Background: an optimization exercise with open tools, aiming at small area and a short achievable clock period. Do not read the settings as production practice. At most, simulation tests tie the RTL to the original design; equivalence was not proved. The series may have gaps, and a smaller design here may also do less where the tests do not look. The RTL of run 8 was laid out without a check of its function.

Figure 1. Clock network drawn from the DEF (run 1).
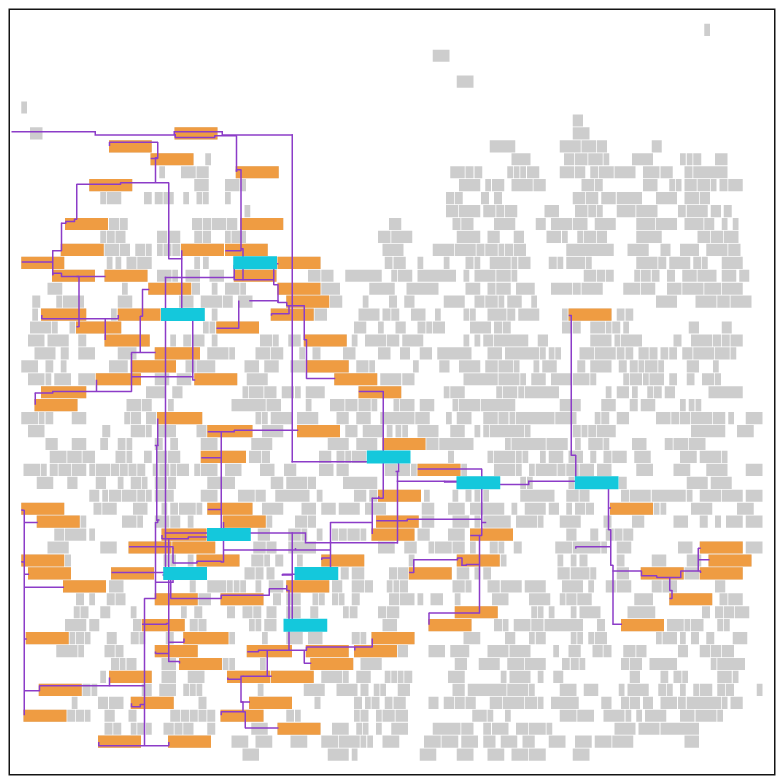
Figure 2. Routing congestion (run 1).
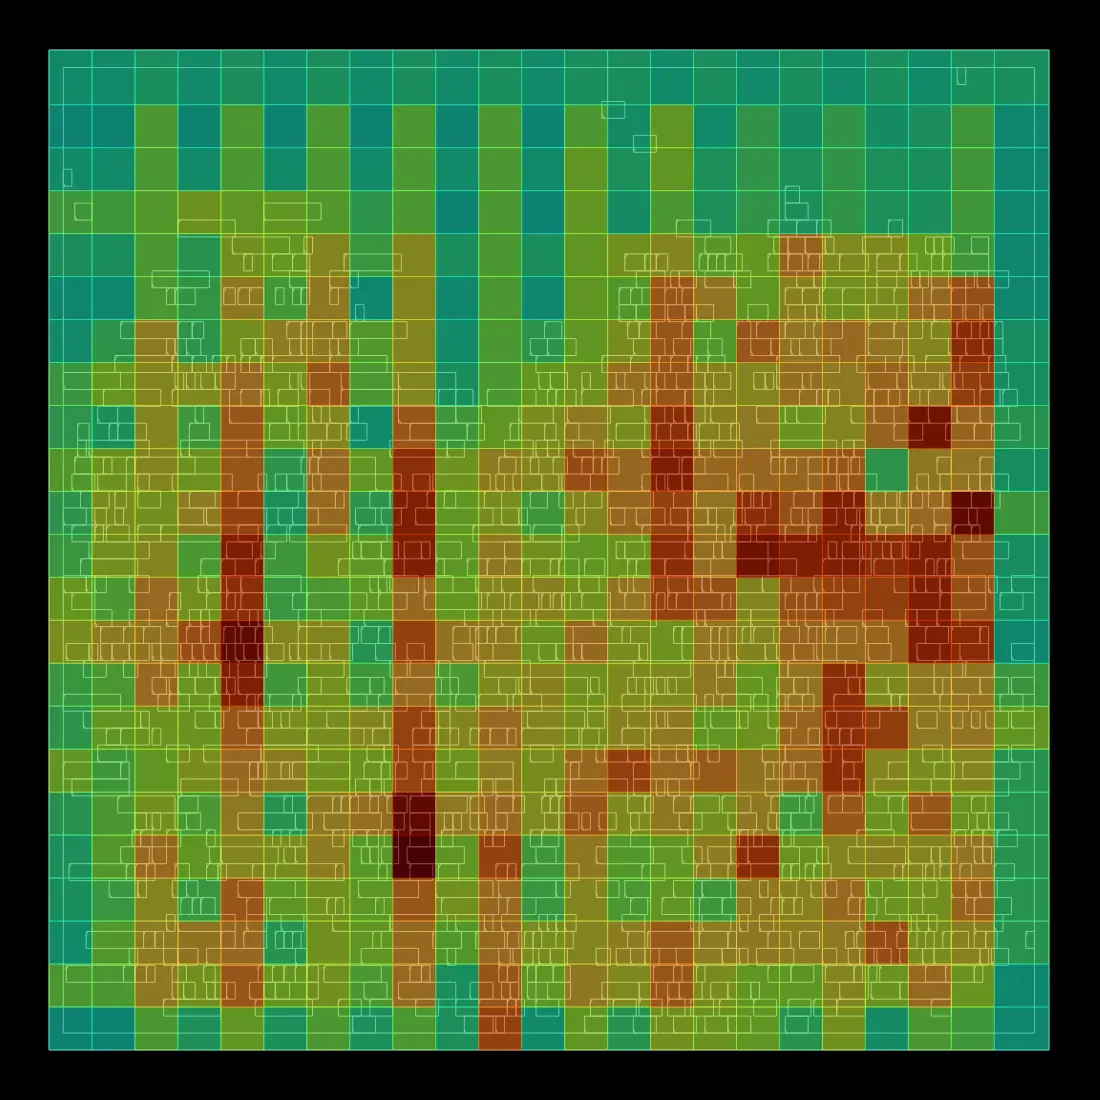
Figure 3. Where the registers sit (run 1).
The bar under the picture is 50 um long. Other sequential cells in the stronger gray, the rest of the logic in the fainter gray.
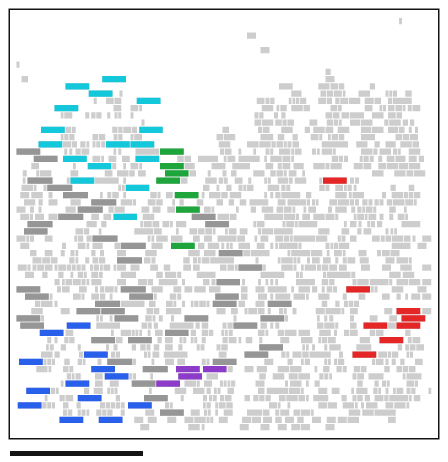
$ cat design.v
module finalproject #(
    parameter CLK_FREQ_HZ = 8_000,
    parameter SCAN_RATE   = 1000
)(
    input  wire        CLK,
    input  wire        RST_N,
    input  wire [3:0]  ROWS,
    output reg  [3:0]  COLS,
    output reg  [7:0]  HEX0,
    output reg  [7:0]  HEX1,
    output reg  [7:0]  HEX2,
    output reg  [9:0]  LEDS,
    output reg  [7:0]  DBG
);
    localparam integer COUNT_MAX = CLK_FREQ_HZ / SCAN_RATE;
    reg [$clog2(COUNT_MAX)-1:0] clk_cnt;
    reg clk_en;
    always @(posedge CLK or negedge RST_N) begin
        if (!RST_N) begin
            clk_cnt <= 0;
            clk_en  <= 0;
        end else begin
            if (clk_cnt == COUNT_MAX-1) begin
                clk_cnt <= 0;
                clk_en  <= 1;
            end else begin
                clk_cnt <= clk_cnt + 1;
                clk_en  <= 0;
            end
        end
    end
    reg [1:0] col_index;
    always @(posedge CLK or negedge RST_N) begin
        if (!RST_N) begin
            col_index <= 0;
            COLS <= 4'b1110;
        end else if (clk_en) begin
            case (col_index)
                2'd0: COLS <= 4'b1110;
                2'd1: COLS <= 4'b1101;
                2'd2: COLS <= 4'b1011;
                2'd3: COLS <= 4'b0111;
            endcase
            col_index <= col_index + 1;
        end
    end
    reg [3:0] key_value;
    reg key_pressed;
    reg [3:0] prev_rows;
    reg [15:0] debounce_timer;
    reg key_ready;
    always @(posedge CLK or negedge RST_N) begin
        if (!RST_N) begin
            key_value <= 4'hF;
            key_pressed <= 0;
            prev_rows <= 4'b1111;
            debounce_timer <= 0;
            key_ready <= 1;
        end else if (clk_en) begin
            key_pressed <= 0;
            if (key_ready) begin
                if (ROWS != 4'b1111 && prev_rows == 4'b1111) begin
                    case ({COLS, ROWS})
                        8'b1110_1110: begin key_value <= 4'd1; key_pressed <= 1; end
                        8'b1110_1101: begin key_value <= 4'd4; key_pressed <= 1; end
                        8'b1110_1011: begin key_value <= 4'd7; key_pressed <= 1; end
                        8'b1110_0111: begin key_value <= 4'hE; key_pressed <= 1; end
                        8'b1101_1110: begin key_value <= 4'd2; key_pressed <= 1; end
                        8'b1101_1101: begin key_value <= 4'd5; key_pressed <= 1; end
                        8'b1101_1011: begin key_value <= 4'd8; key_pressed <= 1; end
                        8'b1101_0111: begin key_value <= 4'd0; key_pressed <= 1; end
                        8'b1011_1110: begin key_value <= 4'd3; key_pressed <= 1; end
                        8'b1011_1101: begin key_value <= 4'd6; key_pressed <= 1; end
                        8'b1011_1011: begin key_value <= 4'd9; key_pressed <= 1; end
                        8'b1011_0111: begin key_value <= 4'hF; key_pressed <= 1; end
                        8'b0111_1110: begin key_value <= 4'hA; key_pressed <= 1; end
                        8'b0111_1101: begin key_value <= 4'hB; key_pressed <= 1; end
                        8'b0111_1011: begin key_value <= 4'hC; key_pressed <= 1; end
                        8'b0111_0111: begin key_value <= 4'hD; key_pressed <= 1; end
                        default: key_pressed <= 0;
                    endcase
                    if (key_pressed) begin
                        key_ready <= 0;
                        debounce_timer <= 0;
                    end
                end
            end else begin
                debounce_timer <= debounce_timer + 1;
                if (debounce_timer >= 16'd1000) begin
                    key_ready <= 1;
                end
            end
            prev_rows <= ROWS;
        end
    end
    reg [6:0] operand1;
    reg [6:0] operand2;
    reg [2:0] operation;
    reg [7:0] result;
    reg calculation_done;
    reg display_result;
    reg input_first_operand;
    reg [1:0] digit_count;
    reg [3:0] display_digit1;
    reg [3:0] display_digit0;
    localparam integer INPUT_DELAY = CLK_FREQ_HZ;
    reg [$clog2(INPUT_DELAY+1)-1:0] input_delay_counter;
    reg [3:0] last_key;
    reg input_ready;
    localparam OP_NONE = 3'd0;
    localparam OP_ADD  = 3'd1;
    localparam OP_SUB  = 3'd2;
    localparam OP_MUL  = 3'd3;
    localparam OP_DIV  = 3'd4;
    reg key_pressed_prev;
    always @(posedge CLK or negedge RST_N) begin
        if (!RST_N) begin
            key_pressed_prev <= 0;
        end else begin
            key_pressed_prev <= key_pressed;
        end
    end
    wire key_rising_edge = key_pressed && !key_pressed_prev;
    always @(posedge CLK or negedge RST_N) begin
        if (!RST_N) begin
            operand1 <= 0;
            operand2 <= 0;
            operation <= OP_NONE;
            result <= 0;
            calculation_done <= 0;
            display_result <= 0;
            input_first_operand <= 1;
            digit_count <= 0;
            display_digit1 <= 0;
            display_digit0 <= 0;
            input_delay_counter <= 0;
            input_ready <= 1;
            last_key <= 4'h0;
        end else begin
            if (!input_ready) begin
                input_delay_counter <= input_delay_counter + 1;
                if (input_delay_counter >= INPUT_DELAY) begin  
                    input_ready <= 1;
                    input_delay_counter <= 0;
                end
            end
            if (key_rising_edge && input_ready) begin
                last_key <= key_value;
                if (key_value == 4'hE) begin
                    operand1 <= 0;
                    operand2 <= 0;
                    operation <= OP_NONE;
                    result <= 0;
                    calculation_done <= 0;
                    display_result <= 0;
                    input_first_operand <= 1;
                    digit_count <= 0;
                    display_digit1 <= 0;
                    display_digit0 <= 0;
                    input_ready <= 1;
                end else if (!calculation_done) begin
                    input_ready <= 0;
                    if (key_value <= 4'd9) begin
                        if (input_first_operand) begin
                            case (digit_count)
                                2'd0: begin
                                    operand1 <= key_value;
                                    display_digit1 <= 0;
                                    display_digit0 <= key_value;
                                    digit_count <= 1;
                                end
                                2'd1: begin
                                    operand1 <= (operand1 * 7'd10) + key_value;
                                    display_digit1 <= operand1[3:0];
                                    display_digit0 <= key_value;
                                    digit_count <= 2;
                                end
                                default: begin
                                    operand1 <= key_value;
                                    display_digit1 <= 0;
                                    display_digit0 <= key_value;
                                    digit_count <= 1;
                                end
                            endcase
                        end else begin
                            case (digit_count)
                                2'd0: begin
                                    operand2 <= key_value;
                                    display_digit1 <= 0;
                                    display_digit0 <= key_value;
                                    digit_count <= 1;
                                end
                                2'd1: begin
                                    operand2 <= (operand2 * 7'd10) + key_value;
                                    display_digit1 <= operand2[3:0];
                                    display_digit0 <= key_value;
                                    digit_count <= 2;
                                end
                                default: begin
                                    operand2 <= key_value;
                                    display_digit1 <= 0;
                                    display_digit0 <= key_value;
                                    digit_count <= 1;
                                end
                            endcase
                        end
                    end else if (key_value >= 4'hA && key_value <= 4'hD) begin
                        case (key_value)
                            4'hA: operation <= OP_ADD;
                            4'hB: operation <= OP_SUB;
                            4'hC: operation <= OP_MUL;
                            4'hD: operation <= OP_DIV;
                        endcase
                        display_result <= 0;
                        input_first_operand <= 0;
                        digit_count <= 0;
                    end else if (key_value == 4'hF) begin
                        calculation_done <= 1;
                        display_result <= 1;
                        case (operation)
                            OP_ADD: result <= operand1 + operand2;
                            OP_SUB: result <= (operand1 >= operand2) ? (operand1 - operand2) : 0;
                            OP_MUL: result <= operand1 * operand2;
                            OP_DIV: result <= (operand2 != 0) ? (operand1 / operand2) : 8'hEE;
                            default: result <= 0;
                        endcase
                    end
                end
            end
        end
    end
    function [6:0] bcd2seg7;
        input [3:0] bcd;
        begin
            case (bcd)
                4'd0: bcd2seg7 = 7'b1000000;
                4'd1: bcd2seg7 = 7'b1111001;
                4'd2: bcd2seg7 = 7'b0100100;
                4'd3: bcd2seg7 = 7'b0110000;
                4'd4: bcd2seg7 = 7'b0011001;
                4'd5: bcd2seg7 = 7'b0010010;
                4'd6: bcd2seg7 = 7'b0000010;
                4'd7: bcd2seg7 = 7'b1111000;
                4'd8: bcd2seg7 = 7'b0000000;
                4'd9: bcd2seg7 = 7'b0010000;
                4'hA: bcd2seg7 = 7'b0001000;
                4'hB: bcd2seg7 = 7'b0000011;
                4'hC: bcd2seg7 = 7'b1000110;
                4'hD: bcd2seg7 = 7'b0100001;
                4'hE: bcd2seg7 = 7'b0000110;
                4'hF: bcd2seg7 = 7'b0001110;
                default: bcd2seg7 = 7'b1111111;
            endcase
        end
    endfunction
    function [3:0] get_tens_digit;
        input [6:0] number;
        begin
            if (number >= 90) get_tens_digit = 4'd9;
            else if (number >= 80) get_tens_digit = 4'd8;
            else if (number >= 70) get_tens_digit = 4'd7;
            else if (number >= 60) get_tens_digit = 4'd6;
            else if (number >= 50) get_tens_digit = 4'd5;
            else if (number >= 40) get_tens_digit = 4'd4;
            else if (number >= 30) get_tens_digit = 4'd3;
            else if (number >= 20) get_tens_digit = 4'd2;
            else if (number >= 10) get_tens_digit = 4'd1;
            else get_tens_digit = 4'd0;
        end
    endfunction
    function [3:0] get_units_digit;
        input [6:0] number;
        begin
            get_units_digit = number - (get_tens_digit(number) * 10);
        end
    endfunction
    reg [3:0] op_display;
    always @(*) begin
        case (operation)
            OP_ADD: op_display = 4'hA;
            OP_SUB: op_display = 4'hB;
            OP_MUL: op_display = 4'hC;
            OP_DIV: op_display = 4'hD;
            default: op_display = 4'hF;
        endcase
        if (display_result) begin
            if (result == 8'hEE && operation == OP_DIV) begin
                HEX0 = {1'b1, bcd2seg7(4'hE)};
                HEX1 = {1'b1, bcd2seg7(4'hE)};
            end else begin
                HEX0 = {1'b1, bcd2seg7(get_units_digit(result[6:0]))};
                HEX1 = {1'b1, bcd2seg7(get_tens_digit(result[6:0]))};
            end
            HEX2 = {1'b1, bcd2seg7(op_display)};
        end else begin
            HEX0 = {1'b1, bcd2seg7(display_digit0)};
            if (digit_count == 2'd2) begin
                HEX1 = {1'b1, bcd2seg7(display_digit1)};
            end else begin
                HEX1 = 8'b11111111;
            end
            if (operation != OP_NONE) begin
                HEX2 = {1'b1, bcd2seg7(op_display)};
            end else begin
                HEX2 = 8'b11111111;
            end
        end
        LEDS[9] = calculation_done;
        LEDS[8] = (operation != OP_NONE);
        LEDS[7] = input_first_operand;
        LEDS[6:5] = digit_count;
        LEDS[4] = input_ready;
        LEDS[3:0] = last_key;
        DBG[3:0] = operand1[3:0];
        DBG[7:4] = {operation, calculation_done};
    end
endmodule
$ cat config.mk
export PLATFORM = sky130hd
export DESIGN_NAME = finalproject
export DESIGN_NICKNAME = finalproject
export VERILOG_FILES = /design/flow/design.v
export SDC_FILE = /design/flow/constraint.sdc
export NUM_CORES = 4
export LEC_CHECK = 0
export CAP_MARGIN = 20
export CORE_MARGIN = 2
export CORE_UTILIZATION = 40
export SLEW_MARGIN = 20
$ cat constraint.sdc
create_clock -name core_clock -period 10.0 [get_ports {CLK}]
set_input_delay 2.0000 -clock core_clock [delete_from_list [all_inputs] [get_ports {CLK}]]
set_output_delay 2.0000 -clock core_clock [all_outputs]
set_load 0.01 [all_outputs]
$ cat run.sh
#!/bin/bash
# synth_recipe.tcl (not shown) runs the flow's synth.tcl, then flattens the netlist and writes it again
# the make line also repeats each setting of config.mk as NAME=value (left out here)
make -C /OpenROAD-flow-scripts/flow DESIGN_CONFIG=/design/flow/config.mk WORK_HOME=/design/flow/orfs CLKGATE_MAP_FILE= SYNTH_SCRIPT=/design/flow/synth_recipe.tcl finish
==> summary.txt, run 1 <==
Logic synthesis
  • Synthesized flop and latch total: 93
  • Register area share after synthesis: a little under a quarter
  • FFs w/ async S/R, synth: 100.0%
  • Synth Area in Adders: around 18%
  • Top-count cell post-synth: nand2_1
  • Simple-gate portion of the synthesized area: between 10% and 20%
  • Post-synthesis xor/xnor area fraction: under 10%

Status
  • Status: timing/DRC/antenna clean

Critical path
  • Worst path depth: 39
  • Crit-path leading delay family: compound AO/OA/AOI/OAI gates
  • Critical-path maximum fanout: 11
  • Reg2reg end: result[0]
  • Worst R2R Path Depth: 39
  • Worst setup path end: result[0]
  • Worst Setup End Kind: flop
  • CP peak stage delay: between 0.5 and 0.6 ns
  • R2R setup slack: between 0.6 and 0.7 ns

CTS
  • Clock Tree Root: clkbuf_16
  • CTS tree: yes
  • Post-CTS sizing: 0

Hold path
  • Hold path depth: 1

Floorplanning
  • Die footprint: 25790 um^2
  • Core area: 24180 um^2

Place
  • Post-DP HPWL: 18.55 mm
  • Placed cell areas: between 10000 and 15000 um^2

Global route
  • Total grt overflow: 0
  • GR peak layer: met2

Route
  • M1 wire length: approximately 12 mm
  • Met3 wire len: between 1 and 1.5 mm
  • Met2 wire len: around 11 mm

Flow run
  • Max-Cap Viols: 0

Layout
  • Fill cells: ~2400
  • Most common cell after layout, fill and taps aside: nand2_1
  • Most frequent cells in the layout: 124 x nand2_1, 113 x ha_1, 88 x nor2_1
  • Clock network area share: under 10%
  • Max FFs per register: 16

Timing
  • Final period utilization: around 94%
Back to the opening pictures, Figure 1:
Key: clock wires = purple [length 1480 um]; clock drivers = cyan [count 9]; flip-flops = orange [count 93]
There are 10 routed clock nets.
Skew-Pair Late Insertion Delay: 0.37 ns
Final Skew: 0.01602 ns

Back to the opening pictures, Figure 2:
Final Util: 45.17%
drt wl/cell: 16.49 um
Tot GR Track Use: 19.40%
GR met2 Demand/Resource: 31.19%
M1 GR Usage: 27.01%

Back to the opening pictures, Figure 3:
Key: operand2 = green [placed flops 7, where center]; debounce_timer = cyan [placed flops 16]; result = red [placed flops 8, where south-east]; display_digit0 = purple [placed flops 4, where south]; input_delay_counter = blue [placed flops 13, where south-west]
Another 45 sequential cells are not colored.

Figure 4. A small window of the routed layout (run 1).
Region (20, 20) to (60, 60) um. Cells in gray, sequential cells in the stronger gray; small squares are vias.
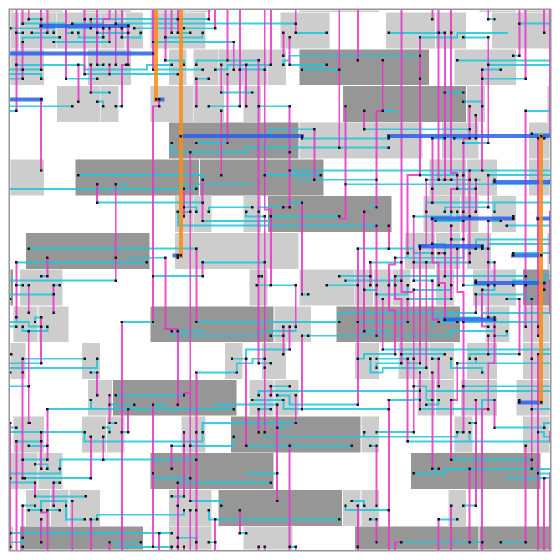

--- run 2 (changed files replaced; the others as in run 1) ---
==> design.v <==
module finalproject #(
    parameter CLK_FREQ_HZ = 8_000,
    parameter SCAN_RATE   = 1000
)(
    input  wire        CLK,
    input  wire        RST_N,
    input  wire [3:0]  ROWS,
    output reg  [3:0]  COLS,
    output wire [7:0]  HEX0,
    output wire [7:0]  HEX1,
    output wire [7:0]  HEX2,
    output wire [9:0]  LEDS,
    output wire [7:0]  DBG
);
    reg [2:0] cnt;
    reg       tick;        
    reg       first;       
    reg       first_ev;    
    always @(posedge CLK or negedge RST_N) begin
        if (!RST_N) begin
            cnt      <= 3'd0;
            tick     <= 1'b0;
            first    <= 1'b1;
            first_ev <= 1'b1;
            COLS     <= 4'b1110;
        end else begin
            cnt  <= cnt + 3'd1;
            tick <= (cnt == 3'd7);
            if (tick) begin
                first <= 1'b0;
                if (!first) COLS <= {COLS[2:0], COLS[3]};
            end
            if (cnt == 3'd1 && !first) first_ev <= 1'b0;
        end
    end
    reg [3:0] rows_q;      
    reg       idle_q;      
    always @(posedge CLK or negedge RST_N) begin
        if (!RST_N) begin
            rows_q <= 4'b1111;
            idle_q <= 1'b1;
        end else if (tick) begin
            rows_q <= ROWS;
            idle_q <= (rows_q == 4'b1111);
        end
    end
    wire [3:0] col_t = first_ev ? COLS : {COLS[0], COLS[3:1]};
    wire [1:0] cidx = {~col_t[3] | ~col_t[2], ~col_t[3] | ~col_t[1]};
    wire [1:0] ridx = {~rows_q[3] | ~rows_q[2], ~rows_q[3] | ~rows_q[1]};
    wire one_row = (rows_q == 4'b1110) | (rows_q == 4'b1101) |
                   (rows_q == 4'b1011) | (rows_q == 4'b0111);
    wire ev = (cnt == 3'd1) & idle_q & one_row;
    reg [3:0] code;
    always @(*) begin
        case ({cidx, ridx})
            4'b00_00: code = 4'd1;  4'b00_01: code = 4'd4;
            4'b00_10: code = 4'd7;  4'b00_11: code = 4'hE;
            4'b01_00: code = 4'd2;  4'b01_01: code = 4'd5;
            4'b01_10: code = 4'd8;  4'b01_11: code = 4'd0;
            4'b10_00: code = 4'd3;  4'b10_01: code = 4'd6;
            4'b10_10: code = 4'd9;  4'b10_11: code = 4'hF;
            4'b11_00: code = 4'hA;  4'b11_01: code = 4'hB;
            4'b11_10: code = 4'hC;  default:  code = 4'hD;
        endcase
    end
    wire k_clr   = (cidx == 2'd0) & (ridx == 2'd3);
    wire k_eq    = (cidx == 2'd2) & (ridx == 2'd3);
    wire k_op    = (cidx == 2'd3);
    wire k_digit = ~k_clr & ~k_eq & ~k_op;
    function [6:0] seg;
        input [3:0] v;
        begin
            case (v)
                4'd0: seg = 7'b1000000;  4'd1: seg = 7'b1111001;
                4'd2: seg = 7'b0100100;  4'd3: seg = 7'b0110000;
                4'd4: seg = 7'b0011001;  4'd5: seg = 7'b0010010;
                4'd6: seg = 7'b0000010;  4'd7: seg = 7'b1111000;
                4'd8: seg = 7'b0000000;  4'd9: seg = 7'b0010000;
                4'hA: seg = 7'b0001000;  4'hB: seg = 7'b0000011;
                4'hC: seg = 7'b1000110;  4'hD: seg = 7'b0100001;
                4'hE: seg = 7'b0000110;  default: seg = 7'b0001110;
            endcase
        end
    endfunction
    reg [6:0] opa, opb;
    reg [2:0] op;
    reg       opsel;
    reg       done;
    reg       first_op;
    reg [1:0] dcnt;
    reg [3:0] last_key;
    reg       ready;
    reg [6:0] hex0, hex1, hex2;
    reg [12:0] lfsr;
    reg [6:0] R, Q;
    reg [1:0] ph;
    localparam PH_IDLE = 2'd0, PH_START = 2'd1, PH_STEP = 2'd2, PH_CONV = 2'd3;
    wire acc   = ev & ready;
    wire work  = acc & ~k_clr & ~done;
    wire [3:0] x   = first_op ? opa[3:0] : opb[3:0];
    wire [6:0] x10 = {x, 3'b000} + {2'b00, x, 1'b0} + {3'b000, code};
    wire [6:0] nv  = (dcnt == 2'd1) ? x10 : {3'b000, code};
    localparam [12:0] LFSR_SEED = 13'h0001;
    localparam [12:0] LFSR_END  = 13'h1914;
    wire [12:0] lfsr_nx = {lfsr[11:0], lfsr[12] ^ lfsr[3] ^ lfsr[2] ^ lfsr[0]};
    always @(posedge CLK or negedge RST_N) begin
        if (!RST_N) begin
            opa <= 0; opb <= 0; op <= 0; opsel <= 0; done <= 0;
            first_op <= 1; dcnt <= 0; last_key <= 0; ready <= 1;
            hex0 <= 7'b1000000; hex1 <= 7'b1111111; hex2 <= 7'b1111111;
            lfsr <= LFSR_SEED;
        end else begin
            lfsr <= lfsr_nx;
            if (!ready && lfsr == LFSR_END) ready <= 1'b1;
            if (acc) begin
                last_key <= code;
                if (k_clr) begin
                    opa <= 0; opb <= 0; op <= 0; opsel <= 0; done <= 0;
                    first_op <= 1; dcnt <= 0;
                    hex0 <= 7'b1000000; hex1 <= 7'b1111111; hex2 <= 7'b1111111;
                end else if (!done) begin
                    ready <= 1'b0;
                    lfsr <= LFSR_SEED;
                    if (k_digit) begin
                        if (first_op) opa <= nv; else opb <= nv;
                        hex0 <= seg(code);
                        hex1 <= (dcnt == 2'd1) ? seg(x) : 7'b1111111;
                        dcnt <= (dcnt == 2'd1) ? 2'd2 : 2'd1;
                    end else if (k_op) begin
                        op <= {1'b0, ridx} + 3'd1;
                        opsel <= 1'b1;
                        first_op <= 1'b0;
                        dcnt <= 2'd0;
                        hex1 <= 7'b1111111;
                        hex2 <= seg(code);
                    end else begin
                        done <= 1'b1;
                        hex0 <= seg(R[3:0]);
                        hex1 <= seg(Q[3:0]);
                        if (!opsel) hex2 <= seg(4'hF);
                    end
                end
            end
        end
    end
    wire op_add = (op == 3'd1);
    wire op_sub = (op == 3'd2);
    wire op_mul = (op == 3'd3);
    wire op_div = (op == 3'd4);
    wire conv = (ph == PH_CONV);
    wire [6:0] y   = conv ? 7'd10 : (op_mul ? opa : opb);
    wire       sub = conv | op_sub | op_div;
    wire [7:0] sum = {1'b0, R} + {1'b0, y ^ {7{sub}}} + {7'd0, sub};
    wire       ge  = sum[7];           
    wire       qeb = (Q == opb);
    always @(posedge CLK or negedge RST_N) begin
        if (!RST_N) begin
            R <= 0; Q <= 0; ph <= PH_IDLE;
        end else if (acc & k_clr) begin
            R <= 0; Q <= 0; ph <= PH_IDLE;
        end else if (work & ~k_eq) begin
            Q <= 0; ph <= PH_START;
        end else begin
            case (ph)
                PH_START: begin
                    Q <= 0;
                    if (op_div & qeb) begin
                        R <= 7'd14; Q <= 7'd14; ph <= PH_IDLE;
                    end else begin
                        R <= (op_add | op_sub | op_div) ? opa : 7'd0;
                        ph <= PH_STEP;
                    end
                end
                PH_STEP: begin
                    if (op_add) begin
                        R <= sum[6:0]; ph <= PH_CONV;
                    end else if (op_sub) begin
                        R <= ge ? sum[6:0] : 7'd0; ph <= PH_CONV;
                    end else if (op_mul) begin
                        if (qeb) begin Q <= 0; ph <= PH_CONV; end
                        else begin R <= sum[6:0]; Q <= Q + 7'd1; end
                    end else if (op_div) begin
                        if (ge) begin R <= sum[6:0]; Q <= Q + 7'd1; end
                        else begin R <= Q; Q <= 0; ph <= PH_CONV; end
                    end else begin
                        ph <= PH_CONV;
                    end
                end
                PH_CONV: begin
                    if (ge & ~(Q[3] & Q[0])) begin
                        R <= sum[6:0]; Q <= Q + 7'd1;
                    end else ph <= PH_IDLE;
                end
                default: ;
            endcase
        end
    end
    assign HEX0 = {1'b1, hex0};
    assign HEX1 = {1'b1, hex1};
    assign HEX2 = {1'b1, hex2};
    assign LEDS = {done, opsel, first_op, dcnt, ready, last_key};
    assign DBG  = {op, done, opa[3:0]};
endmodule
Figure 5. A small window of the routed layout (run 2).
Region (13, 13) to (53, 53) um. Cells in gray, sequential cells in the stronger gray; small squares are vias.
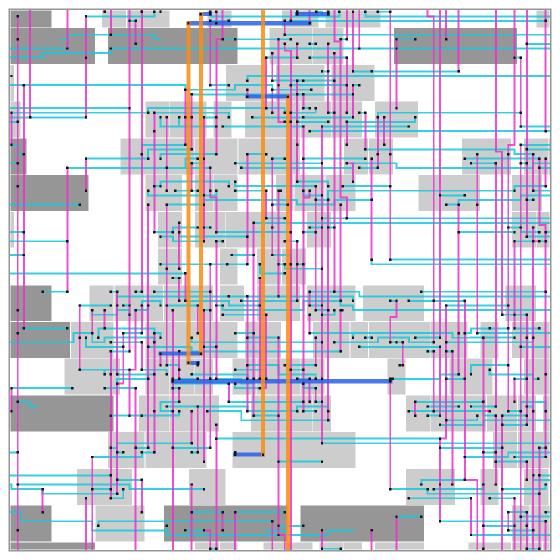
Key: metal 1 = cyan; metal 3 = blue; metal 2 = magenta; metal 4 = orange
Netlist names of flops here include last_key (2). 93 logic cells have their middle in the window. Most frequent: nand2_1 (8), ha_1 (8). Sequential cells in the window: 7.

Figure 6. Where the registers sit (run 2).
The bar under the picture is 50 um long. Other sequential cells in the stronger gray, the rest of the logic in the fainter gray.
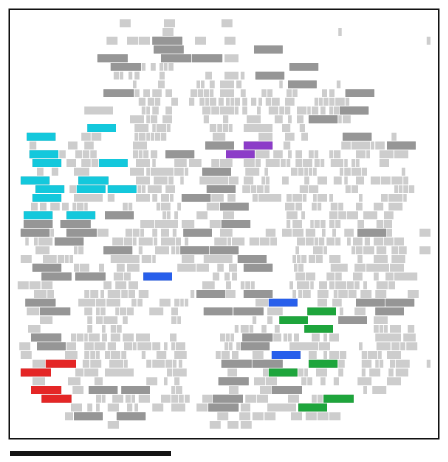
Key: ph = purple [placed flops 2]; lfsr = cyan [placed flops 13, where west]; rows_q = red [placed flops 4, where south-west]; op = blue [placed flops 3]; hex0 = green [placed flops 7, where south-east]
Final Util: 45.68%
FF/Latch Area: 2337 um^2

Figure 7. Routing congestion (run 2).
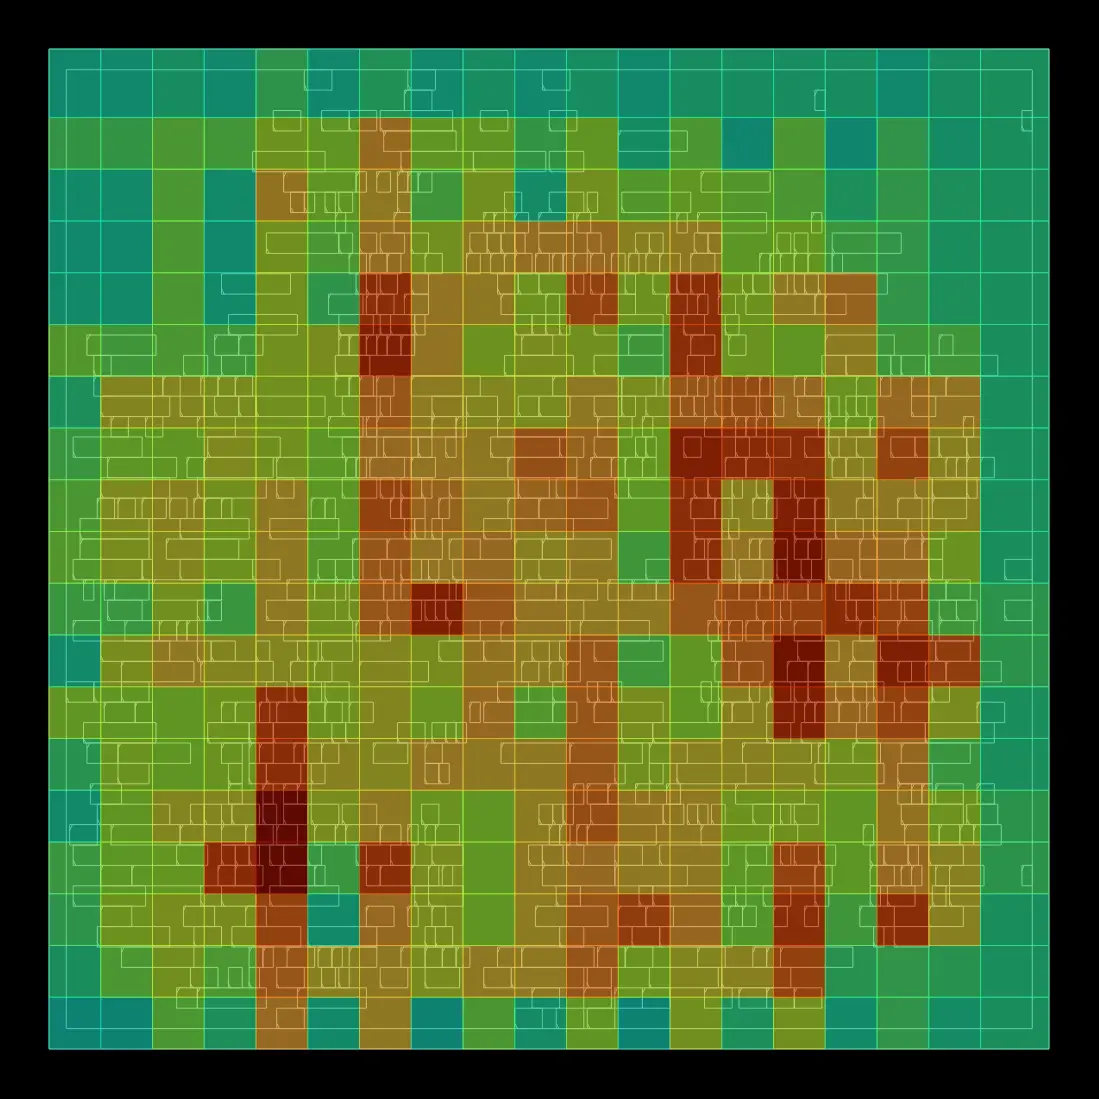
Tot GR Track Use: 21.23%
M1 GR Usage: 29.58%

==> run 2 against run 1 <==
Net effect:
- fmax rose by 100%
- non-clock buffer count is 23 lower
- via count down 33%
- first-iteration DRC count fell by 25%
- area after synthesis decreased by 32%
- critical path depth fell by 23
- critical path type unchanged
==> summary.txt, run 2 <==
Layout
  • Largest cell class: multi-input gates
  • Max FFs per register: 13
  • Clock network area share: 3.843%
  • Multi-input combinational area share: a little over half
  • ANT cells: 0
  • Synth-to-layout area growth: 12.42%
  • Nets: ~810
  • Fraction of area in registers: between 30% and 40%
  • Fill cells: ~1600
  • Non-CTS inverters: 43
  • Most frequent cells in the layout: 64 x dfrtp_1, 64 x nand2_1, 53 x a21oi_1

Timing
  • RSZ-0062 raised after global routing: no
  • Setup ws final: 5.428 ns
  • Relative slew margins: 32.67%
  • Final Max Slew Viols: 0
  • Final Hold Fails: 0
  • Final period utilization: around 46%
  • Final Skew: between 0.009 and 0.01 ns

Route
  • Total vias in the final route: 5644
  • Met2 wire len: a little over 8 mm
  • Violation count after the first detailed-route iteration: 424
  • Drt total wl: around 18 mm
  • Met3 wire len: approximately 850 um
  • Drt wl/cell: about 18 um
  • M1 wire length: 8.322 mm

Place
  • Post-DP HPWL: between 10 and 15 mm
  • Placed cell areas: ~7200 um^2
  • I/O Buffers: 48
  • Placed cell count: ~960

Flow run
  • Max-Cap Viols: 0

Hold path
  • Worst Hold Launch: cnt[0]
  • Hold path endpoint: cnt[0]
  • Hold WC Path Type: flop to flop
  • Hold path depth: 1

Critical path
  • RR Startpoint: rows_q[2]
  • Slowest CP cell: dfstp_2
  • Worst setup path end: opb[6]
  • Reg2reg end: opb[6]
  • Kind of critical path: flop to flop
  • Worst path depth: 16
  • Worst Setup End Kind: flop
  • Worst R2R Path Depth: 16
  • Critical-path maximum fanout: 11
  • CP cell instances: and2_1, inv_1, ha_1, and4b_1, nor2_2, a32o_1, inv_2, fa_1, inv_1, fa_1, inv_1, a21o_1, a21oi_1, xnor2_1, nor2_1, mux2_2
  • CP peak stage delay: around 0.58 ns
  • Crit-path leading delay family: adder cells
  • R2R setup slack: approximately 5.4 ns

Global route
  • GR peak layer: met2
  • Number of global-route vias before repair: between 5000 and 6000
  • GR met2 Demand/Resource: between 30% and 40%
  • Total grt overflow: 0
  • Initial antenna violation count: 0
  • Met3 Use GR: under 10%

Floorplanning
  • Core area: ~16000 um^2
  • Ports: between 50 and 60
  • Tapcells inserted: between 200 and 250
  • Die footprint: around 18000 um^2

Logic synthesis
  • Post-synthesis xor/xnor area fraction: 3.535%
  • Synthesized flop and latch total: 92
  • Register area share after synthesis: a little over a third
  • Synth Area in Adders: around a tenth
  • FFs w/ async S/R, synth: 100.0%
  • Top FF cell, synth: dfrtp_1
  • Post-synthesis mux area share: roughly 7%
  • Ys Warns: 1
  • Simple-gate portion of the synthesized area: 17.13%

Status
  • Status: timing/DRC/antenna clean

CTS
  • Clock Tree Root: clkbuf_16
  • Skew-Pair Late Insertion Delay: 0.35 ns
  • CTS tree: yes
  • Post-CTS sizing: 0
  • Setup bufs post-CTS: 0
  • CTS clk-pin slew, worst paths: 0.06 ns
--- run 3 (diff from run 2) ---
--- a/config.mk
+++ b/config.mk
@@ -5,7 +5,10 @@
 export SDC_FILE = /design/flow/constraint.sdc
 export NUM_CORES = 4
 export LEC_CHECK = 0
+export ABC_CLOCK_PERIOD_IN_PS = 3000
 export CAP_MARGIN = 20
 export CORE_MARGIN = 2
 export CORE_UTILIZATION = 40
+export SETUP_SLACK_MARGIN = 5
 export SLEW_MARGIN = 20
+export TNS_END_PERCENT = 100
Figure 8. Clock network drawn from the DEF (run 3).
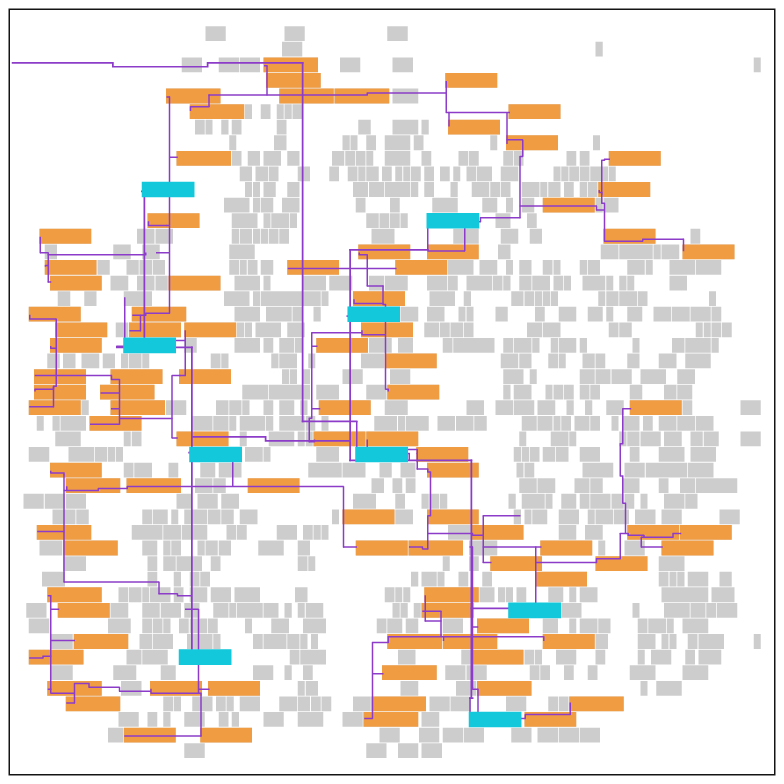
Key: flip-flops = orange [count 92]; clock wires = purple [length 1320 um]; clock drivers = cyan [count 9]
There are 10 routed clock nets.

==> run 3 against run 2 <==
Net effect:
- largest cell class unchanged
- clock skew stayed put
- highest routed layer unchanged
- synthesized cell count unchanged
- count of clock-buffer cells in the layout stayed put
- flip-flop and latch count unchanged
- non-clock buffer count did not move
- fmax stayed put
- sequential share of layout area is the same
==> summary.txt, run 3 <==
CTS
  • CTS clk-pin slew, worst paths: roughly 0.06 ns
  • Setup bufs post-CTS: 0
  • Post-CTS sizing: 0
  • Clock Tree Root: clkbuf_16

Critical path
  • Worst Setup End Kind: flop
  • Reg2reg end: opb[6]
  • R2R setup slack: 5.43 ns
  • Kind of critical path: flop to flop
  • Worst R2R Path Depth: 16
  • Slowest CP cell: dfstp_2
  • CP cell instances: and2_1, inv_1, ha_1, and4b_1, nor2_2, a32o_1, inv_2, fa_1, inv_1, fa_1, inv_1, a21o_1, a21oi_1, xnor2_1, nor2_1, mux2_2
  • Crit-path leading delay family: adder cells
  • Worst setup path end: opb[6]
  • RR Startpoint: rows_q[2]

Global route
  • GR peak layer: met2
  • M1 GR Usage: 29.58%
  • Number of global-route vias before repair: ~5500
  • GR met2 Demand/Resource: between 30% and 40%
  • Initial antenna violation count: 0

Layout
  • Nets: 813
  • Final Util: 45.68%
  • Largest cell class: multi-input gates
  • Most frequent cells in the layout: 64 x dfrtp_1, 64 x nand2_1, 53 x a21oi_1
  • Non-CTS inverters: between 40 and 50
  • FF/Latch Area: 2337 um^2
  • Clock network area share: roughly 3.8%
  • Synth-to-layout area growth: 12.42%
  • Fill cells: about 1600

Floorplanning
  • Core area: about 16000 um^2
  • Die footprint: 17780 um^2
  • Ports: 52
  • Tapcells inserted: 220

Timing
  • Setup ws final: roughly 5.4 ns
  • RSZ-0062 raised after global routing: no
  • Relative slew margins: 32.67%

Logic synthesis
  • Synthesized flop and latch total: between 90 and 100
  • Simple-gate portion of the synthesized area: roughly 17%
  • Post-synthesis mux area share: ~7%
  • Ys Warns: 1
  • Top FF cell, synth: dfrtp_1
  • Synth Area in Adders: roughly 10%

Route
  • Total vias in the final route: about 5600
  • Violation count after the first detailed-route iteration: 424
  • Met2 wire len: 8.298 mm
  • Drt wl/cell: between 15 and 20 um
  • Drt total wl: 17.98 mm

Place
  • I/O Buffers: 48

Hold path
  • Hold path depth: 1
  • Hold path endpoint: cnt[0]
  • Worst Hold Launch: cnt[0]
  • Hold WC Path Type: flop to flop

Status
  • Status: timing/DRC/antenna clean
Figure 9. Logic cells by family (run 3).
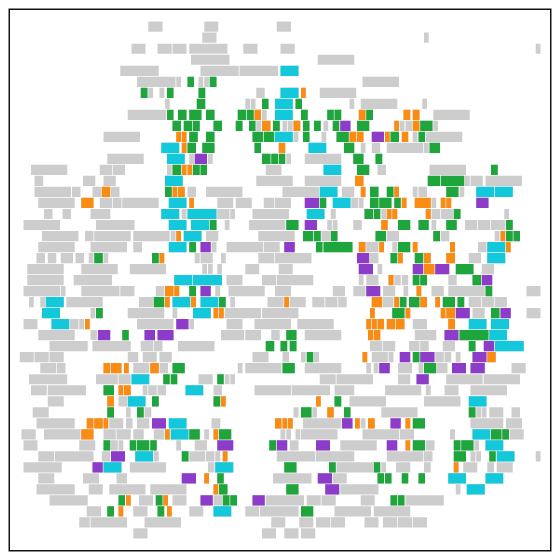
Key: non-inverting ao/oa cells = purple [cells 44]; fa/ha/maj cells = cyan [cells 52]; aoi and oai cells = green [cells 161]; nand cells = orange [cells 106]

==> run 4: a larger rewrite; changed files in full <==
==> design.v <==
module finalproject #(
    parameter CLK_FREQ_HZ = 8_000,
    parameter SCAN_RATE   = 1000
)(
    input  wire        CLK,
    input  wire        RST_N,
    input  wire [3:0]  ROWS,
    output reg  [3:0]  COLS,
    output wire [7:0]  HEX0,
    output wire [7:0]  HEX1,
    output wire [7:0]  HEX2,
    output wire [9:0]  LEDS,
    output wire [7:0]  DBG
);
    reg [2:0] cnt;
    reg       tick;        
    reg       first;       
    always @(posedge CLK or negedge RST_N) begin
        if (!RST_N) begin
            cnt   <= 3'd0;
            tick  <= 1'b0;
            first <= 1'b1;
            COLS  <= 4'b1110;
        end else begin
            cnt  <= cnt + 3'd1;
            tick <= (cnt == 3'd7);
            if (tick) begin
                first <= 1'b0;
                if (!first) COLS <= {COLS[2:0], COLS[3]};
            end
        end
    end
    wire one_row = (ROWS == 4'b1110) | (ROWS == 4'b1101) |
                   (ROWS == 4'b1011) | (ROWS == 4'b0111);
    wire [1:0] cidx = {~COLS[3] | ~COLS[2], ~COLS[3] | ~COLS[1]};
    wire [1:0] ridx = {~ROWS[3] | ~ROWS[2], ~ROWS[3] | ~ROWS[1]};
    reg [3:0] kcode;
    always @(*) begin
        case ({cidx, ridx})
            4'b00_00: kcode = 4'd1;  4'b00_01: kcode = 4'd4;
            4'b00_10: kcode = 4'd7;  4'b00_11: kcode = 4'hE;
            4'b01_00: kcode = 4'd2;  4'b01_01: kcode = 4'd5;
            4'b01_10: kcode = 4'd8;  4'b01_11: kcode = 4'd0;
            4'b10_00: kcode = 4'd3;  4'b10_01: kcode = 4'd6;
            4'b10_10: kcode = 4'd9;  4'b10_11: kcode = 4'hF;
            4'b11_00: kcode = 4'hA;  4'b11_01: kcode = 4'hB;
            4'b11_10: kcode = 4'hC;  default:  kcode = 4'hD;
        endcase
    end
    reg [3:0] code;        
    reg       kev;         
    reg       idle;        
    always @(posedge CLK) code <= kcode;
    always @(posedge CLK or negedge RST_N) begin
        if (!RST_N) begin
            kev  <= 1'b0;
            idle <= 1'b1;
        end else begin
            kev <= tick & idle & one_row;
            if (tick) idle <= (ROWS == 4'b1111);
        end
    end
    wire k_clr   = (code == 4'hE);
    wire k_eq    = (code == 4'hF);
    wire k_op    = code[3] & (code[2] ^ code[1]);
    wire k_digit = ~k_clr & ~k_eq & ~k_op;
    function [6:0] seg;
        input [3:0] v;
        begin
            case (v)
                4'd0: seg = 7'b1000000;  4'd1: seg = 7'b1111001;
                4'd2: seg = 7'b0100100;  4'd3: seg = 7'b0110000;
                4'd4: seg = 7'b0011001;  4'd5: seg = 7'b0010010;
                4'd6: seg = 7'b0000010;  4'd7: seg = 7'b1111000;
                4'd8: seg = 7'b0000000;  4'd9: seg = 7'b0010000;
                4'hA: seg = 7'b0001000;  4'hB: seg = 7'b0000011;
                4'hC: seg = 7'b1000110;  4'hD: seg = 7'b0100001;
                4'hE: seg = 7'b0000110;  default: seg = 7'b0001110;
            endcase
        end
    endfunction
    reg [6:0] opa, opb;
    reg [2:0] op;
    reg       opsel;
    reg       done;
    reg       first_op;
    reg [1:0] dcnt;
    reg [3:0] last_key;
    reg       ready;
    reg [6:0] hex0, hex1, hex2;
    reg [12:0] lfsr;
    reg [6:0] R, Q;
    wire acc   = kev & ready;
    wire work  = acc & ~k_clr & ~done;      
    wire w_dig = work & k_digit;
    wire w_op  = work & k_op;
    wire w_eq  = work & k_eq;
    wire w_clr = acc & k_clr;
    wire       two = (dcnt == 2'd1);
    wire [6:0] x10 = {last_key, 3'b000} + {2'b00, last_key, 1'b0} + {3'b000, code};
    wire [6:0] nv  = two ? x10 : {3'b000, code};
    localparam [12:0] LFSR_SEED = 13'h0001;
    localparam [12:0] LFSR_END  = 13'h1914;
    wire [12:0] lfsr_nx = {lfsr[11:0], lfsr[12] ^ lfsr[3] ^ lfsr[2] ^ lfsr[0]};
    always @(posedge CLK)
        lfsr <= work ? LFSR_SEED : lfsr_nx;
    wire [3:0] s0 = k_eq ? R[3:0] : (k_clr ? 4'd0 : code);
    wire [3:0] s1 = k_eq ? Q[3:0] : last_key;
    wire       b1 = w_clr | w_op | (w_dig & ~two);
    wire [2:0] op_n   = w_clr ? 3'd0 : (w_op ? code[2:0] - 3'd1 : op);
    wire       done_n = ~w_clr & (done | w_eq);
    function [6:0] seg2;
        input [2:0] o;
        input       d;
        begin
            case (o)
                3'd1: seg2 = 7'b0001000;
                3'd2: seg2 = 7'b0000011;
                3'd3: seg2 = 7'b1000110;
                3'd4: seg2 = 7'b0100001;
                default: seg2 = d ? 7'b0001110 : 7'b1111111;
            endcase
        end
    endfunction
    always @(posedge CLK or negedge RST_N) begin
        if (!RST_N) begin
            opa <= 0; opb <= 0; op <= 0; opsel <= 0; done <= 0;
            first_op <= 1; dcnt <= 0; last_key <= 0; ready <= 1;
            hex0 <= 7'b1000000; hex1 <= 7'b1111111; hex2 <= 7'b1111111;
        end else begin
            if (work) ready <= 1'b0;
            else if (lfsr == LFSR_END) ready <= 1'b1;
            if (acc) last_key <= code;
            if (w_clr | (w_dig & first_op)) opa <= w_clr ? 7'd0 : nv;
            if (w_clr | (w_dig & ~first_op)) opb <= w_clr ? 7'd0 : nv;
            op <= op_n;
            done <= done_n;
            if (w_clr | w_op) opsel <= w_op;
            if (w_clr | w_op) first_op <= w_clr;
            if (w_clr | w_op | w_dig) dcnt <= w_dig ? (two ? 2'd2 : 2'd1) : 2'd0;
            if (w_clr | w_dig | w_eq) hex0 <= seg(s0);
            if (w_clr | w_op | w_dig | w_eq) hex1 <= b1 ? 7'b1111111 : seg(s1);
            if (w_clr | w_op | w_eq) hex2 <= seg2(op_n, done_n);
        end
    end
    reg [1:0] ph;
    localparam PH_IDLE = 2'd0, PH_START = 2'd1, PH_STEP = 2'd2, PH_CONV = 2'd3;
    wire op_add = (op == 3'd1);
    wire op_sub = (op == 3'd2);
    wire op_mul = (op == 3'd3);
    wire op_div = (op == 3'd4);
    wire conv  = (ph == PH_CONV);
    wire start = (ph == PH_START);
    wire step  = (ph == PH_STEP);
    wire [6:0] y   = conv ? 7'd10 : ((op_mul | start) ? opa : opb);
    wire       sub = conv | ((op_sub | op_div) & ~start);
    wire [6:0] yy  = y ^ {7{sub}};
    wire [7:0] c;
    wire [6:0] sum;
    assign c[0] = sub;
    genvar i;
    generate for (i = 0; i < 7; i = i + 1) begin : g_add
        assign sum[i]  = R[i] ^ yy[i] ^ c[i];
        assign c[i+1]  = (R[i] & yy[i]) | (c[i] & (R[i] ^ yy[i]));
    end endgenerate
    wire ge   = c[7];                  
    wire ge10 = R[6] | R[5] | R[4] | (R[3] & (R[2] | R[1]));
    wire qeb  = (Q == opb);
    wire [6:0] qinc = Q + 7'd1;
    wire err     = start & op_div & qeb;               
    wire r_sum   = (start & (op_add | op_sub | op_div) & ~qeb) |
                   (start & (op_add | op_sub) & qeb) |
                   (step & (op_add | (op_sub & ge) | (op_mul & ~qeb) | (op_div & ge))) |
                   (conv & ge10 & ~(Q[3] & Q[0]));
    wire r_zero  = step & op_sub & ~ge;
    wire r_q     = step & op_div & ~ge;
    wire q_inc   = (step & ((op_mul & ~qeb) | (op_div & ge))) |
                   (conv & ge10 & ~(Q[3] & Q[0]));
    wire q_zero  = step & ((op_mul & qeb) | (op_div & ~ge));
    wire to_step = start & ~err;
    wire to_conv = step & (op_add | op_sub | (op_mul & qeb) | (op_div & ~ge) | ~(op_add | op_sub | op_mul | op_div));
    wire to_idle = err | (conv & ~(ge10 & ~(Q[3] & Q[0])));
    always @(posedge CLK or negedge RST_N) begin
        if (!RST_N) begin
            R <= 0; Q <= 0; ph <= PH_IDLE;
        end else if (w_clr | w_dig | w_op) begin
            R <= 0; Q <= 0; ph <= w_clr ? PH_IDLE : PH_START;
        end else begin
            if (err) R <= 7'd14;
            else if (r_sum) R <= sum;
            else if (r_zero) R <= 7'd0;
            else if (r_q) R <= Q;
            if (err) Q <= 7'd14;
            else if (q_inc) Q <= qinc;
            else if (q_zero) Q <= 7'd0;
            if (to_step) ph <= PH_STEP;
            else if (to_conv) ph <= PH_CONV;
            else if (to_idle) ph <= PH_IDLE;
        end
    end
    assign HEX0 = {1'b1, hex0};
    assign HEX1 = {1'b1, hex1};
    assign HEX2 = {1'b1, hex2};
    assign LEDS = {done, opsel, first_op, dcnt, ready, last_key};
    assign DBG  = {op, done, opa[3:0]};
endmodule
==> config.mk <==
export PLATFORM = sky130hd
export DESIGN_NAME = finalproject
export DESIGN_NICKNAME = finalproject
export VERILOG_FILES = /design/flow/design.v
export SDC_FILE = /design/flow/constraint.sdc
export NUM_CORES = 4
export LEC_CHECK = 0
export CAP_MARGIN = 20
export CORE_MARGIN = 2
export CORE_UTILIZATION = 40
export SLEW_MARGIN = 20
Figure 10. Where the registers sit (run 4).
The bar under the picture is 20 um long. Other sequential cells in the stronger gray, the rest of the logic in the fainter gray.
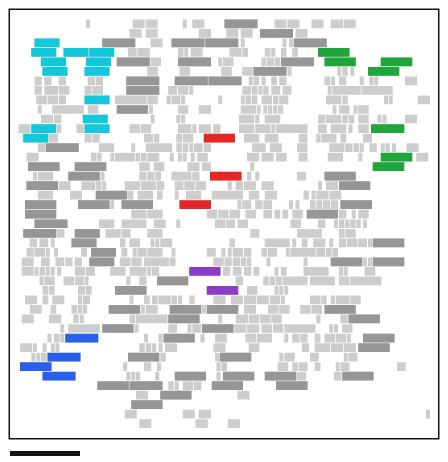
Key: hex0 = green [placed flops 7, where north-east]; COLS = blue [placed flops 4, where south-west]; op = red [placed flops 3]; ph = purple [placed flops 2]; lfsr = cyan [placed flops 13, where north-west]

Figure 11. Routing congestion (run 4).
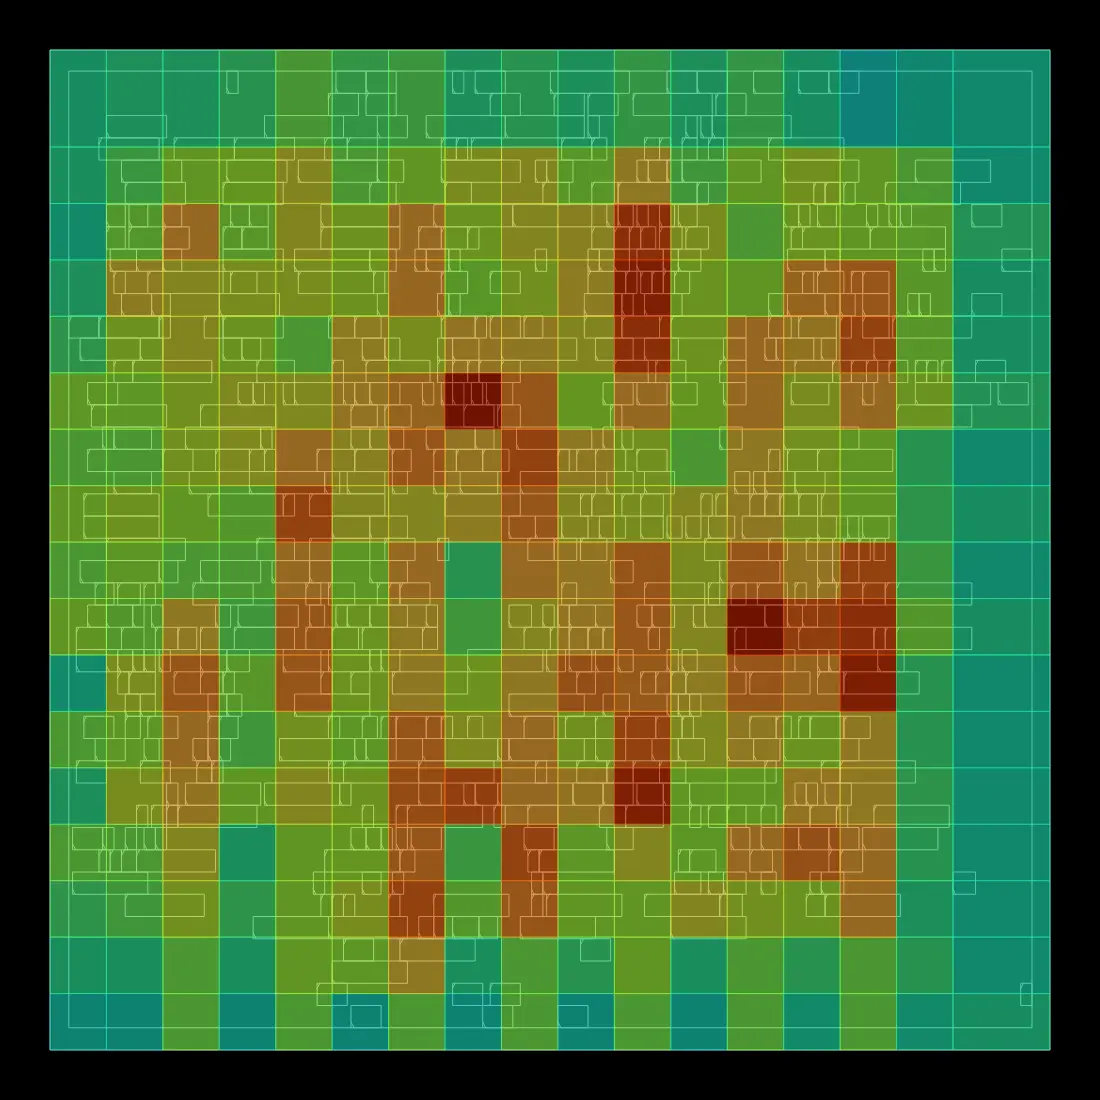
Final Util: 46.39%
GR met2 Demand/Resource: 31.70%
Tot GR Track Use: 19.53%
GR peak layer: met2

==> run 4 against run 3 <==
Net effect:
- die area decreased by 16%
- cell area decreased by 15%
- clock skew grew 0.0026 ns
- area after synthesis decreased by 16%
- critical path depth up 4
- worst hold slack lost 0.031 ns
- largest cell class unchanged
==> summary.txt, run 4 <==
Critical path
  • Kind of critical path: flop to flop
  • Worst path depth: 20
  • CP cell instances: nor2b_1, or2_2, mux2i_1, nor2_1, a21oi_1, a21oi_1, fa_1, fa_1, fa_1, inv_1, fa_1, fa_1, inv_1, fa_1, or3b_2, a211oi_1, o21ai_0, and3_1, a2bb2oi_1, a211oi_1
  • Worst setup path end: R[6]
  • Worst Setup End Kind: flop
  • Worst R2R Path Depth: 20
  • Crit-path leading delay family: adder cells
  • CP peak stage delay: between 0.6 and 0.7 ns
  • Slowest CP cell: dfrtp_1

Logic synthesis
  • Post-synthesis xor/xnor area fraction: a little under 5%
  • Register area share after synthesis: about two fifths
  • Top FF cell, synth: dfrtp_1
  • Top-count cell post-synth: nand2_1

Place
  • Post-DP HPWL: between 9 and 10 mm

Hold path
  • Worst Hold Launch: cnt[0]
  • Hold path depth: 1
  • Hold WC Path Type: flop to flop

Layout
  • Nets: between 600 and 700
  • Fraction of area in registers: 35.13%
  • Most frequent cells in the layout: 74 x nand2_1, 55 x nor2_1, 53 x dfrtp_1
  • Max FFs per register: 13
  • Largest cell class: multi-input gates
  • Clock network area share: 4.484%
  • Non-CTS inverters: 25

CTS
  • Post-CTS sizing: 0
  • Setup bufs post-CTS: 0

Flow run
  • Max-Cap Viols: 0

Timing
  • Final Hold Fails: 0
  • Final Max Slew Viols: 0

Route
  • Drt total wl: approximately 13 mm
  • Met2 wire len: ~6.4 mm

Floorplanning
  • Core area: about 14000 um^2
  • Die footprint: 14950 um^2
  • Ports: 52

Global route
  • Number of global-route vias before repair: ~4500
  • Met3 Use GR: under 10%
  • M1 GR Usage: roughly a quarter

Status
  • Status: timing/DRC/antenna clean
Figure 12. A small window of the routed layout (run 4).
Region (11, 11) to (51, 51) um. Cells in gray, sequential cells in the stronger gray; small squares are vias.
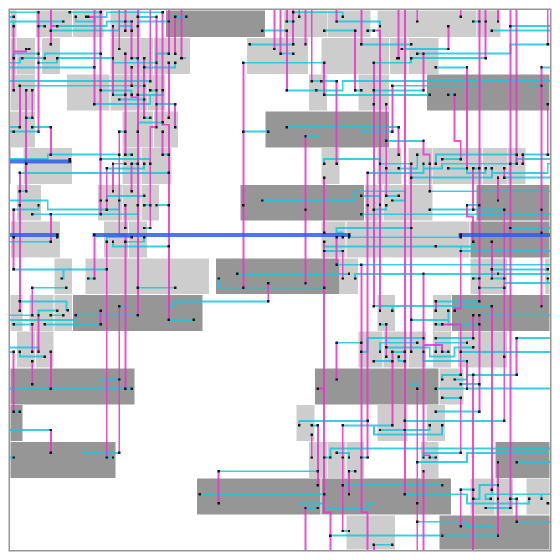
Key: metal 3 = blue; metal 2 = magenta; metal 1 = cyan
Sequential cells in the window: 15. 87 logic cells have their middle in the window. Netlist names of flops here include opa (4), opb (4), COLS (3). Most frequent: nand2_1 (17), dfrtp_1 (10).

--- run 5 (diff from run 4) ---
--- a/design.v
+++ b/design.v
@@ -144,6 +144,7 @@
         end
     end
     reg [1:0] ph;
+    reg       cy;
     localparam PH_IDLE = 2'd0, PH_START = 2'd1, PH_STEP = 2'd2, PH_CONV = 2'd3;
     wire op_add = (op == 3'd1);
     wire op_sub = (op == 3'd2);
@@ -152,50 +153,55 @@
     wire conv  = (ph == PH_CONV);
     wire start = (ph == PH_START);
     wire step  = (ph == PH_STEP);
-    wire [6:0] y   = conv ? 7'd10 : ((op_mul | start) ? opa : opb);
-    wire       sub = conv | ((op_sub | op_div) & ~start);
-    wire [6:0] yy  = y ^ {7{sub}};
+    wire       sub = conv | op_sub | op_div;
+    wire [6:0] yy  = (conv ? 7'd10 : opb) ^ {7{sub}};
+    wire [6:0] p = R ^ yy;
+    wire [6:0] g = R & yy;
     wire [7:0] c;
-    wire [6:0] sum;
     assign c[0] = sub;
-    genvar i;
-    generate for (i = 0; i < 7; i = i + 1) begin : g_add
-        assign sum[i]  = R[i] ^ yy[i] ^ c[i];
-        assign c[i+1]  = (R[i] & yy[i]) | (c[i] & (R[i] ^ yy[i]));
-    end endgenerate
-    wire ge   = c[7];                  
+    assign c[1] = g[0] | (p[0] & c[0]);
+    assign c[2] = g[1] | (p[1] & g[0]) | (p[1] & p[0] & c[0]);
+    wire g32 = g[3] | (p[3] & g[2]);
+    wire p32 = p[3] & p[2];
+    assign c[3] = g[2] | (p[2] & c[2]);
+    assign c[4] = g32 | (p32 & c[2]);
+    wire g54 = g[5] | (p[5] & g[4]);
+    wire p54 = p[5] & p[4];
+    assign c[5] = g[4] | (p[4] & c[4]);
+    assign c[6] = g54 | (p54 & c[4]);
+    assign c[7] = g[6] | (p[6] & c[6]);
+    wire [6:0] sum = p ^ c[6:0];
     wire ge10 = R[6] | R[5] | R[4] | (R[3] & (R[2] | R[1]));
-    wire qeb  = (Q == opb);
+    wire qea  = (Q == opa);
+    wire bz   = (opb == 7'd0);
     wire [6:0] qinc = Q + 7'd1;
-    wire err     = start & op_div & qeb;               
-    wire r_sum   = (start & (op_add | op_sub | op_div) & ~qeb) |
-                   (start & (op_add | op_sub) & qeb) |
-                   (step & (op_add | (op_sub & ge) | (op_mul & ~qeb) | (op_div & ge))) |
-                   (conv & ge10 & ~(Q[3] & Q[0]));
-    wire r_zero  = step & op_sub & ~ge;
-    wire r_q     = step & op_div & ~ge;
-    wire q_inc   = (step & ((op_mul & ~qeb) | (op_div & ge))) |
-                   (conv & ge10 & ~(Q[3] & Q[0]));
-    wire q_zero  = step & ((op_mul & qeb) | (op_div & ~ge));
-    wire to_step = start & ~err;
-    wire to_conv = step & (op_add | op_sub | (op_mul & qeb) | (op_div & ~ge) | ~(op_add | op_sub | op_mul | op_div));
-    wire to_idle = err | (conv & ~(ge10 & ~(Q[3] & Q[0])));
-    always @(posedge CLK or negedge RST_N) begin
-        if (!RST_N) begin
-            R <= 0; Q <= 0; ph <= PH_IDLE;
-        end else if (w_clr | w_dig | w_op) begin
-            R <= 0; Q <= 0; ph <= w_clr ? PH_IDLE : PH_START;
-        end else begin
-            if (err) R <= 7'd14;
-            else if (r_sum) R <= sum;
-            else if (r_zero) R <= 7'd0;
-            else if (r_q) R <= Q;
-            if (err) Q <= 7'd14;
-            else if (q_inc) Q <= qinc;
-            else if (q_zero) Q <= 7'd0;
-            if (to_step) ph <= PH_STEP;
-            else if (to_conv) ph <= PH_CONV;
-            else if (to_idle) ph <= PH_IDLE;
+    wire cgo  = conv & ge10 & ~(Q[3] & Q[0]);
+    wire err  = start & op_div & bz;
+    wire sub1 = Q[6];                     
+    wire r_a    = start & (op_add | op_sub | (op_div & ~bz));
+    wire r_zero = (start & ~(op_add | op_sub | op_div)) | (step & op_sub & ~sub1 & ~cy);
+    wire r_sum  = (step & (op_add | (op_sub & sub1) | (op_mul & ~qea) | (op_div & cy))) | cgo;
+    wire r_q    = step & op_div & ~cy;
+    wire q_m1   = start & (op_sub | op_div);
+    wire q_inc  = (step & ((op_sub & sub1) | (op_mul & ~qea) | (op_div & cy))) | cgo;
+    wire q_zero = (start & ~(op_sub | op_div)) | (step & ((op_mul & qea) | (op_div & ~cy)));
+    wire stay   = (op_sub & sub1) | (op_mul & ~qea) | (op_div & cy);
+    always @(posedge CLK or negedge RST_N) begin
+        if (!RST_N) begin
+            R <= 0; Q <= 0; ph <= PH_IDLE; cy <= 1'b0;
+        end else begin
+            cy <= start | c[7];
+            if (w_clr | w_dig | w_op) begin
+                R <= 0; Q <= 0; ph <= w_clr ? PH_IDLE : PH_START;
+            end else begin
+                R <= ({7{err}} & 7'd14) | ({7{r_a}} & opa) | ({7{r_sum}} & sum) | ({7{r_q}} & Q) |
+                     ({7{~(err | r_a | r_zero | r_sum | r_q)}} & R);
+                Q <= ({7{err | q_m1}} & {~err, ~err, ~err, 3'b111, ~err}) | ({7{q_inc}} & qinc) |
+                     ({7{~(err | q_m1 | q_inc | q_zero)}} & Q);
+                if (start) ph <= err ? PH_IDLE : PH_STEP;
+                else if (step & ~stay) ph <= PH_CONV;
+                else if (conv & ~cgo) ph <= PH_IDLE;
+            end
         end
     end
     assign HEX0 = {1'b1, hex0};
==> flow/run.sh (new file) <==
#!/bin/bash
# Own flow: the standard layout (standard.sh, unchanged synthesis,
# floorplan, power grid, placement, CTS and routing), with two changes:
#  - the port buffers are plain buffers instead of the delay cells that
#    buffer_ports picks by default;
#  - setup repair aims at a margin below the clock period.
# Each tool's full output stays in orfs/logs; make's output goes to
# standard.log in this folder.
set -euo pipefail
bash standard.sh \
  "BUFFER_PORTS_ARGS=-buffer_cell sky130_fd_sc_hd__buf_2" \
  SETUP_SLACK_MARGIN=7 \
  finish > standard.log 2>&1
==> standard.sh (new file) <==
#!/bin/bash
# synth_recipe.tcl (not shown) runs the flow's synth.tcl, then flattens the netlist and writes it again
# the make line also repeats each setting of config.mk as NAME=value (left out here)
make -C /OpenROAD-flow-scripts/flow DESIGN_CONFIG=/design/flow/config.mk WORK_HOME=/design/flow/orfs CLKGATE_MAP_FILE= SYNTH_SCRIPT=/design/flow/synth_recipe.tcl "${@:-finish}"
removed: run.sh
==> run 5 against run 4 <==
Net effect:
- non-clock buffer count increased by 26
- synthesized cell count shrank 1.5%
- wire length grew 0.25%
- largest cell class unchanged
==> summary.txt, run 5 <==
Timing
  • Final Max Slew Viols: 0
  • Relative slew margins: 35.64%
  • Setup ws final: ~7.0 ns
  • Final Hold Fails: 0
  • Final period utilization: between 30 and 40%
  • Final Skew: around 0.0063 ns
  • RSZ-0062 raised after global routing: yes

Route
  • Met3 wire len: ~660 um
  • Violation count after the first detailed-route iteration: 238
  • Met2 wire len: around 6.4 mm
  • Drt total wl: between 10 and 15 mm
  • Drt wl/cell: 16.19 um
  • 1st-pass router iterations: 5
  • Total vias in the final route: about 4500
  • M1 wire length: about 5.9 mm

Critical path
  • CP cell instances: buf_4, buf_6
  • Kind of critical path: flop to output port
  • Critical-path maximum fanout: 5
  • Crit-path leading delay family: flip-flops
  • Worst Setup End Kind: output port
  • R2R setup slack: about 7 ns
  • Startpoint Class: flop
  • RR Startpoint: op[1]
  • Reg2reg end: R[6]
  • Worst path depth: 2
  • Slowest CP cell: dfrtp_2
  • CP peak stage delay: about 0.43 ns
  • Buf/Inv on CP: 2
  • Worst R2R Path Depth: 12
  • Worst setup path end: DBG[6]

Floorplanning
  • Core area: between 10000 and 15000 um^2
  • Tapcells inserted: 180
  • Die footprint: roughly 15000 um^2
  • Ports: 52

CTS
  • CTS tree: yes
  • Clock Tree Root: clkbuf_16
  • Maximum root-to-sink buffer count: 2
  • Skew-Pair Late Insertion Delay: roughly 0.36 ns
  • Post-CTS sizing: 27
  • Setup bufs post-CTS: 14
  • CTS clk-pin slew, worst paths: ~0.07 ns

Logic synthesis
  • Simple-gate portion of the synthesized area: 17.37%
  • Post-synthesis xor/xnor area fraction: under 10%
  • Post-synthesis mux area share: 6.044%
  • Top-count cell post-synth: nand2_1
  • Ys Warns: 1
  • Register area share after synthesis: between 40 and 50%
  • Top FF cell, synth: dfrtp_1
  • Synth Area in Adders: between 8 and 9%
  • Syn Inst Count: 591
  • FFs w/ async S/R, synth: 81.72%
  • Synthesized flop and latch total: 93
  • Number of synthesized flops with an enable pin: 0
  • Largest family of logic cells by synthesized area: compound AO/OA/AOI/OAI gates
  • Cell area after synthesis: roughly 5500 um^2

Hold path
  • Hold WC Path Type: flop to flop
  • Hold path depth: 1
  • Hold path endpoint: cnt[0]
  • Worst Hold Launch: cnt[0]

Place
  • Placed cell count: 794
  • Post-DP HPWL: roughly 9.9 mm
  • I/O Buffers: 48
  • Placed cell areas: 5907 um^2

Layout
  • Nets: about 690
  • Fraction of area in registers: 34.76%
  • Area of the multi-input gates: roughly 3000 um^2
  • Max FFs per register: 13
  • Most common cell after layout, fill and taps aside: nand2_1
  • Post-layout instance area: 6563 um^2
  • Non-CTS inverters: 25
  • Multi-input combinational area share: a little under half
  • Most frequent cells in the layout: 69 x nand2_1, 46 x nor2_1, 45 x dfrtp_1
  • Largest cell class: multi-input gates
  • Fill cells: 1301
  • ANT cells: 0
  • Synth-to-layout area growth: 18.29%
  • Clock network area share: 4.728%

Global route
  • Number of global-route vias before repair: roughly 4600
  • First-pass GRT wire length: 22.62 mm
  • Total grt overflow: 0
  • GR peak layer: met2
  • Initial antenna violation count: 0
  • M1 GR Usage: about 25%

Flow run
  • Max-Cap Viols: 0

Status
  • Status: timing/DRC/antenna clean
Figure 13. A small window of the routed layout (run 5).
Region (10, 10) to (50, 50) um. Cells in gray, sequential cells in the stronger gray; small squares are vias.
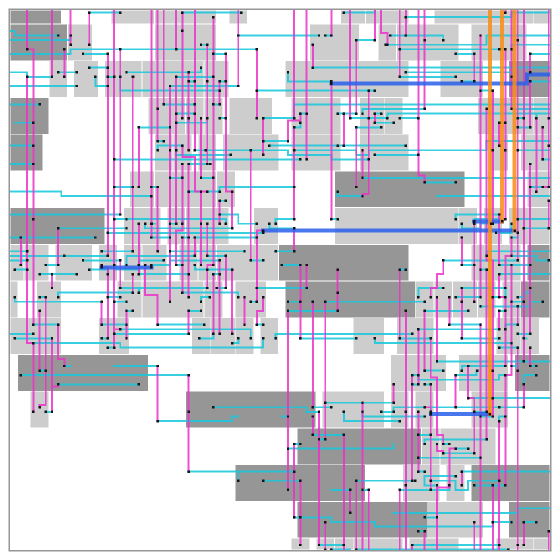
Key: metal 2 = magenta; metal 4 = orange; metal 1 = cyan; metal 3 = blue
Most frequent: nand2_1 (15), nor2_1 (12), dfstp_2 (8). 94 logic cells have their middle in the window. Netlist names of flops here include hex2 (5), hex1 (3). Sequential cells in the window: 10.

Figure 14. Where the registers sit (run 5).
The bar under the picture is 20 um long. Other sequential cells in the stronger gray, the rest of the logic in the fainter gray.
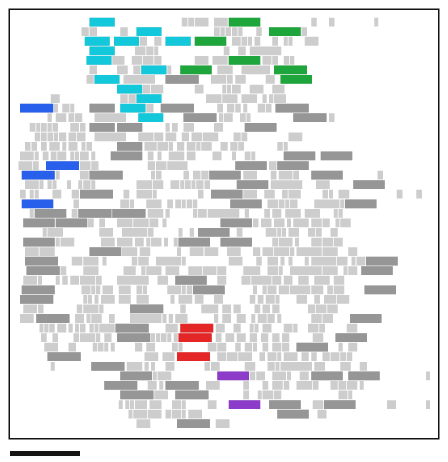
Key: COLS = blue [placed flops 4]; op = red [placed flops 3]; ph = purple [placed flops 2]; hex0 = green [placed flops 7, where north]; lfsr = cyan [placed flops 13, where north-west]
Another 64 sequential cells are not colored.
Final Util: 47.83%
FF/Latch Area: 2281 um^2

Figure 15. Routing congestion (run 5).
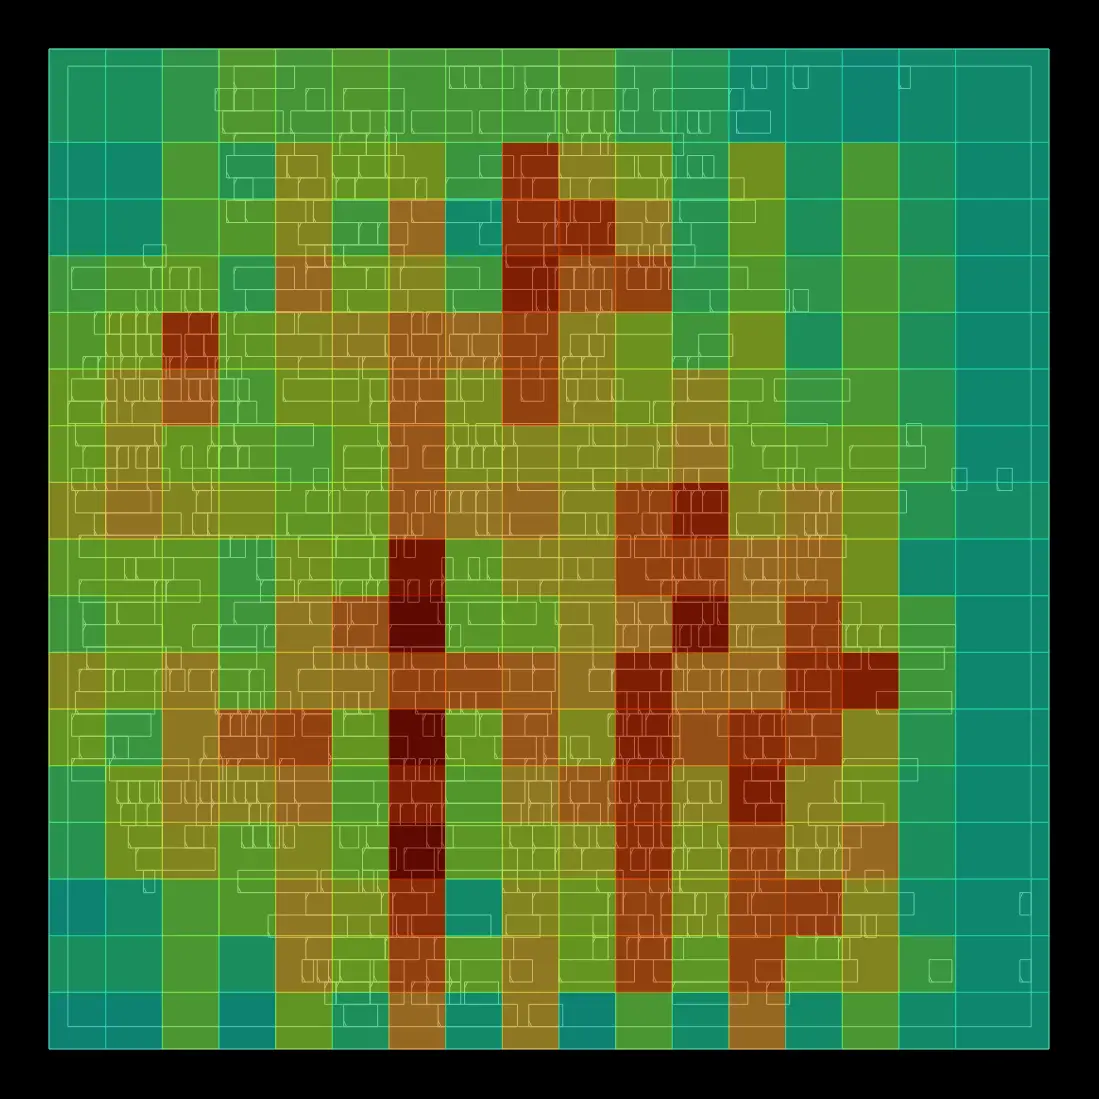
GR met2 Demand/Resource: 31.39%
Tot GR Track Use: 19.42%
met3 Use GR: 3.792%

--- run 6 (diff from run 5) ---
--- a/config.mk
+++ b/config.mk
@@ -8,4 +8,5 @@
 export CAP_MARGIN = 20
 export CORE_MARGIN = 2
 export CORE_UTILIZATION = 40
+export CTS_BUF_LIST = sky130_fd_sc_hd__clkbuf_4 sky130_fd_sc_hd__clkbuf_8
 export SLEW_MARGIN = 20
==> run 6 against run 5 <==
Net effect:
- still clean
- final cell count up 1.2%
- flip-flop and latch count unchanged
- synthesized cell count unchanged
- worst hold slack better by 0.0036 ns
- clock skew up 0.0041 ns
- cell area down 0.19%
- register-to-register slack worse by 0.02 ns
- largest cell class unchanged
==> summary.txt, run 6 <==
Logic synthesis
  • Synth Area in Adders: 8.796%
  • Post-synthesis xor/xnor area fraction: under 10%
  • Register area share after synthesis: 40.91%
  • Syn Inst Count: just under 600
  • Top-count cell post-synth: nand2_1
  • FFs w/ async S/R, synth: between 80% and 90%
  • Number of synthesized flops with an enable pin: 0
  • Largest family of logic cells by synthesized area: compound AO/OA/AOI/OAI gates
  • Ys Warns: 1
  • Simple-gate portion of the synthesized area: between 10% and 20%
  • Synthesized flop and latch total: 93
  • Cell area after synthesis: roughly 5500 um^2

Floorplanning
  • Ports: 52
  • Tapcells inserted: between 150 and 200
  • Die footprint: approximately 15000 um^2
  • Core area: approximately 14000 um^2

Layout
  • Most frequent cells in the layout: 69 x nand2_1, 46 x nor2_1, 45 x dfrtp_1
  • Nets: 699
  • Multi-input combinational area share: roughly 47%
  • Post-layout instance area: about 6600 um^2
  • Clock network area share: between 3 and 4%
  • Largest cell class: multi-input gates
  • Non-CTS inverters: 25
  • FF/Latch Area: approximately 2300 um^2
  • Most common cell after layout, fill and taps aside: nand2_1
  • Fill cells: ~1300
  • Max FFs per register: 13
  • Fraction of area in registers: a little over a third
  • Synth-to-layout area growth: 18.06%
  • Area of the multi-input gates: around 3000 um^2
  • Final Util: between 40% and 50%
  • ANT cells: 0

Route
  • M1 wire length: between 5 and 6 mm
  • Total vias in the final route: 4608
  • 1st-pass router iterations: 5
  • Vias per Instance: about 5.5
  • Violation count after the first detailed-route iteration: 251
  • Met3 wire len: a little over 600 um

CTS
  • CTS clk-pin slew, worst paths: about 0.11 ns
  • CTS tree: yes
  • Setup bufs post-CTS: 28
  • Post-CTS sizing: 31
  • Skew-Pair Late Insertion Delay: around 0.39 ns
  • Maximum root-to-sink buffer count: 2
  • Clock Tree Root: clkbuf_8

Critical path
  • Startpoint Class: flop
  • CP cell instances: buf_6
  • Reg2reg end: R[6]
  • Kind of critical path: flop to output port
  • Worst setup path end: LEDS[7]
  • Worst R2R Path Depth: 13
  • Critical-path maximum fanout: 2
  • R2R setup slack: 7.08 ns
  • RR Startpoint: op[2]
  • Slowest CP cell: dfstp_2
  • Buf/Inv on CP: 1
  • Crit-path leading delay family: flip-flops

Hold path
  • Hold WC Path Type: flop to flop
  • Hold path depth: 1
  • Hold path endpoint: cnt[0]
  • Worst Hold Launch: cnt[0]

Global route
  • M1 GR Usage: about a quarter
  • Number of global-route vias before repair: 4553
  • Met3 Use GR: between 3 and 4%
  • GR peak layer: met2
  • GR met2 Demand/Resource: a little under a third
  • Initial antenna violation count: 0
  • Total grt overflow: 0
  • First-pass GRT wire length: ~23 mm

Timing
  • Final Hold Fails: 0
  • Setup_tns: 0 ns
  • Setup ws final: between 6 and 7 ns
  • RSZ-0062 raised after global routing: yes
  • Relative slew margins: between 30% and 40%
  • Final Skew: approximately 0.010 ns
  • Final period utilization: between 30% and 40%
  • Final Max Slew Viols: 0

Place
  • Post-DP HPWL: between 9 and 10 mm
  • Placed cell count: just under 800
  • Placed cell areas: 5907 um^2
  • I/O Buffers: 48

Status
  • Status: timing/DRC/antenna clean

Flow run
  • Max-Cap Viols: 0
Figure 16. Routing congestion (run 6).
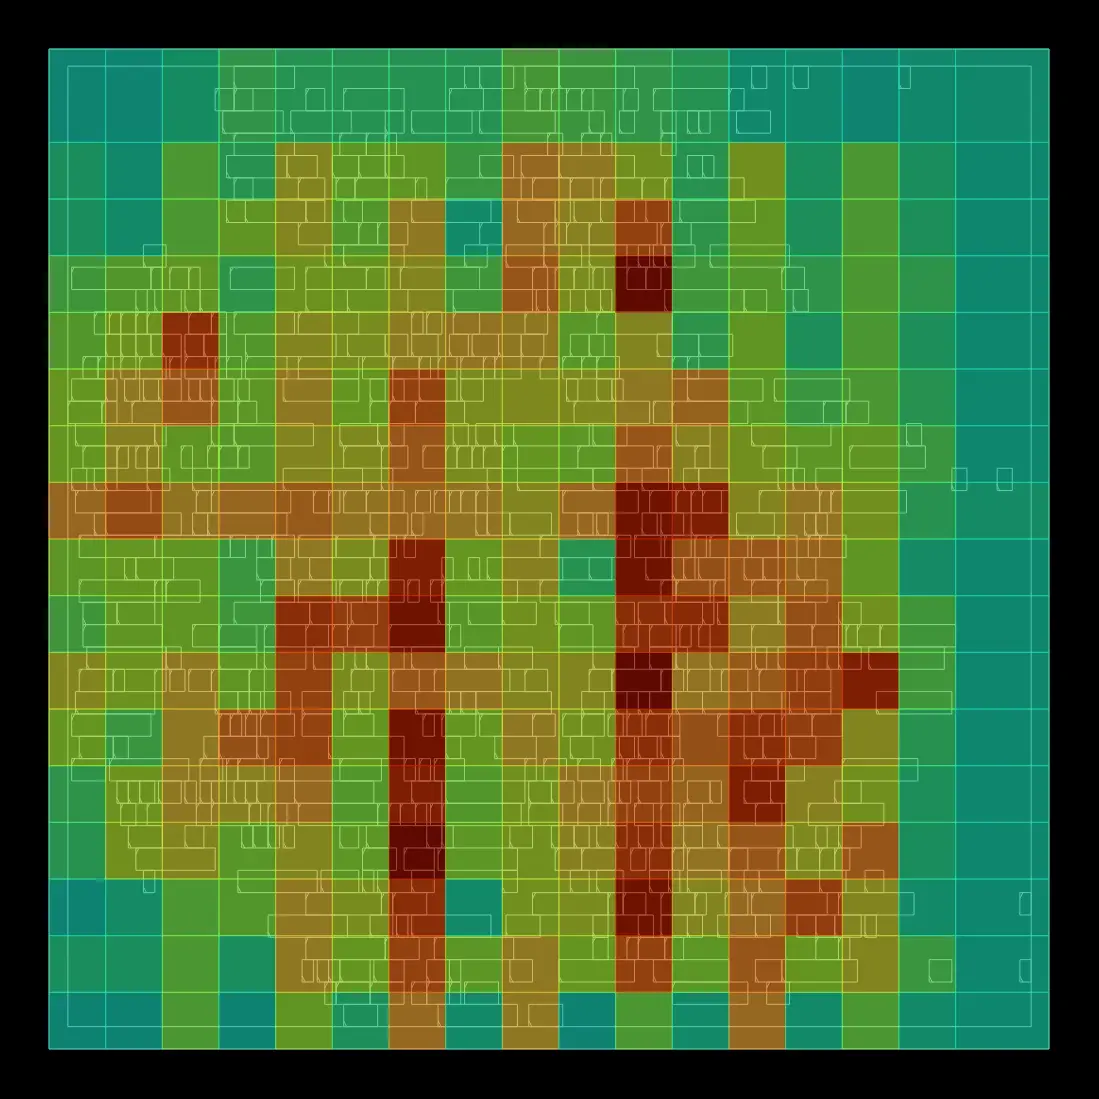
Tot GR Track Use: 19.40%
drt wl/cell: 16.07 um

Figure 17. Where the registers sit (run 6).
The bar under the picture is 20 um long. Other sequential cells in the stronger gray, the rest of the logic in the fainter gray.
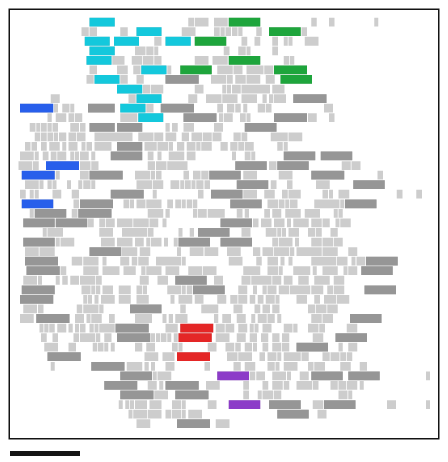
Key: lfsr = cyan [placed flops 13, where north-west]; op = red [placed flops 3]; ph = purple [placed flops 2]; hex0 = green [placed flops 7, where north]; COLS = blue [placed flops 4]
Another 64 sequential cells are not colored.

Figure 18. Logic cells by family (run 6).
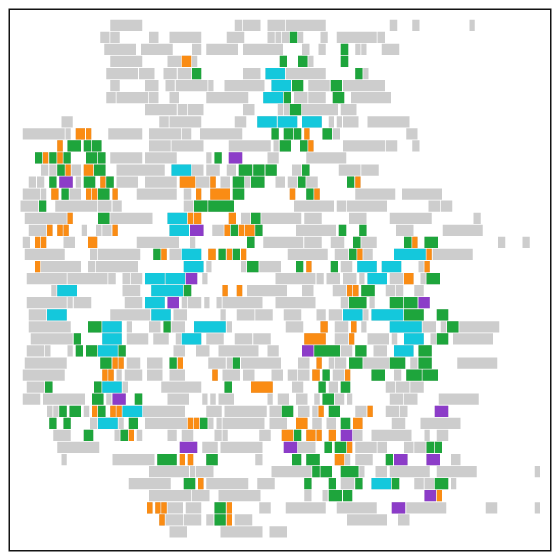
Key: aoi and oai cells = green [cells 136, where spread over the die]; nand cells = orange [cells 91]; non-inverting ao/oa cells = purple [cells 16]; fa/ha/maj cells = cyan [cells 36]

--- run 7 (diff from run 6) ---
==> run.sh (new file) <==
#!/bin/bash
# synth_recipe.tcl (not shown) runs the flow's synth.tcl, then flattens the netlist and writes it again
# the make line also repeats each setting of config.mk as NAME=value (left out here)
make -C /OpenROAD-flow-scripts/flow DESIGN_CONFIG=/design/flow/config.mk WORK_HOME=/design/flow/orfs CLKGATE_MAP_FILE= SYNTH_SCRIPT=/design/flow/synth_recipe.tcl finish
--- a/config.mk
+++ b/config.mk
@@ -8,5 +8,4 @@
 export CAP_MARGIN = 20
 export CORE_MARGIN = 2
 export CORE_UTILIZATION = 40
-export CTS_BUF_LIST = sky130_fd_sc_hd__clkbuf_4 sky130_fd_sc_hd__clkbuf_8
 export SLEW_MARGIN = 20
removed: flow/run.sh
removed: standard.sh
==> run 7 against run 6 <==
Net effect:
- setup slack got worse by 0.66 ns
- count of clock-buffer cells in the layout up 1
- largest cell class unchanged
- register-to-register slack worse by 0.79 ns
- sequential share of layout area rose by 0.58 points
- critical path depth grew 11
- still clean
==> summary.txt, run 7 <==
CTS
  • Clock Tree Root: clkbuf_16
  • Maximum root-to-sink buffer count: 2
  • Setup bufs post-CTS: 0
  • CTS tree: yes
  • CTS clk-pin slew, worst paths: 0.07 ns
  • Skew-Pair Late Insertion Delay: about 0.36 ns
  • Post-CTS sizing: 0

Critical path
  • Kind of critical path: flop to flop
  • Crit-path leading delay family: compound AO/OA/AOI/OAI gates
  • Critical-path maximum fanout: 9
  • Worst Setup End Kind: flop
  • Slowest CP cell: a21oi_1
  • R2R setup slack: between 6 and 7 ns
  • CP arrival: a little under 4 ns
  • CP cell instances: nand2b_1, a21oi_1, xnor2_1, nand2_1, ha_1, a21boi_0, o21ai_0, a21oi_1, a31oi_1, fa_1, nor2b_1, a211oi_1
  • RR Startpoint: op[1]
  • Reg2reg end: R[6]
  • Worst R2R Path Depth: 12
  • Startpoint Class: flop
  • Worst path depth: 12
  • Buf/Inv on CP: 0
  • Worst setup path end: R[6]
  • CP peak stage delay: 0.68 ns

Route
  • Drt total wl: ~13 mm
  • Met2 wire len: 6.387 mm
  • Total vias in the final route: roughly 4500
  • M1 wire length: 5.948 mm
  • Violation count after the first detailed-route iteration: 337
  • 1st-pass router iterations: 6
  • DRT antenna net count: 0
  • Met3 wire len: 680 um
  • Vias per Instance: 5.519

Floorplanning
  • Tapcells inserted: 180
  • Ports: 52
  • Starting Density: between 40 and 50%
  • Core area: roughly 14000 um^2
  • Die footprint: between 10000 and 15000 um^2

Timing
  • RSZ-0062 raised after global routing: no
  • Final Max Slew Viols: 0
  • Setup ws final: roughly 6.3 ns
  • Final Skew: 0.01348 ns
  • Setup_tns: 0 ns
  • Final Setup Violations: 0
  • Relative slew margins: 31.02%
  • Final period utilization: 37.14%
  • Final Hold Fails: 0

Logic synthesis
  • Syn Inst Count: just under 600
  • Ys Warns: 1
  • Register area share after synthesis: 40.91%
  • Top FF cell, synth: dfrtp_1
  • Cell area after synthesis: around 5500 um^2
  • FFs w/ async S/R, synth: around 80%
  • Largest family of logic cells by synthesized area: compound AO/OA/AOI/OAI gates
  • Post-synthesis mux area share: 6.044%
  • Simple-gate portion of the synthesized area: 17.37%
  • Ranking of synthesized cells by area: dfrtp_1 24%, dfstp_2 10%, ha_1 7.0%, dfxtp_1 6.1%, nand2_1 4.7%
  • Post-synthesis xor/xnor area fraction: roughly 4.1%
  • Synthesized flop and latch total: 93
  • Top-count cell post-synth: nand2_1
  • Synth Area in Adders: 8.796%

Place
  • Placed cell count: 793
  • Placed cell areas: approximately 6100 um^2
  • I/O Buffers: 48
  • Post-DP HPWL: 9.928 mm

Hold path
  • Worst Hold Launch: cnt[0]
  • Hold path endpoint: cnt[0]
  • Hold WC Path Type: flop to flop
  • Hold path depth: 1

Layout
  • Synth-to-layout area growth: 15.49%
  • Max FFs per register: 13
  • Nets: ~670
  • Fraction of area in registers: a little over a third
  • Clock network area share: under 10%
  • Largest cell class: multi-input gates
  • Post-layout instance area: between 6000 and 7000 um^2
  • Area of the multi-input gates: between 3000 and 4000 um^2
  • Non-CTS inverters: 25
  • Fill cells: 1314
  • ANT cells: 0
  • FF/Latch Area: 2270 um^2

Global route
  • GR peak layer: met2
  • Initial antenna violation count: 0
  • Met3 Use GR: between 4 and 5%
  • GR met2 Demand/Resource: between 30% and 40%
  • First-pass GRT wire length: 22.02 mm
  • Total grt overflow: 0
  • Number of global-route vias before repair: ~4300
  • Tot GR Track Use: about a fifth

Status
  • Status: timing/DRC/antenna clean

Flow run
  • Max-Cap Viols: 0
Figure 19. A small window of the routed layout (run 7).
Region (10, 10) to (50, 50) um. Cells in gray, sequential cells in the stronger gray; small squares are vias.
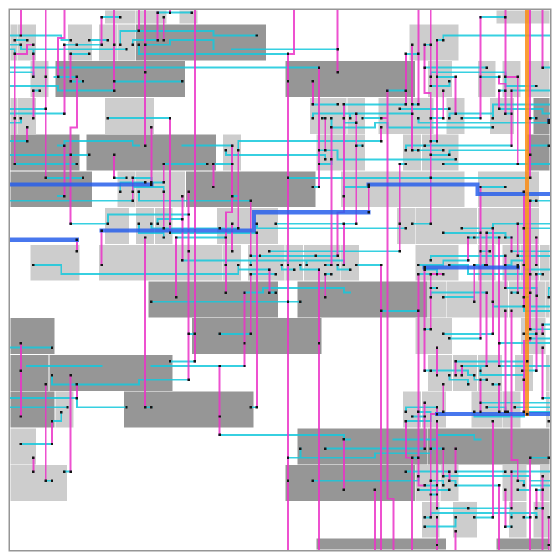
Key: metal 4 = orange; metal 1 = cyan; metal 3 = blue; metal 2 = magenta
Most frequent: nand2_1 (15), dfstp_2 (13), nor2_1 (10). 79 logic cells have their middle in the window. Sequential cells in the window: 15. Netlist names of flops here include hex2 (7), COLS (3), hex1 (3).

Figure 20. Routing congestion (run 7).
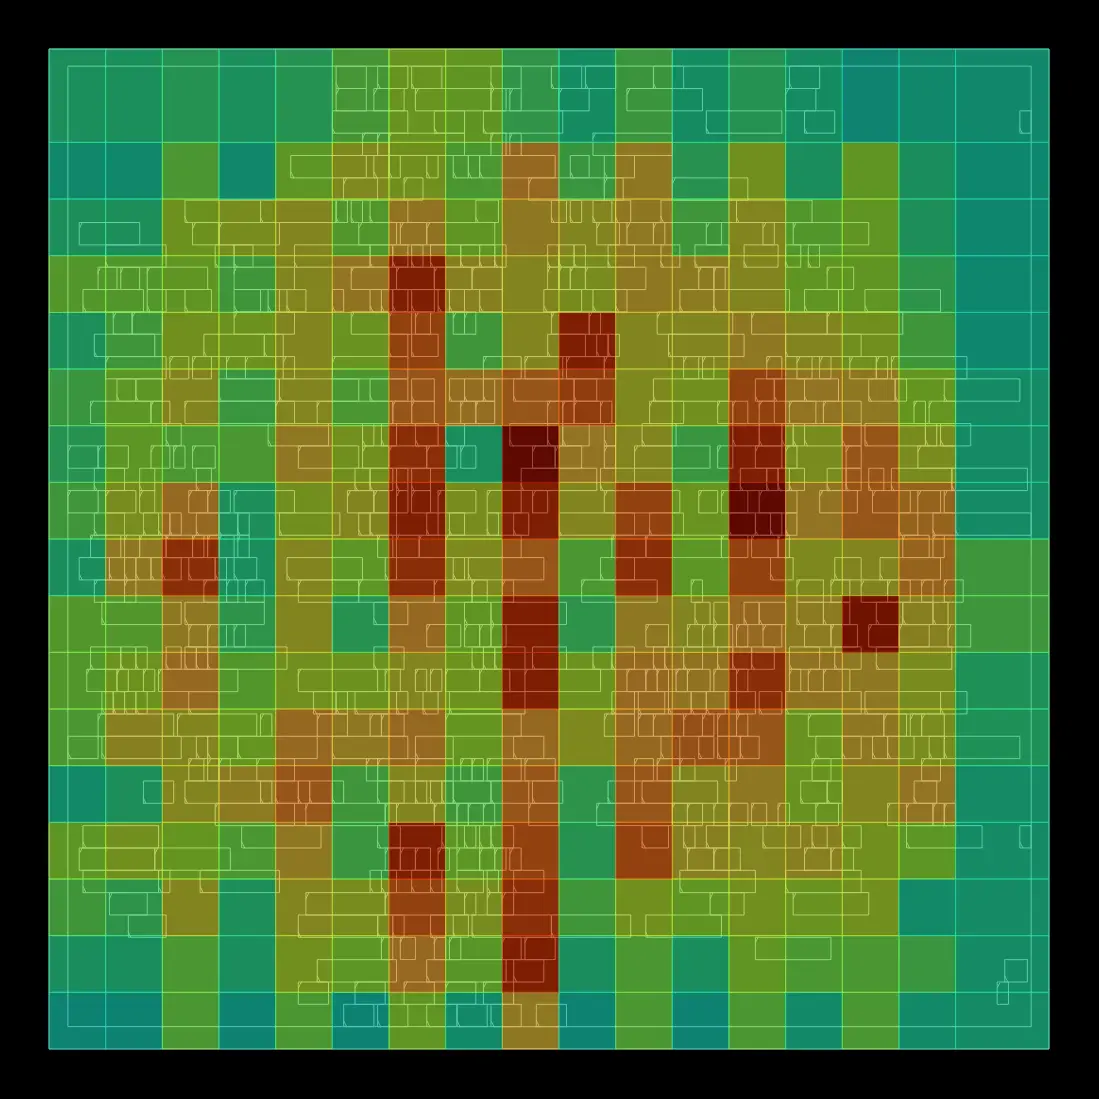
Final Util: 46.70%
drt wl/cell: 16.57 um
M1 GR Usage: 24.78%

Figure 21. Logic cells by family (run 7).
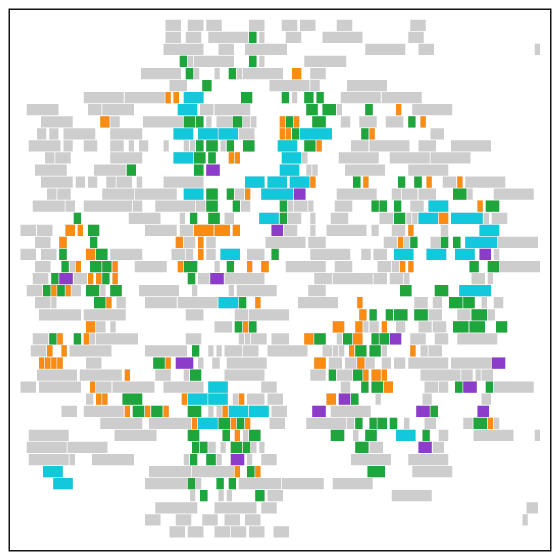
Key: fa/ha/maj cells = cyan [cells 36]; non-inverting ao/oa cells = purple [cells 16]; aoi and oai cells = green [cells 136]; nand cells = orange [cells 91]
multi-input combinational area share: 47.16%
fin cells: 809
most common cell after layout, fill and taps aside: nand2_1

## Run 8: files that changed since run 7, shown whole
removed: run.sh
==> design.v <==
module finalproject #(
    parameter CLK_FREQ_HZ = 8_000,
    parameter SCAN_RATE   = 1000
)(
    input  wire        CLK,
    input  wire        RST_N,
    input  wire [3:0]  ROWS,
    output reg  [3:0]  COLS,
    output wire [7:0]  HEX0,
    output wire [7:0]  HEX1,
    output wire [7:0]  HEX2,
    output wire [9:0]  LEDS,
    output wire [7:0]  DBG
);
    reg [2:0] cnt;
    reg       tick;        
    reg       first;       
    always @(posedge CLK or negedge RST_N) begin
        if (!RST_N) begin
            cnt   <= 3'd0;
            tick  <= 1'b0;
            first <= 1'b1;
            COLS  <= 4'b1110;
        end else begin
            cnt  <= cnt + 3'd1;
            tick <= (cnt == 3'd7);
            if (tick) begin
                first <= 1'b0;
                if (!first) COLS <= {COLS[2:0], COLS[3]};
            end
        end
    end
    wire one_row = (ROWS == 4'b1110) | (ROWS == 4'b1101) |
                   (ROWS == 4'b1011) | (ROWS == 4'b0111);
    wire [1:0] cidx = {~COLS[3] | ~COLS[2], ~COLS[3] | ~COLS[1]};
    wire [1:0] ridx = {~ROWS[3] | ~ROWS[2], ~ROWS[3] | ~ROWS[1]};
    reg [3:0] kcode;
    always @(*) begin
        case ({cidx, ridx})
            4'b00_00: kcode = 4'd1;  4'b00_01: kcode = 4'd4;
            4'b00_10: kcode = 4'd7;  4'b00_11: kcode = 4'hE;
            4'b01_00: kcode = 4'd2;  4'b01_01: kcode = 4'd5;
            4'b01_10: kcode = 4'd8;  4'b01_11: kcode = 4'd0;
            4'b10_00: kcode = 4'd3;  4'b10_01: kcode = 4'd6;
            4'b10_10: kcode = 4'd9;  4'b10_11: kcode = 4'hF;
            4'b11_00: kcode = 4'hA;  4'b11_01: kcode = 4'hB;
            4'b11_10: kcode = 4'hC;  default:  kcode = 4'hD;
        endcase
    end
    reg [3:0] code;        
    reg       kev;         
    reg       idle;        
    always @(posedge CLK) code <= kcode;
    always @(posedge CLK or negedge RST_N) begin
        if (!RST_N) begin
            kev  <= 1'b0;
            idle <= 1'b1;
        end else begin
            kev <= tick & idle & one_row;
            if (tick) idle <= (ROWS == 4'b1111);
        end
    end
    wire k_clr   = (code == 4'hE);
    wire k_eq    = (code == 4'hF);
    wire k_op    = code[3] & (code[2] ^ code[1]);
    wire k_digit = ~code[3] | ~(code[2] | code[1]);
    function [6:0] seg;
        input [3:0] v;
        begin
            seg[0] = (v[0] & ~v[1] & ~v[2] & ~v[3]) | (v[0] & ~v[1] & v[2] & v[3]) | (~v[0] & ~v[1] & v[2] & ~v[3]) | (v[0] & v[1] & ~v[2] & v[3]);
            seg[1] = (~v[0] & v[2] & v[3]) | (v[0] & ~v[1] & v[2] & ~v[3]) | (~v[0] & v[1] & v[2]) | (v[0] & v[1] & v[3]);
            seg[2] = (~v[0] & v[1] & ~v[2] & ~v[3]) | (v[1] & v[2] & v[3]) | (~v[0] & v[2] & v[3]);
            seg[3] = (v[0] & ~v[1] & ~v[2] & ~v[3]) | (~v[0] & ~v[1] & v[2] & ~v[3]) | (~v[0] & v[1] & ~v[2] & v[3]) | (v[0] & v[1] & v[2]);
            seg[4] = (v[0] & ~v[3]) | (~v[1] & v[2] & ~v[3]) | (v[0] & ~v[1] & ~v[2]);
            seg[5] = (v[0] & ~v[1] & v[2] & v[3]) | (v[1] & ~v[2] & ~v[3]) | (v[0] & ~v[2] & ~v[3]) | (v[0] & v[1] & ~v[3]);
            seg[6] = (~v[0] & ~v[1] & v[2] & v[3]) | (v[0] & v[1] & v[2] & ~v[3]) | (~v[1] & ~v[2] & ~v[3]);
        end
    endfunction
    reg [6:0] opa, opb;
    reg [2:0] op;
    reg       opsel;
    reg       done;
    reg       first_op;
    reg [1:0] dcnt;
    reg [3:0] last_key;
    reg       ready;
    reg [6:0] hex0, hex1, hex2;
    reg [12:0] lfsr;
    reg [6:0] R, Q;        
    reg       e_start, e_step, e_conv, e_seg;
    wire acc   = kev & ready;
    wire work  = acc & ~k_clr & ~done;      
    wire w_dig = work & k_digit;
    wire w_op  = work & k_op;
    wire w_eq  = work & k_eq;
    wire w_clr = acc & k_clr;
    wire       two = (dcnt == 2'd1);
    wire [6:0] x10 = {last_key, 3'b000} + {2'b00, last_key, 1'b0} + {3'b000, code};
    wire [6:0] nv  = two ? x10 : {3'b000, code};
    localparam [12:0] LFSR_SEED = 13'h0001;
    localparam [12:0] LFSR_END  = 13'h1914;
    wire [12:0] lfsr_nx = {lfsr[11:0], lfsr[12] ^ lfsr[3] ^ lfsr[2] ^ lfsr[0]};
    always @(posedge CLK)
        lfsr <= work ? LFSR_SEED : lfsr_nx;
    wire [3:0] s0   = e_seg ? Q[3:0] : (k_eq ? R[3:0] : code);
    wire [6:0] seg0 = seg(s0);
    wire [2:0] op_n   = w_clr ? 3'd0 : (w_op ? code[2:0] - 3'd1 : op);
    wire       done_n = ~w_clr & (done | w_eq);
    always @(posedge CLK or negedge RST_N) begin
        if (!RST_N) begin
            opa <= 0; opb <= 0; op <= 0; opsel <= 0; done <= 0;
            first_op <= 1; dcnt <= 0; last_key <= 0; ready <= 1;
            hex0 <= 7'b1000000; hex1 <= 7'b1111111; hex2 <= 7'b1111111;
        end else begin
            if (work) ready <= 1'b0;
            else if (lfsr == LFSR_END) ready <= 1'b1;
            if (acc) last_key <= code;
            if (w_clr | (w_dig & first_op)) opa <= w_clr ? 7'd0 : nv;
            if (w_clr | (w_dig & ~first_op)) opb <= w_clr ? 7'd0 : nv;
            op <= op_n;
            done <= done_n;
            if (w_clr | w_op) opsel <= w_op;
            if (w_clr | w_op) first_op <= w_clr;
            if (w_clr | w_op | w_dig) dcnt <= w_dig ? (two ? 2'd2 : 2'd1) : 2'd0;
            if (w_clr) hex0 <= 7'b1000000;
            else if (w_dig | w_eq) hex0 <= seg0;
            if (w_eq) hex1 <= Q;
            else if (w_dig & two) hex1 <= hex0;
            else if (w_clr | w_op | w_dig) hex1 <= 7'b1111111;
            if (w_clr) hex2 <= 7'b1111111;
            else if (w_op)
                case (code[2:0])
                    3'b010:  hex2 <= 7'b0001000;     
                    3'b011:  hex2 <= 7'b0000011;     
                    3'b100:  hex2 <= 7'b1000110;     
                    default: hex2 <= 7'b0100001;     
                endcase
            else if (w_eq & ~opsel) hex2 <= 7'b0001110;   
        end
    end
    reg cy;
    wire op_add = (op == 3'd1);
    wire op_sub = (op == 3'd2);
    wire op_mul = (op == 3'd3);
    wire op_div = (op == 3'd4);
    wire       sub = e_conv | op_sub | op_div;
    wire [6:0] yy  = (e_conv ? 7'd10 : opb) ^ {7{sub}};
    wire [6:0] p = R ^ yy;
    wire [6:0] g = R & yy;
    wire [7:0] c;
    assign c[0] = sub;
    assign c[1] = g[0] | (p[0] & c[0]);
    assign c[2] = g[1] | (p[1] & g[0]) | (p[1] & p[0] & c[0]);
    wire g32 = g[3] | (p[3] & g[2]);
    wire p32 = p[3] & p[2];
    assign c[3] = g[2] | (p[2] & c[2]);
    assign c[4] = g32 | (p32 & c[2]);
    wire g54 = g[5] | (p[5] & g[4]);
    wire p54 = p[5] & p[4];
    assign c[5] = g[4] | (p[4] & c[4]);
    assign c[6] = g54 | (p54 & c[4]);
    assign c[7] = g[6] | (p[6] & c[6]);
    wire [6:0] sum = p ^ c[6:0];
    wire ge10 = R[6] | R[5] | R[4] | (R[3] & (R[2] | R[1]));
    wire qea  = (Q == opa);
    wire bz   = (opb == 7'd0);
    wire [6:0] qinc = Q + 7'd1;
    wire cgo  = e_conv & ge10 & ~(Q[3] & Q[0]);
    wire err  = e_start & op_div & bz;
    wire sub1 = Q[6];                     
    wire r_a    = e_start & (op_add | op_sub | (op_div & ~bz));
    wire r_zero = (e_start & ~(op_add | op_sub | op_div)) | (e_step & op_sub & ~sub1 & ~cy);
    wire r_sum  = (e_step & (op_add | (op_sub & sub1) | (op_mul & ~qea) | (op_div & cy))) | cgo;
    wire r_q    = e_step & op_div & ~cy;
    wire q_m1   = e_start & (op_sub | op_div);
    wire q_inc  = (e_step & ((op_sub & sub1) | (op_mul & ~qea) | (op_div & cy))) | cgo;
    wire q_zero = (e_start & ~(op_sub | op_div)) | (e_step & ((op_mul & qea) | (op_div & ~cy)));
    wire stay   = (op_sub & sub1) | (op_mul & ~qea) | (op_div & cy);
    wire trig   = w_clr | w_dig | w_op;
    always @(posedge CLK) begin
        cy <= e_start | c[7];
        R <= ({7{err}} & 7'd14) | ({7{r_a}} & opa) | ({7{r_sum}} & sum) | ({7{r_q}} & Q) |
             ({7{~(err | r_a | r_zero | r_sum | r_q)}} & R);
        Q <= ({7{err | q_m1}} & {~err, ~err, ~err, 3'b111, ~err}) | ({7{q_inc}} & qinc) |
             ({7{e_seg}} & seg0) | ({7{~(err | q_m1 | q_inc | q_zero | e_seg)}} & Q);
    end
    always @(posedge CLK or negedge RST_N) begin
        if (!RST_N) begin
            e_start <= 1'b1; e_step <= 1'b0; e_conv <= 1'b0; e_seg <= 1'b0;
        end else begin
            e_start <= trig;
            e_step  <= ~trig & ((e_start & ~err) | (e_step & stay));
            e_conv  <= ~trig & ((e_step & ~stay) | cgo);
            e_seg   <= ~trig & ((e_conv & ~cgo) | err);
        end
    end
    assign HEX0 = {1'b1, hex0};
    assign HEX1 = {1'b1, hex1};
    assign HEX2 = {1'b1, hex2};
    assign LEDS = {done, opsel, first_op, dcnt, ready, last_key};
    assign DBG  = {op, done, opa[3:0]};
endmodule
==> flow/run.sh <==
#!/bin/bash
# Own flow: the standard layout (standard.sh, unchanged synthesis,
# floorplan, power grid, placement, CTS and routing), with two changes:
#  - the port buffers are plain buffers instead of the delay cells that
#    buffer_ports picks by default;
#  - setup repair aims at a margin below the clock period.
# Each tool's full output stays in orfs/logs; make's output goes to
# standard.log in this folder.
set -euo pipefail
bash standard.sh \
  "BUFFER_PORTS_ARGS=-buffer_cell sky130_fd_sc_hd__buf_2" \
  SETUP_SLACK_MARGIN=7 \
  finish > standard.log 2>&1
==> standard.sh <==
#!/bin/bash
# synth_recipe.tcl (not shown) runs the flow's synth.tcl, then flattens the netlist and writes it again
# the make line also repeats each setting of config.mk as NAME=value (left out here)
make -C /OpenROAD-flow-scripts/flow DESIGN_CONFIG=/design/flow/config.mk WORK_HOME=/design/flow/orfs CLKGATE_MAP_FILE= SYNTH_SCRIPT=/design/flow/synth_recipe.tcl "${@:-finish}"
Figure 22. Routing congestion (run 8).
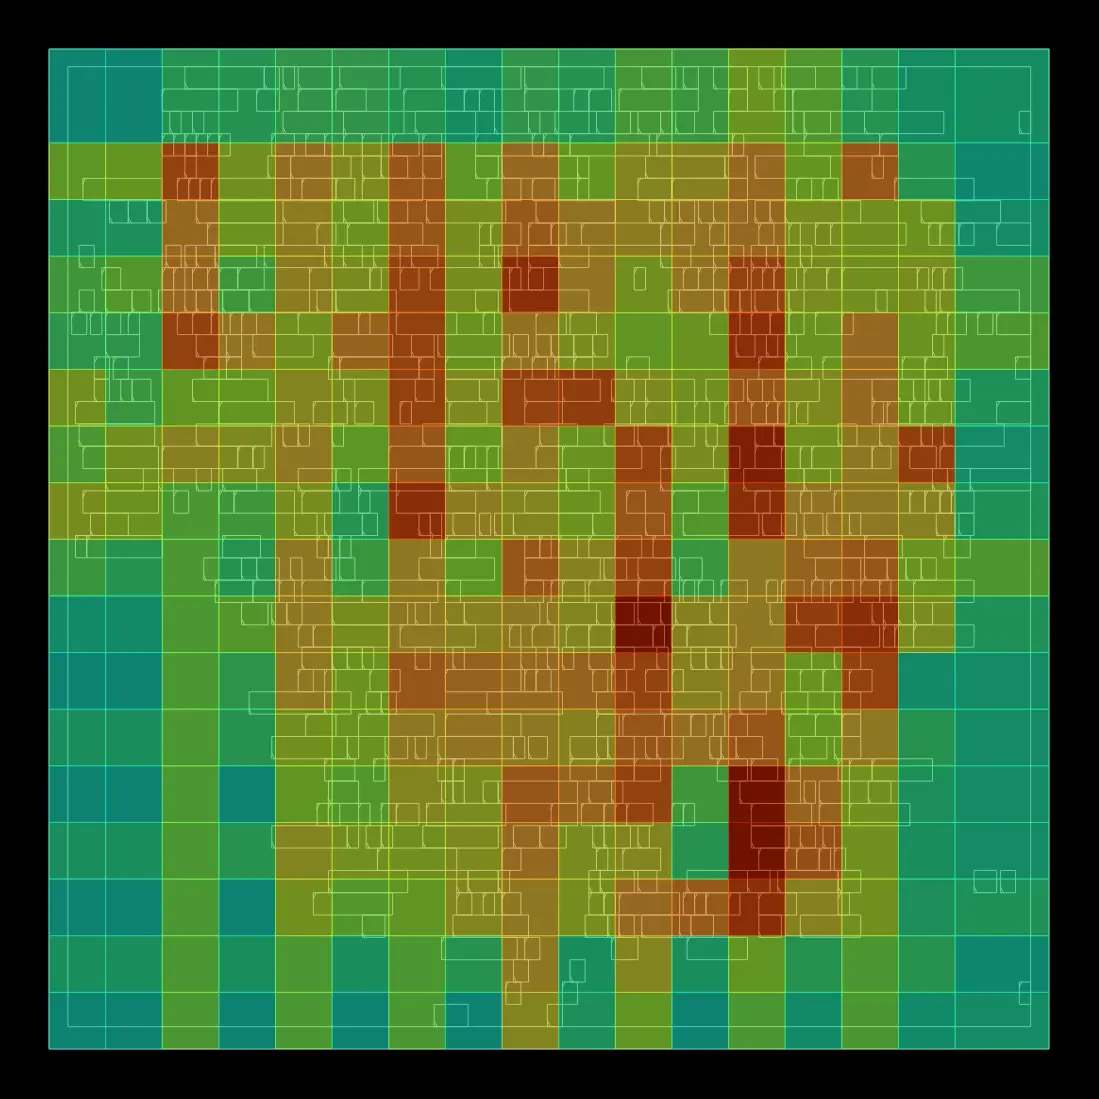
Final Util: 47.24%
M1 GR Usage: 25.96%

Figure 23. Clock network drawn from the DEF (run 8).
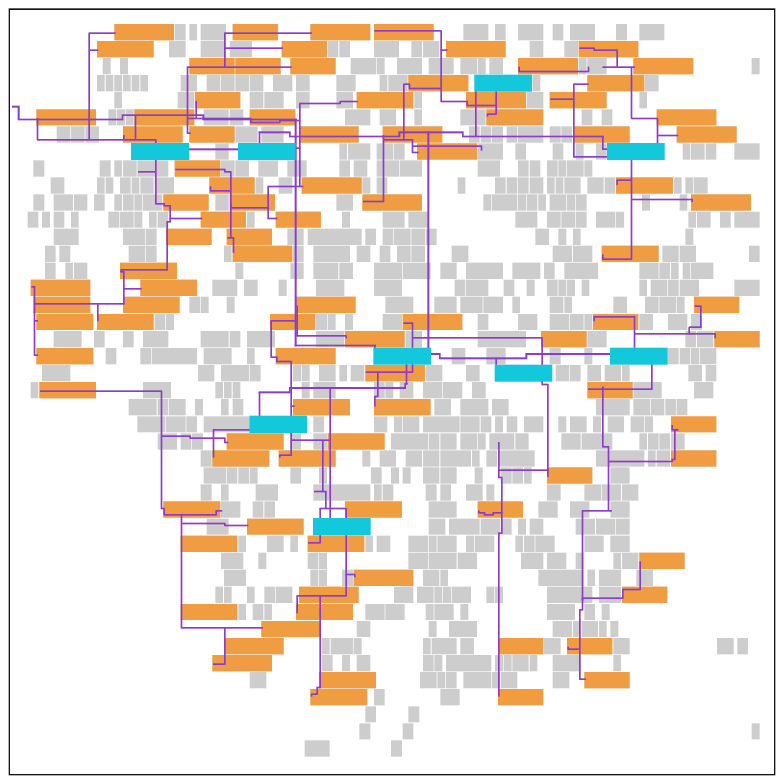
Key: flip-flops = orange [count 95]; clock wires = purple [length 1300 um]; clock drivers = cyan [count 9]
Position of the flops: spread over the die.
Skew-Pair Late Insertion Delay: 0.35 ns
Final Skew: 0.008480 ns

==> run 8 against run 7 <==
Net effect:
- cell area increased by 1.2%
- final cell count is 4.1% higher
- register-to-register slack improved by 0.67 ns
- die area is 0.11% higher
- synthesized cell count rose by 3.0%
- global-route usage grew 0.94 points
- critical path type is now flop to output port
- largest cell class unchanged
- highest routed layer unchanged
==> summary.txt, run 8 <==
Logic synthesis
  • Ys Warns: 1
  • Syn Inst Count: ~600
  • Simple-gate portion of the synthesized area: a little over a fifth
  • Register area share after synthesis: 40.44%
  • Top-count cell post-synth: nand2_1
  • Post-synthesis xor/xnor area fraction: about 4.6%
  • Cell area after synthesis: between 5000 and 6000 um^2
  • FFs w/ async S/R, synth: about two thirds
  • Largest family of logic cells by synthesized area: simple AND/OR/NAND/NOR gates
  • Ranking of synthesized cells by area: dfrtp_1 18%, dfxtp_1 12%, dfstp_2 11%, nand2_1 5.2%, ha_1 4.7%
  • Top FF cell, synth: dfrtp_1
  • Synthesized flop and latch total: 95
  • Number of synthesized flops with an enable pin: 0

Route
  • Violation count after the first detailed-route iteration: 337
  • Vias per Instance: 5.531
  • Met2 wire len: a little over 7 mm
  • M1 wire length: approximately 6.3 mm
  • Total vias in the final route: 4657
  • Drt wl/cell: between 15 and 20 um
  • DRT antenna net count: 0
  • 1st-pass router iterations: 9

Critical path
  • Worst path depth: 1
  • Critical-path maximum fanout: 2
  • Worst setup path end: LEDS[7]
  • CP cell instances: buf_6
  • CP arrival: 1.04 ns
  • Slowest CP cell: dfstp_2
  • Buf/Inv on CP: 1
  • R2R setup slack: roughly 7.0 ns
  • Worst R2R Path Depth: 13
  • Worst Setup End Kind: output port
  • Reg2reg end: R[6]
  • Startpoint Class: flop
  • Crit-path leading delay family: flip-flops
  • Kind of critical path: flop to output port

Layout
  • Nets: 689
  • Most common cell after layout, fill and taps aside: nand2_1
  • Max FFs per register: 13
  • Post-layout instance area: ~6500 um^2
  • Largest cell class: multi-input gates
  • Multi-input combinational area share: a little under half
  • ANT cells: 0
  • Non-CTS inverters: 20
  • Most frequent cells in the layout: 77 x nand2_1, 54 x nor2_1, 34 x a21oi_1
  • Fin cells: 842

Hold path
  • Hold path endpoint: cnt[0]
  • Hold WC Path Type: flop to flop
  • Hold path depth: 1
  • Worst Hold Launch: cnt[0]

Timing
  • Final period utilization: a little under a third
  • RSZ-0062 raised after global routing: yes
  • Setup ws final: 6.956 ns
  • Final Setup Violations: 0
  • Final Hold Fails: 0

Global route
  • Tot GR Track Use: between 20% and 30%
  • Number of global-route vias before repair: 4440
  • GR peak layer: met2
  • Initial antenna violation count: 0
  • Met3 Use GR: ~4.7%
  • First-pass GRT wire length: 23.20 mm

CTS
  • Maximum root-to-sink buffer count: 2
  • Num CTS Buffers: 9
  • CTS tree: yes
  • Post-CTS sizing: 30
  • Clock Sinks: 95
  • Setup bufs post-CTS: 16

Place
  • Post-DP HPWL: 10.32 mm
  • Placed cell count: 800
  • Placed cell areas: approximately 5800 um^2
  • I/O Buffers: 48

Floorplanning
  • Ports: between 50 and 60
  • Starting Density: 40.48%
  • Tapcells inserted: 180
  • Die footprint: between 10000 and 15000 um^2

Flow run
  • Max-Cap Viols: 0

Status
  • Status: timing/DRC/antenna clean
Figure 24. Where the registers sit (run 8).
The bar under the picture is 20 um long. Other sequential cells in the stronger gray, the rest of the logic in the fainter gray.
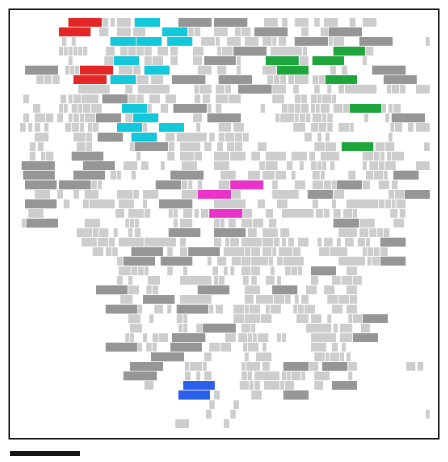
Key: COLS = red [placed flops 4, where north-west]; dcnt = blue [placed flops 2]; op = magenta [placed flops 3]; hex0 = green [placed flops 7, where north-east]; lfsr = cyan [placed flops 13]
Another 66 sequential cells are not colored.
fraction of area in registers: 34.83%
FF/Latch Area: 2257 um^2

## Run 9: large edit since run 8, in outline
design.v: 202 -> 229 lines; modules unchanged: 0
  finalproject: edited, 202 -> 229 lines
Figure 25. Clock network drawn from the DEF (run 9).
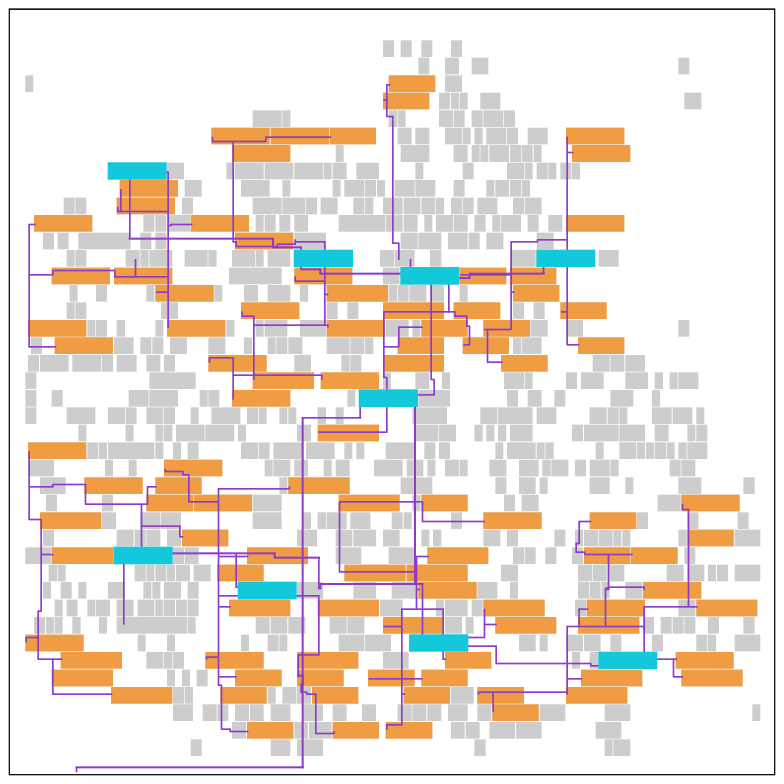
Key: clock wires = purple [length 1220 um]; flip-flops = orange [count 98]; clock drivers = cyan [count 9]
Position of the flops: spread over the die. There are 10 routed clock nets.
Final Skew: 0.007268 ns

Figure 26. Logic cells by family (run 9).
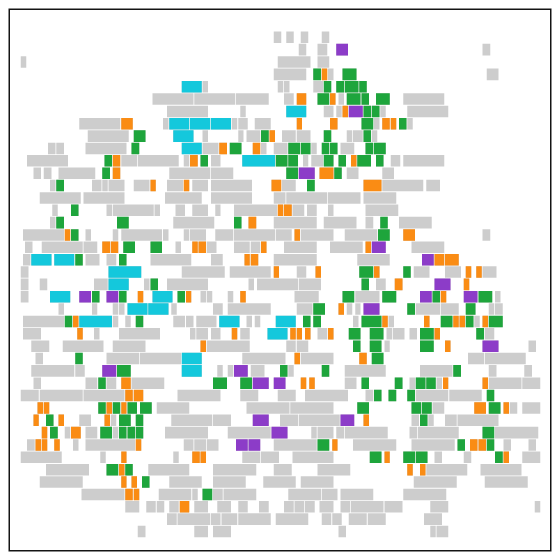
Key: fa/ha/maj cells = cyan [cells 22]; non-inverting ao/oa cells = purple [cells 21]; aoi and oai cells = green [cells 125]; nand cells = orange [cells 105]

Figure 27. A small window of the routed layout (run 9).
Region (10, 10) to (50, 50) um. Cells in gray, sequential cells in the stronger gray; small squares are vias.
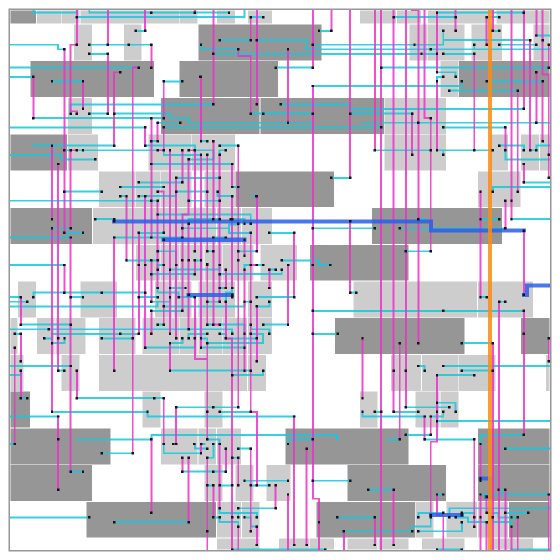
Key: metal 3 = blue; metal 4 = orange; metal 1 = cyan; metal 2 = magenta
Sequential cells in the window: 19. 87 logic cells have their middle in the window. Most frequent: nand2_1 (15), o21ai_0 (9), dfstp_2 (8). Netlist names of flops here include code (4), COLS (3), hex2 (3).

==> run 9 against run 8 <==
Net effect:
- non-clock buffer count fell by 11
- critical path depth is the same
- core utilization rose by 0.23 points
- register-to-register slack improved by 0.26 ns
- die area shrank 4.8%
- sequential share of layout area grew 3.2 points
- cell area down 6.4%
- wire length fell by 10%
- highest routed layer unchanged
- setup slack improved by 0.036 ns
- largest cell class unchanged
- first-iteration DRC count is 7.1% lower
==> summary.txt, run 9 <==
CTS
  • CTS tree: yes
  • Post-CTS sizing: 27
  • Clock Sinks: slightly below 100
  • Num CTS Buffers: 9
  • CTS clk-pin slew, worst paths: 0.06 ns

Floorplanning
  • Starting Density: about two fifths
  • Core area: between 10000 and 15000 um^2
  • Die footprint: 14130 um^2
  • Ports: between 50 and 60

Timing
  • Setup_tns: 0 ns
  • Final Hold Fails: 0
  • Setup ws final: ~7 ns
  • Final Max Slew Viols: 0
  • Relative slew margins: a little over two fifths

Route
  • DRT antenna net count: 0
  • Violation count after the first detailed-route iteration: about 310
  • M1 wire length: 6.040 mm
  • Total vias in the final route: 4282
  • Met2 wire len: approximately 6.3 mm
  • Met3 wire len: around 460 um
  • Drt wl/cell: ~16 um

Layout
  • Most frequent cells in the layout: 72 x nand2_1, 48 x nor2_1, 38 x o21ai_0
  • Fraction of area in registers: between 30% and 40%
  • Fin cells: between 700 and 800
  • ANT cells: 0
  • Area of the multi-input gates: between 2000 and 3000 um^2
  • Max FFs per register: 13
  • Non-CTS inverters: 22
  • Nets: between 600 and 700
  • Final Util: roughly 47%
  • Multi-input combinational area share: 44.24%
  • FF/Latch Area: 2306 um^2

Logic synthesis
  • Synthesized flop and latch total: slightly below 100
  • Top-count cell post-synth: nand2_1
  • Syn Inst Count: between 500 and 600
  • Ys Warns: 1
  • Synth Area in Adders: 5.640%
  • Cell area after synthesis: 5280 um^2
  • Largest family of logic cells by synthesized area: simple AND/OR/NAND/NOR gates
  • FFs w/ async S/R, synth: between 60 and 70%
  • Register area share after synthesis: 43.55%
  • Post-synthesis xor/xnor area fraction: 1.991%
  • Top FF cell, synth: dfrtp_1

Global route
  • Initial antenna violation count: 0
  • First-pass GRT wire length: 21.96 mm
  • Tot GR Track Use: about 19%
  • Met3 Use GR: about 3.9%
  • M1 GR Usage: between 20% and 30%
  • GR peak layer: met2
  • Number of global-route vias before repair: approximately 4200

Critical path
  • RR Startpoint: code[0]
  • Worst Setup End Kind: output port
  • CP peak stage delay: ~0.56 ns
  • Worst R2R Path Depth: 7
  • CP cell instances: buf_6
  • Critical-path maximum fanout: 2
  • Startpoint Class: flop
  • Worst path depth: 1
  • Buf/Inv on CP: 1
  • Worst setup path end: COLS[1]

Status
  • Status: timing/DRC/antenna clean

Hold path
  • Hold WC Path Type: flop to flop
  • Hold path depth: 0
  • Hold path endpoint: R[0]
  • Worst Hold Launch: R[1]

Place
  • Post-DP HPWL: a little over 9 mm
  • Placed cell count: between 700 and 800
--- run 10 (diff from run 9) ---
--- a/config.mk
+++ b/config.mk
@@ -5,6 +5,7 @@
 export SDC_FILE = /design/flow/constraint.sdc
 export NUM_CORES = 4
 export LEC_CHECK = 0
+export ABC_AREA = 1
 export CAP_MARGIN = 20
 export CORE_MARGIN = 2
 export CORE_UTILIZATION = 40
Figure 28. Logic cells by family (run 10).
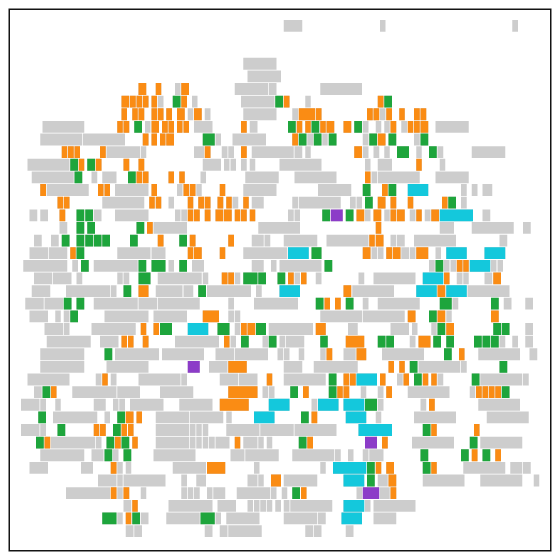
Key: fa/ha/maj cells = cyan [cells 22]; aoi and oai cells = green [cells 111]; nand cells = orange [cells 204]; non-inverting ao/oa cells = purple [cells 4]

Figure 29. Where the registers sit (run 10).
The bar under the picture is 20 um long. Other sequential cells in the stronger gray, the rest of the logic in the fainter gray.
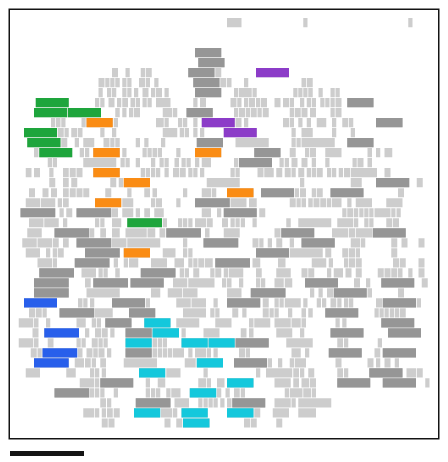
Key: COLS = blue [placed flops 4, where south-west]; st = purple [placed flops 3]; Q = orange [placed flops 8, where west]; lfsr = cyan [placed flops 13, where south]; hex0 = green [placed flops 7]
Another 63 sequential cells are not colored.

Figure 30. Routing congestion (run 10).
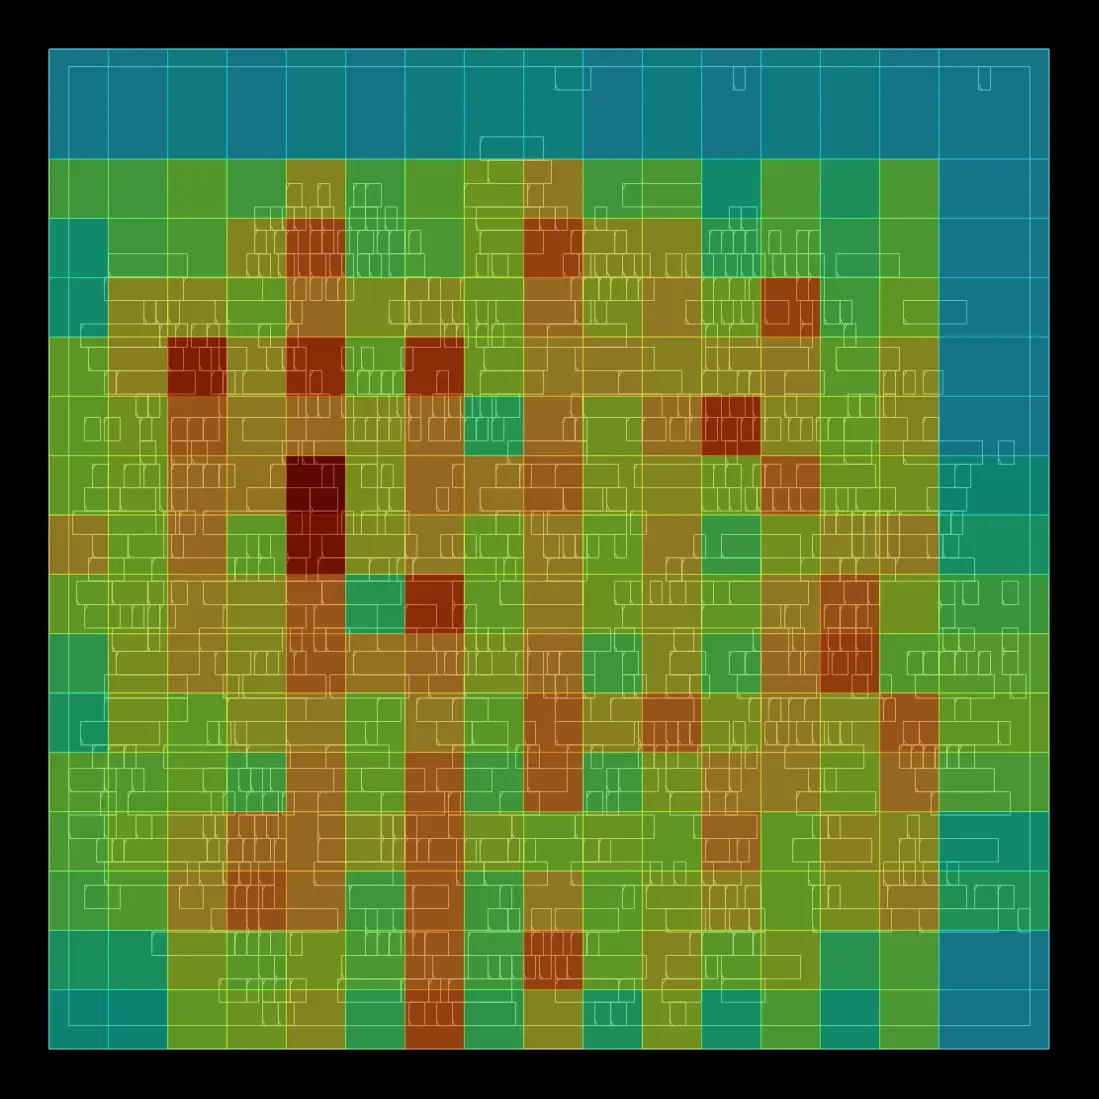
GR met2 Demand/Resource: 30.93%
met3 Use GR: 3.788%
Final Util: 47.45%

==> run 10 against run 9 <==
Net effect:
- still clean on timing, DRC and antenna
- first-iteration DRC count fell by 26%
- die area decreased by 4.3%
- count of clock-buffer cells in the layout unchanged
- sequential share of layout area increased by 0.87 points
- setup slack worse by 0.0076 ns
- worst hold slack improved by 0.0015 ns
- via count is essentially flat
- final cell count up 11%
- core utilization about the same
- largest cell class is now sequential cells
==> summary.txt, run 10 <==
Timing
  • Setup_tns: 0 ns
  • Final period utilization: a little under a third
  • Final Skew: between 0.006 and 0.007 ns
  • Final Hold Fails: 0
  • RSZ-0062 raised after global routing: yes
  • Setup ws final: 6.984 ns

Place
  • Placed cell count: approximately 850
  • I/O Buffers: 48

Layout
  • Max FFs per register: 13
  • Fill cells: 1267
  • Fraction of area in registers: 38.90%
  • FF/Latch Area: roughly 2300 um^2
  • Synth-to-layout area growth: 17.27%
  • Area of the multi-input gates: roughly 2300 um^2
  • Nets: ~730
  • Clock network area share: 5.225%

Critical path
  • CP arrival: ~1 ns
  • Worst setup path end: HEX0[6]
  • R2R setup slack: around 7.4 ns
  • Worst Setup End Kind: output port
  • CP peak stage delay: roughly 0.56 ns
  • Crit-path leading delay family: flip-flops
  • Worst path depth: 1

Global route
  • M1 GR Usage: around a quarter
  • Total grt overflow: 0
  • Tot GR Track Use: 19.04%
  • Number of global-route vias before repair: just over 4000
  • Initial antenna violation count: 0

Hold path
  • Hold path depth: 0
  • Hold WC Path Type: flop to flop
  • Worst Hold Launch: R[6]

CTS
  • Maximum root-to-sink buffer count: 2
  • Clock Tree Root: clkbuf_16
  • CTS tree: yes
  • Skew-Pair Late Insertion Delay: 0.34 ns
  • Setup bufs post-CTS: 6

Route
  • Vias per Instance: a little under 5
  • M1 wire length: roughly 5.8 mm
  • Met3 wire len: approximately 520 um
  • Violation count after the first detailed-route iteration: ~230
  • 1st-pass router iterations: 4
  • DRT antenna net count: 0
  • Drt total wl: ~12 mm
  • Total vias in the final route: 4279
  • Drt wl/cell: ~14 um

Floorplanning
  • Ports: between 50 and 60
  • Core area: roughly 12000 um^2

Flow run
  • Max-Cap Viols: 0

Logic synthesis
  • Post-synthesis mux area share: less than 1%
  • Syn Inst Count: approximately 640
  • Ranking of synthesized cells by area: dfrtp_1 20%, dfxtp_1 14%, nand2_1 12%, dfstp_2 11%, inv_1 6.8%
  • Post-synthesis xor/xnor area fraction: less than 1%
  • Cell area after synthesis: about 5000 um^2
  • Register area share after synthesis: a little under half
  • Synthesized flop and latch total: 98
  • Largest family of logic cells by synthesized area: simple AND/OR/NAND/NOR gates
  • Top FF cell, synth: dfrtp_1

Status
  • Status: timing/DRC/antenna clean

what the ideal ports hide:
The flow's constraints put no driver on any port. The routed layouts listed below were extracted and timed again, unchanged, in two steps.
Step 1: set_driving_cell puts a clkbuf_16 on CLK and a buf_2 on each other input, an assumption about the parent block.
Step 2, shift: input delay + t, output delay - t, t = (earliest + latest rising clock arrival at the registers) / 2. This alone moves slack from input paths to output paths.
Slacks: no drivers / after step 1 / after step 2; pairs: no drivers / after step 1.
run | t (ns) | slack for setup (ns) | worst data-port slew with drivers (ns)
run 1 | 0.401 | 0.640 / 0.640 / 0.640 | 0.03
run 2 | 0.394 | 5.428 / 5.428 / 5.428 | 0.04
run 3 | 0.394 | 5.428 / 5.428 / 5.428 | 0.04
run 4 | 0.398 | 4.457 / 4.457 / 4.457 | 0.03
run 5 | 0.395 | 6.951 / 6.910 / 7.095 | 0.03
run 6 | 0.416 | 6.948 / 6.914 / 7.079 | 0.03
run 7 | 0.391 | 6.286 / 6.286 / 6.286 | 0.03
run 8 | 0.388 | 6.956 / 6.917 / 6.962 | 0.03
run 9 | 0.381 | 6.992 / 6.954 / 7.107 | 0.03
run 10 | 0.376 | 6.984 / 6.949 / 7.128 | 0.03
After both steps setup and hold are still met in every run listed.
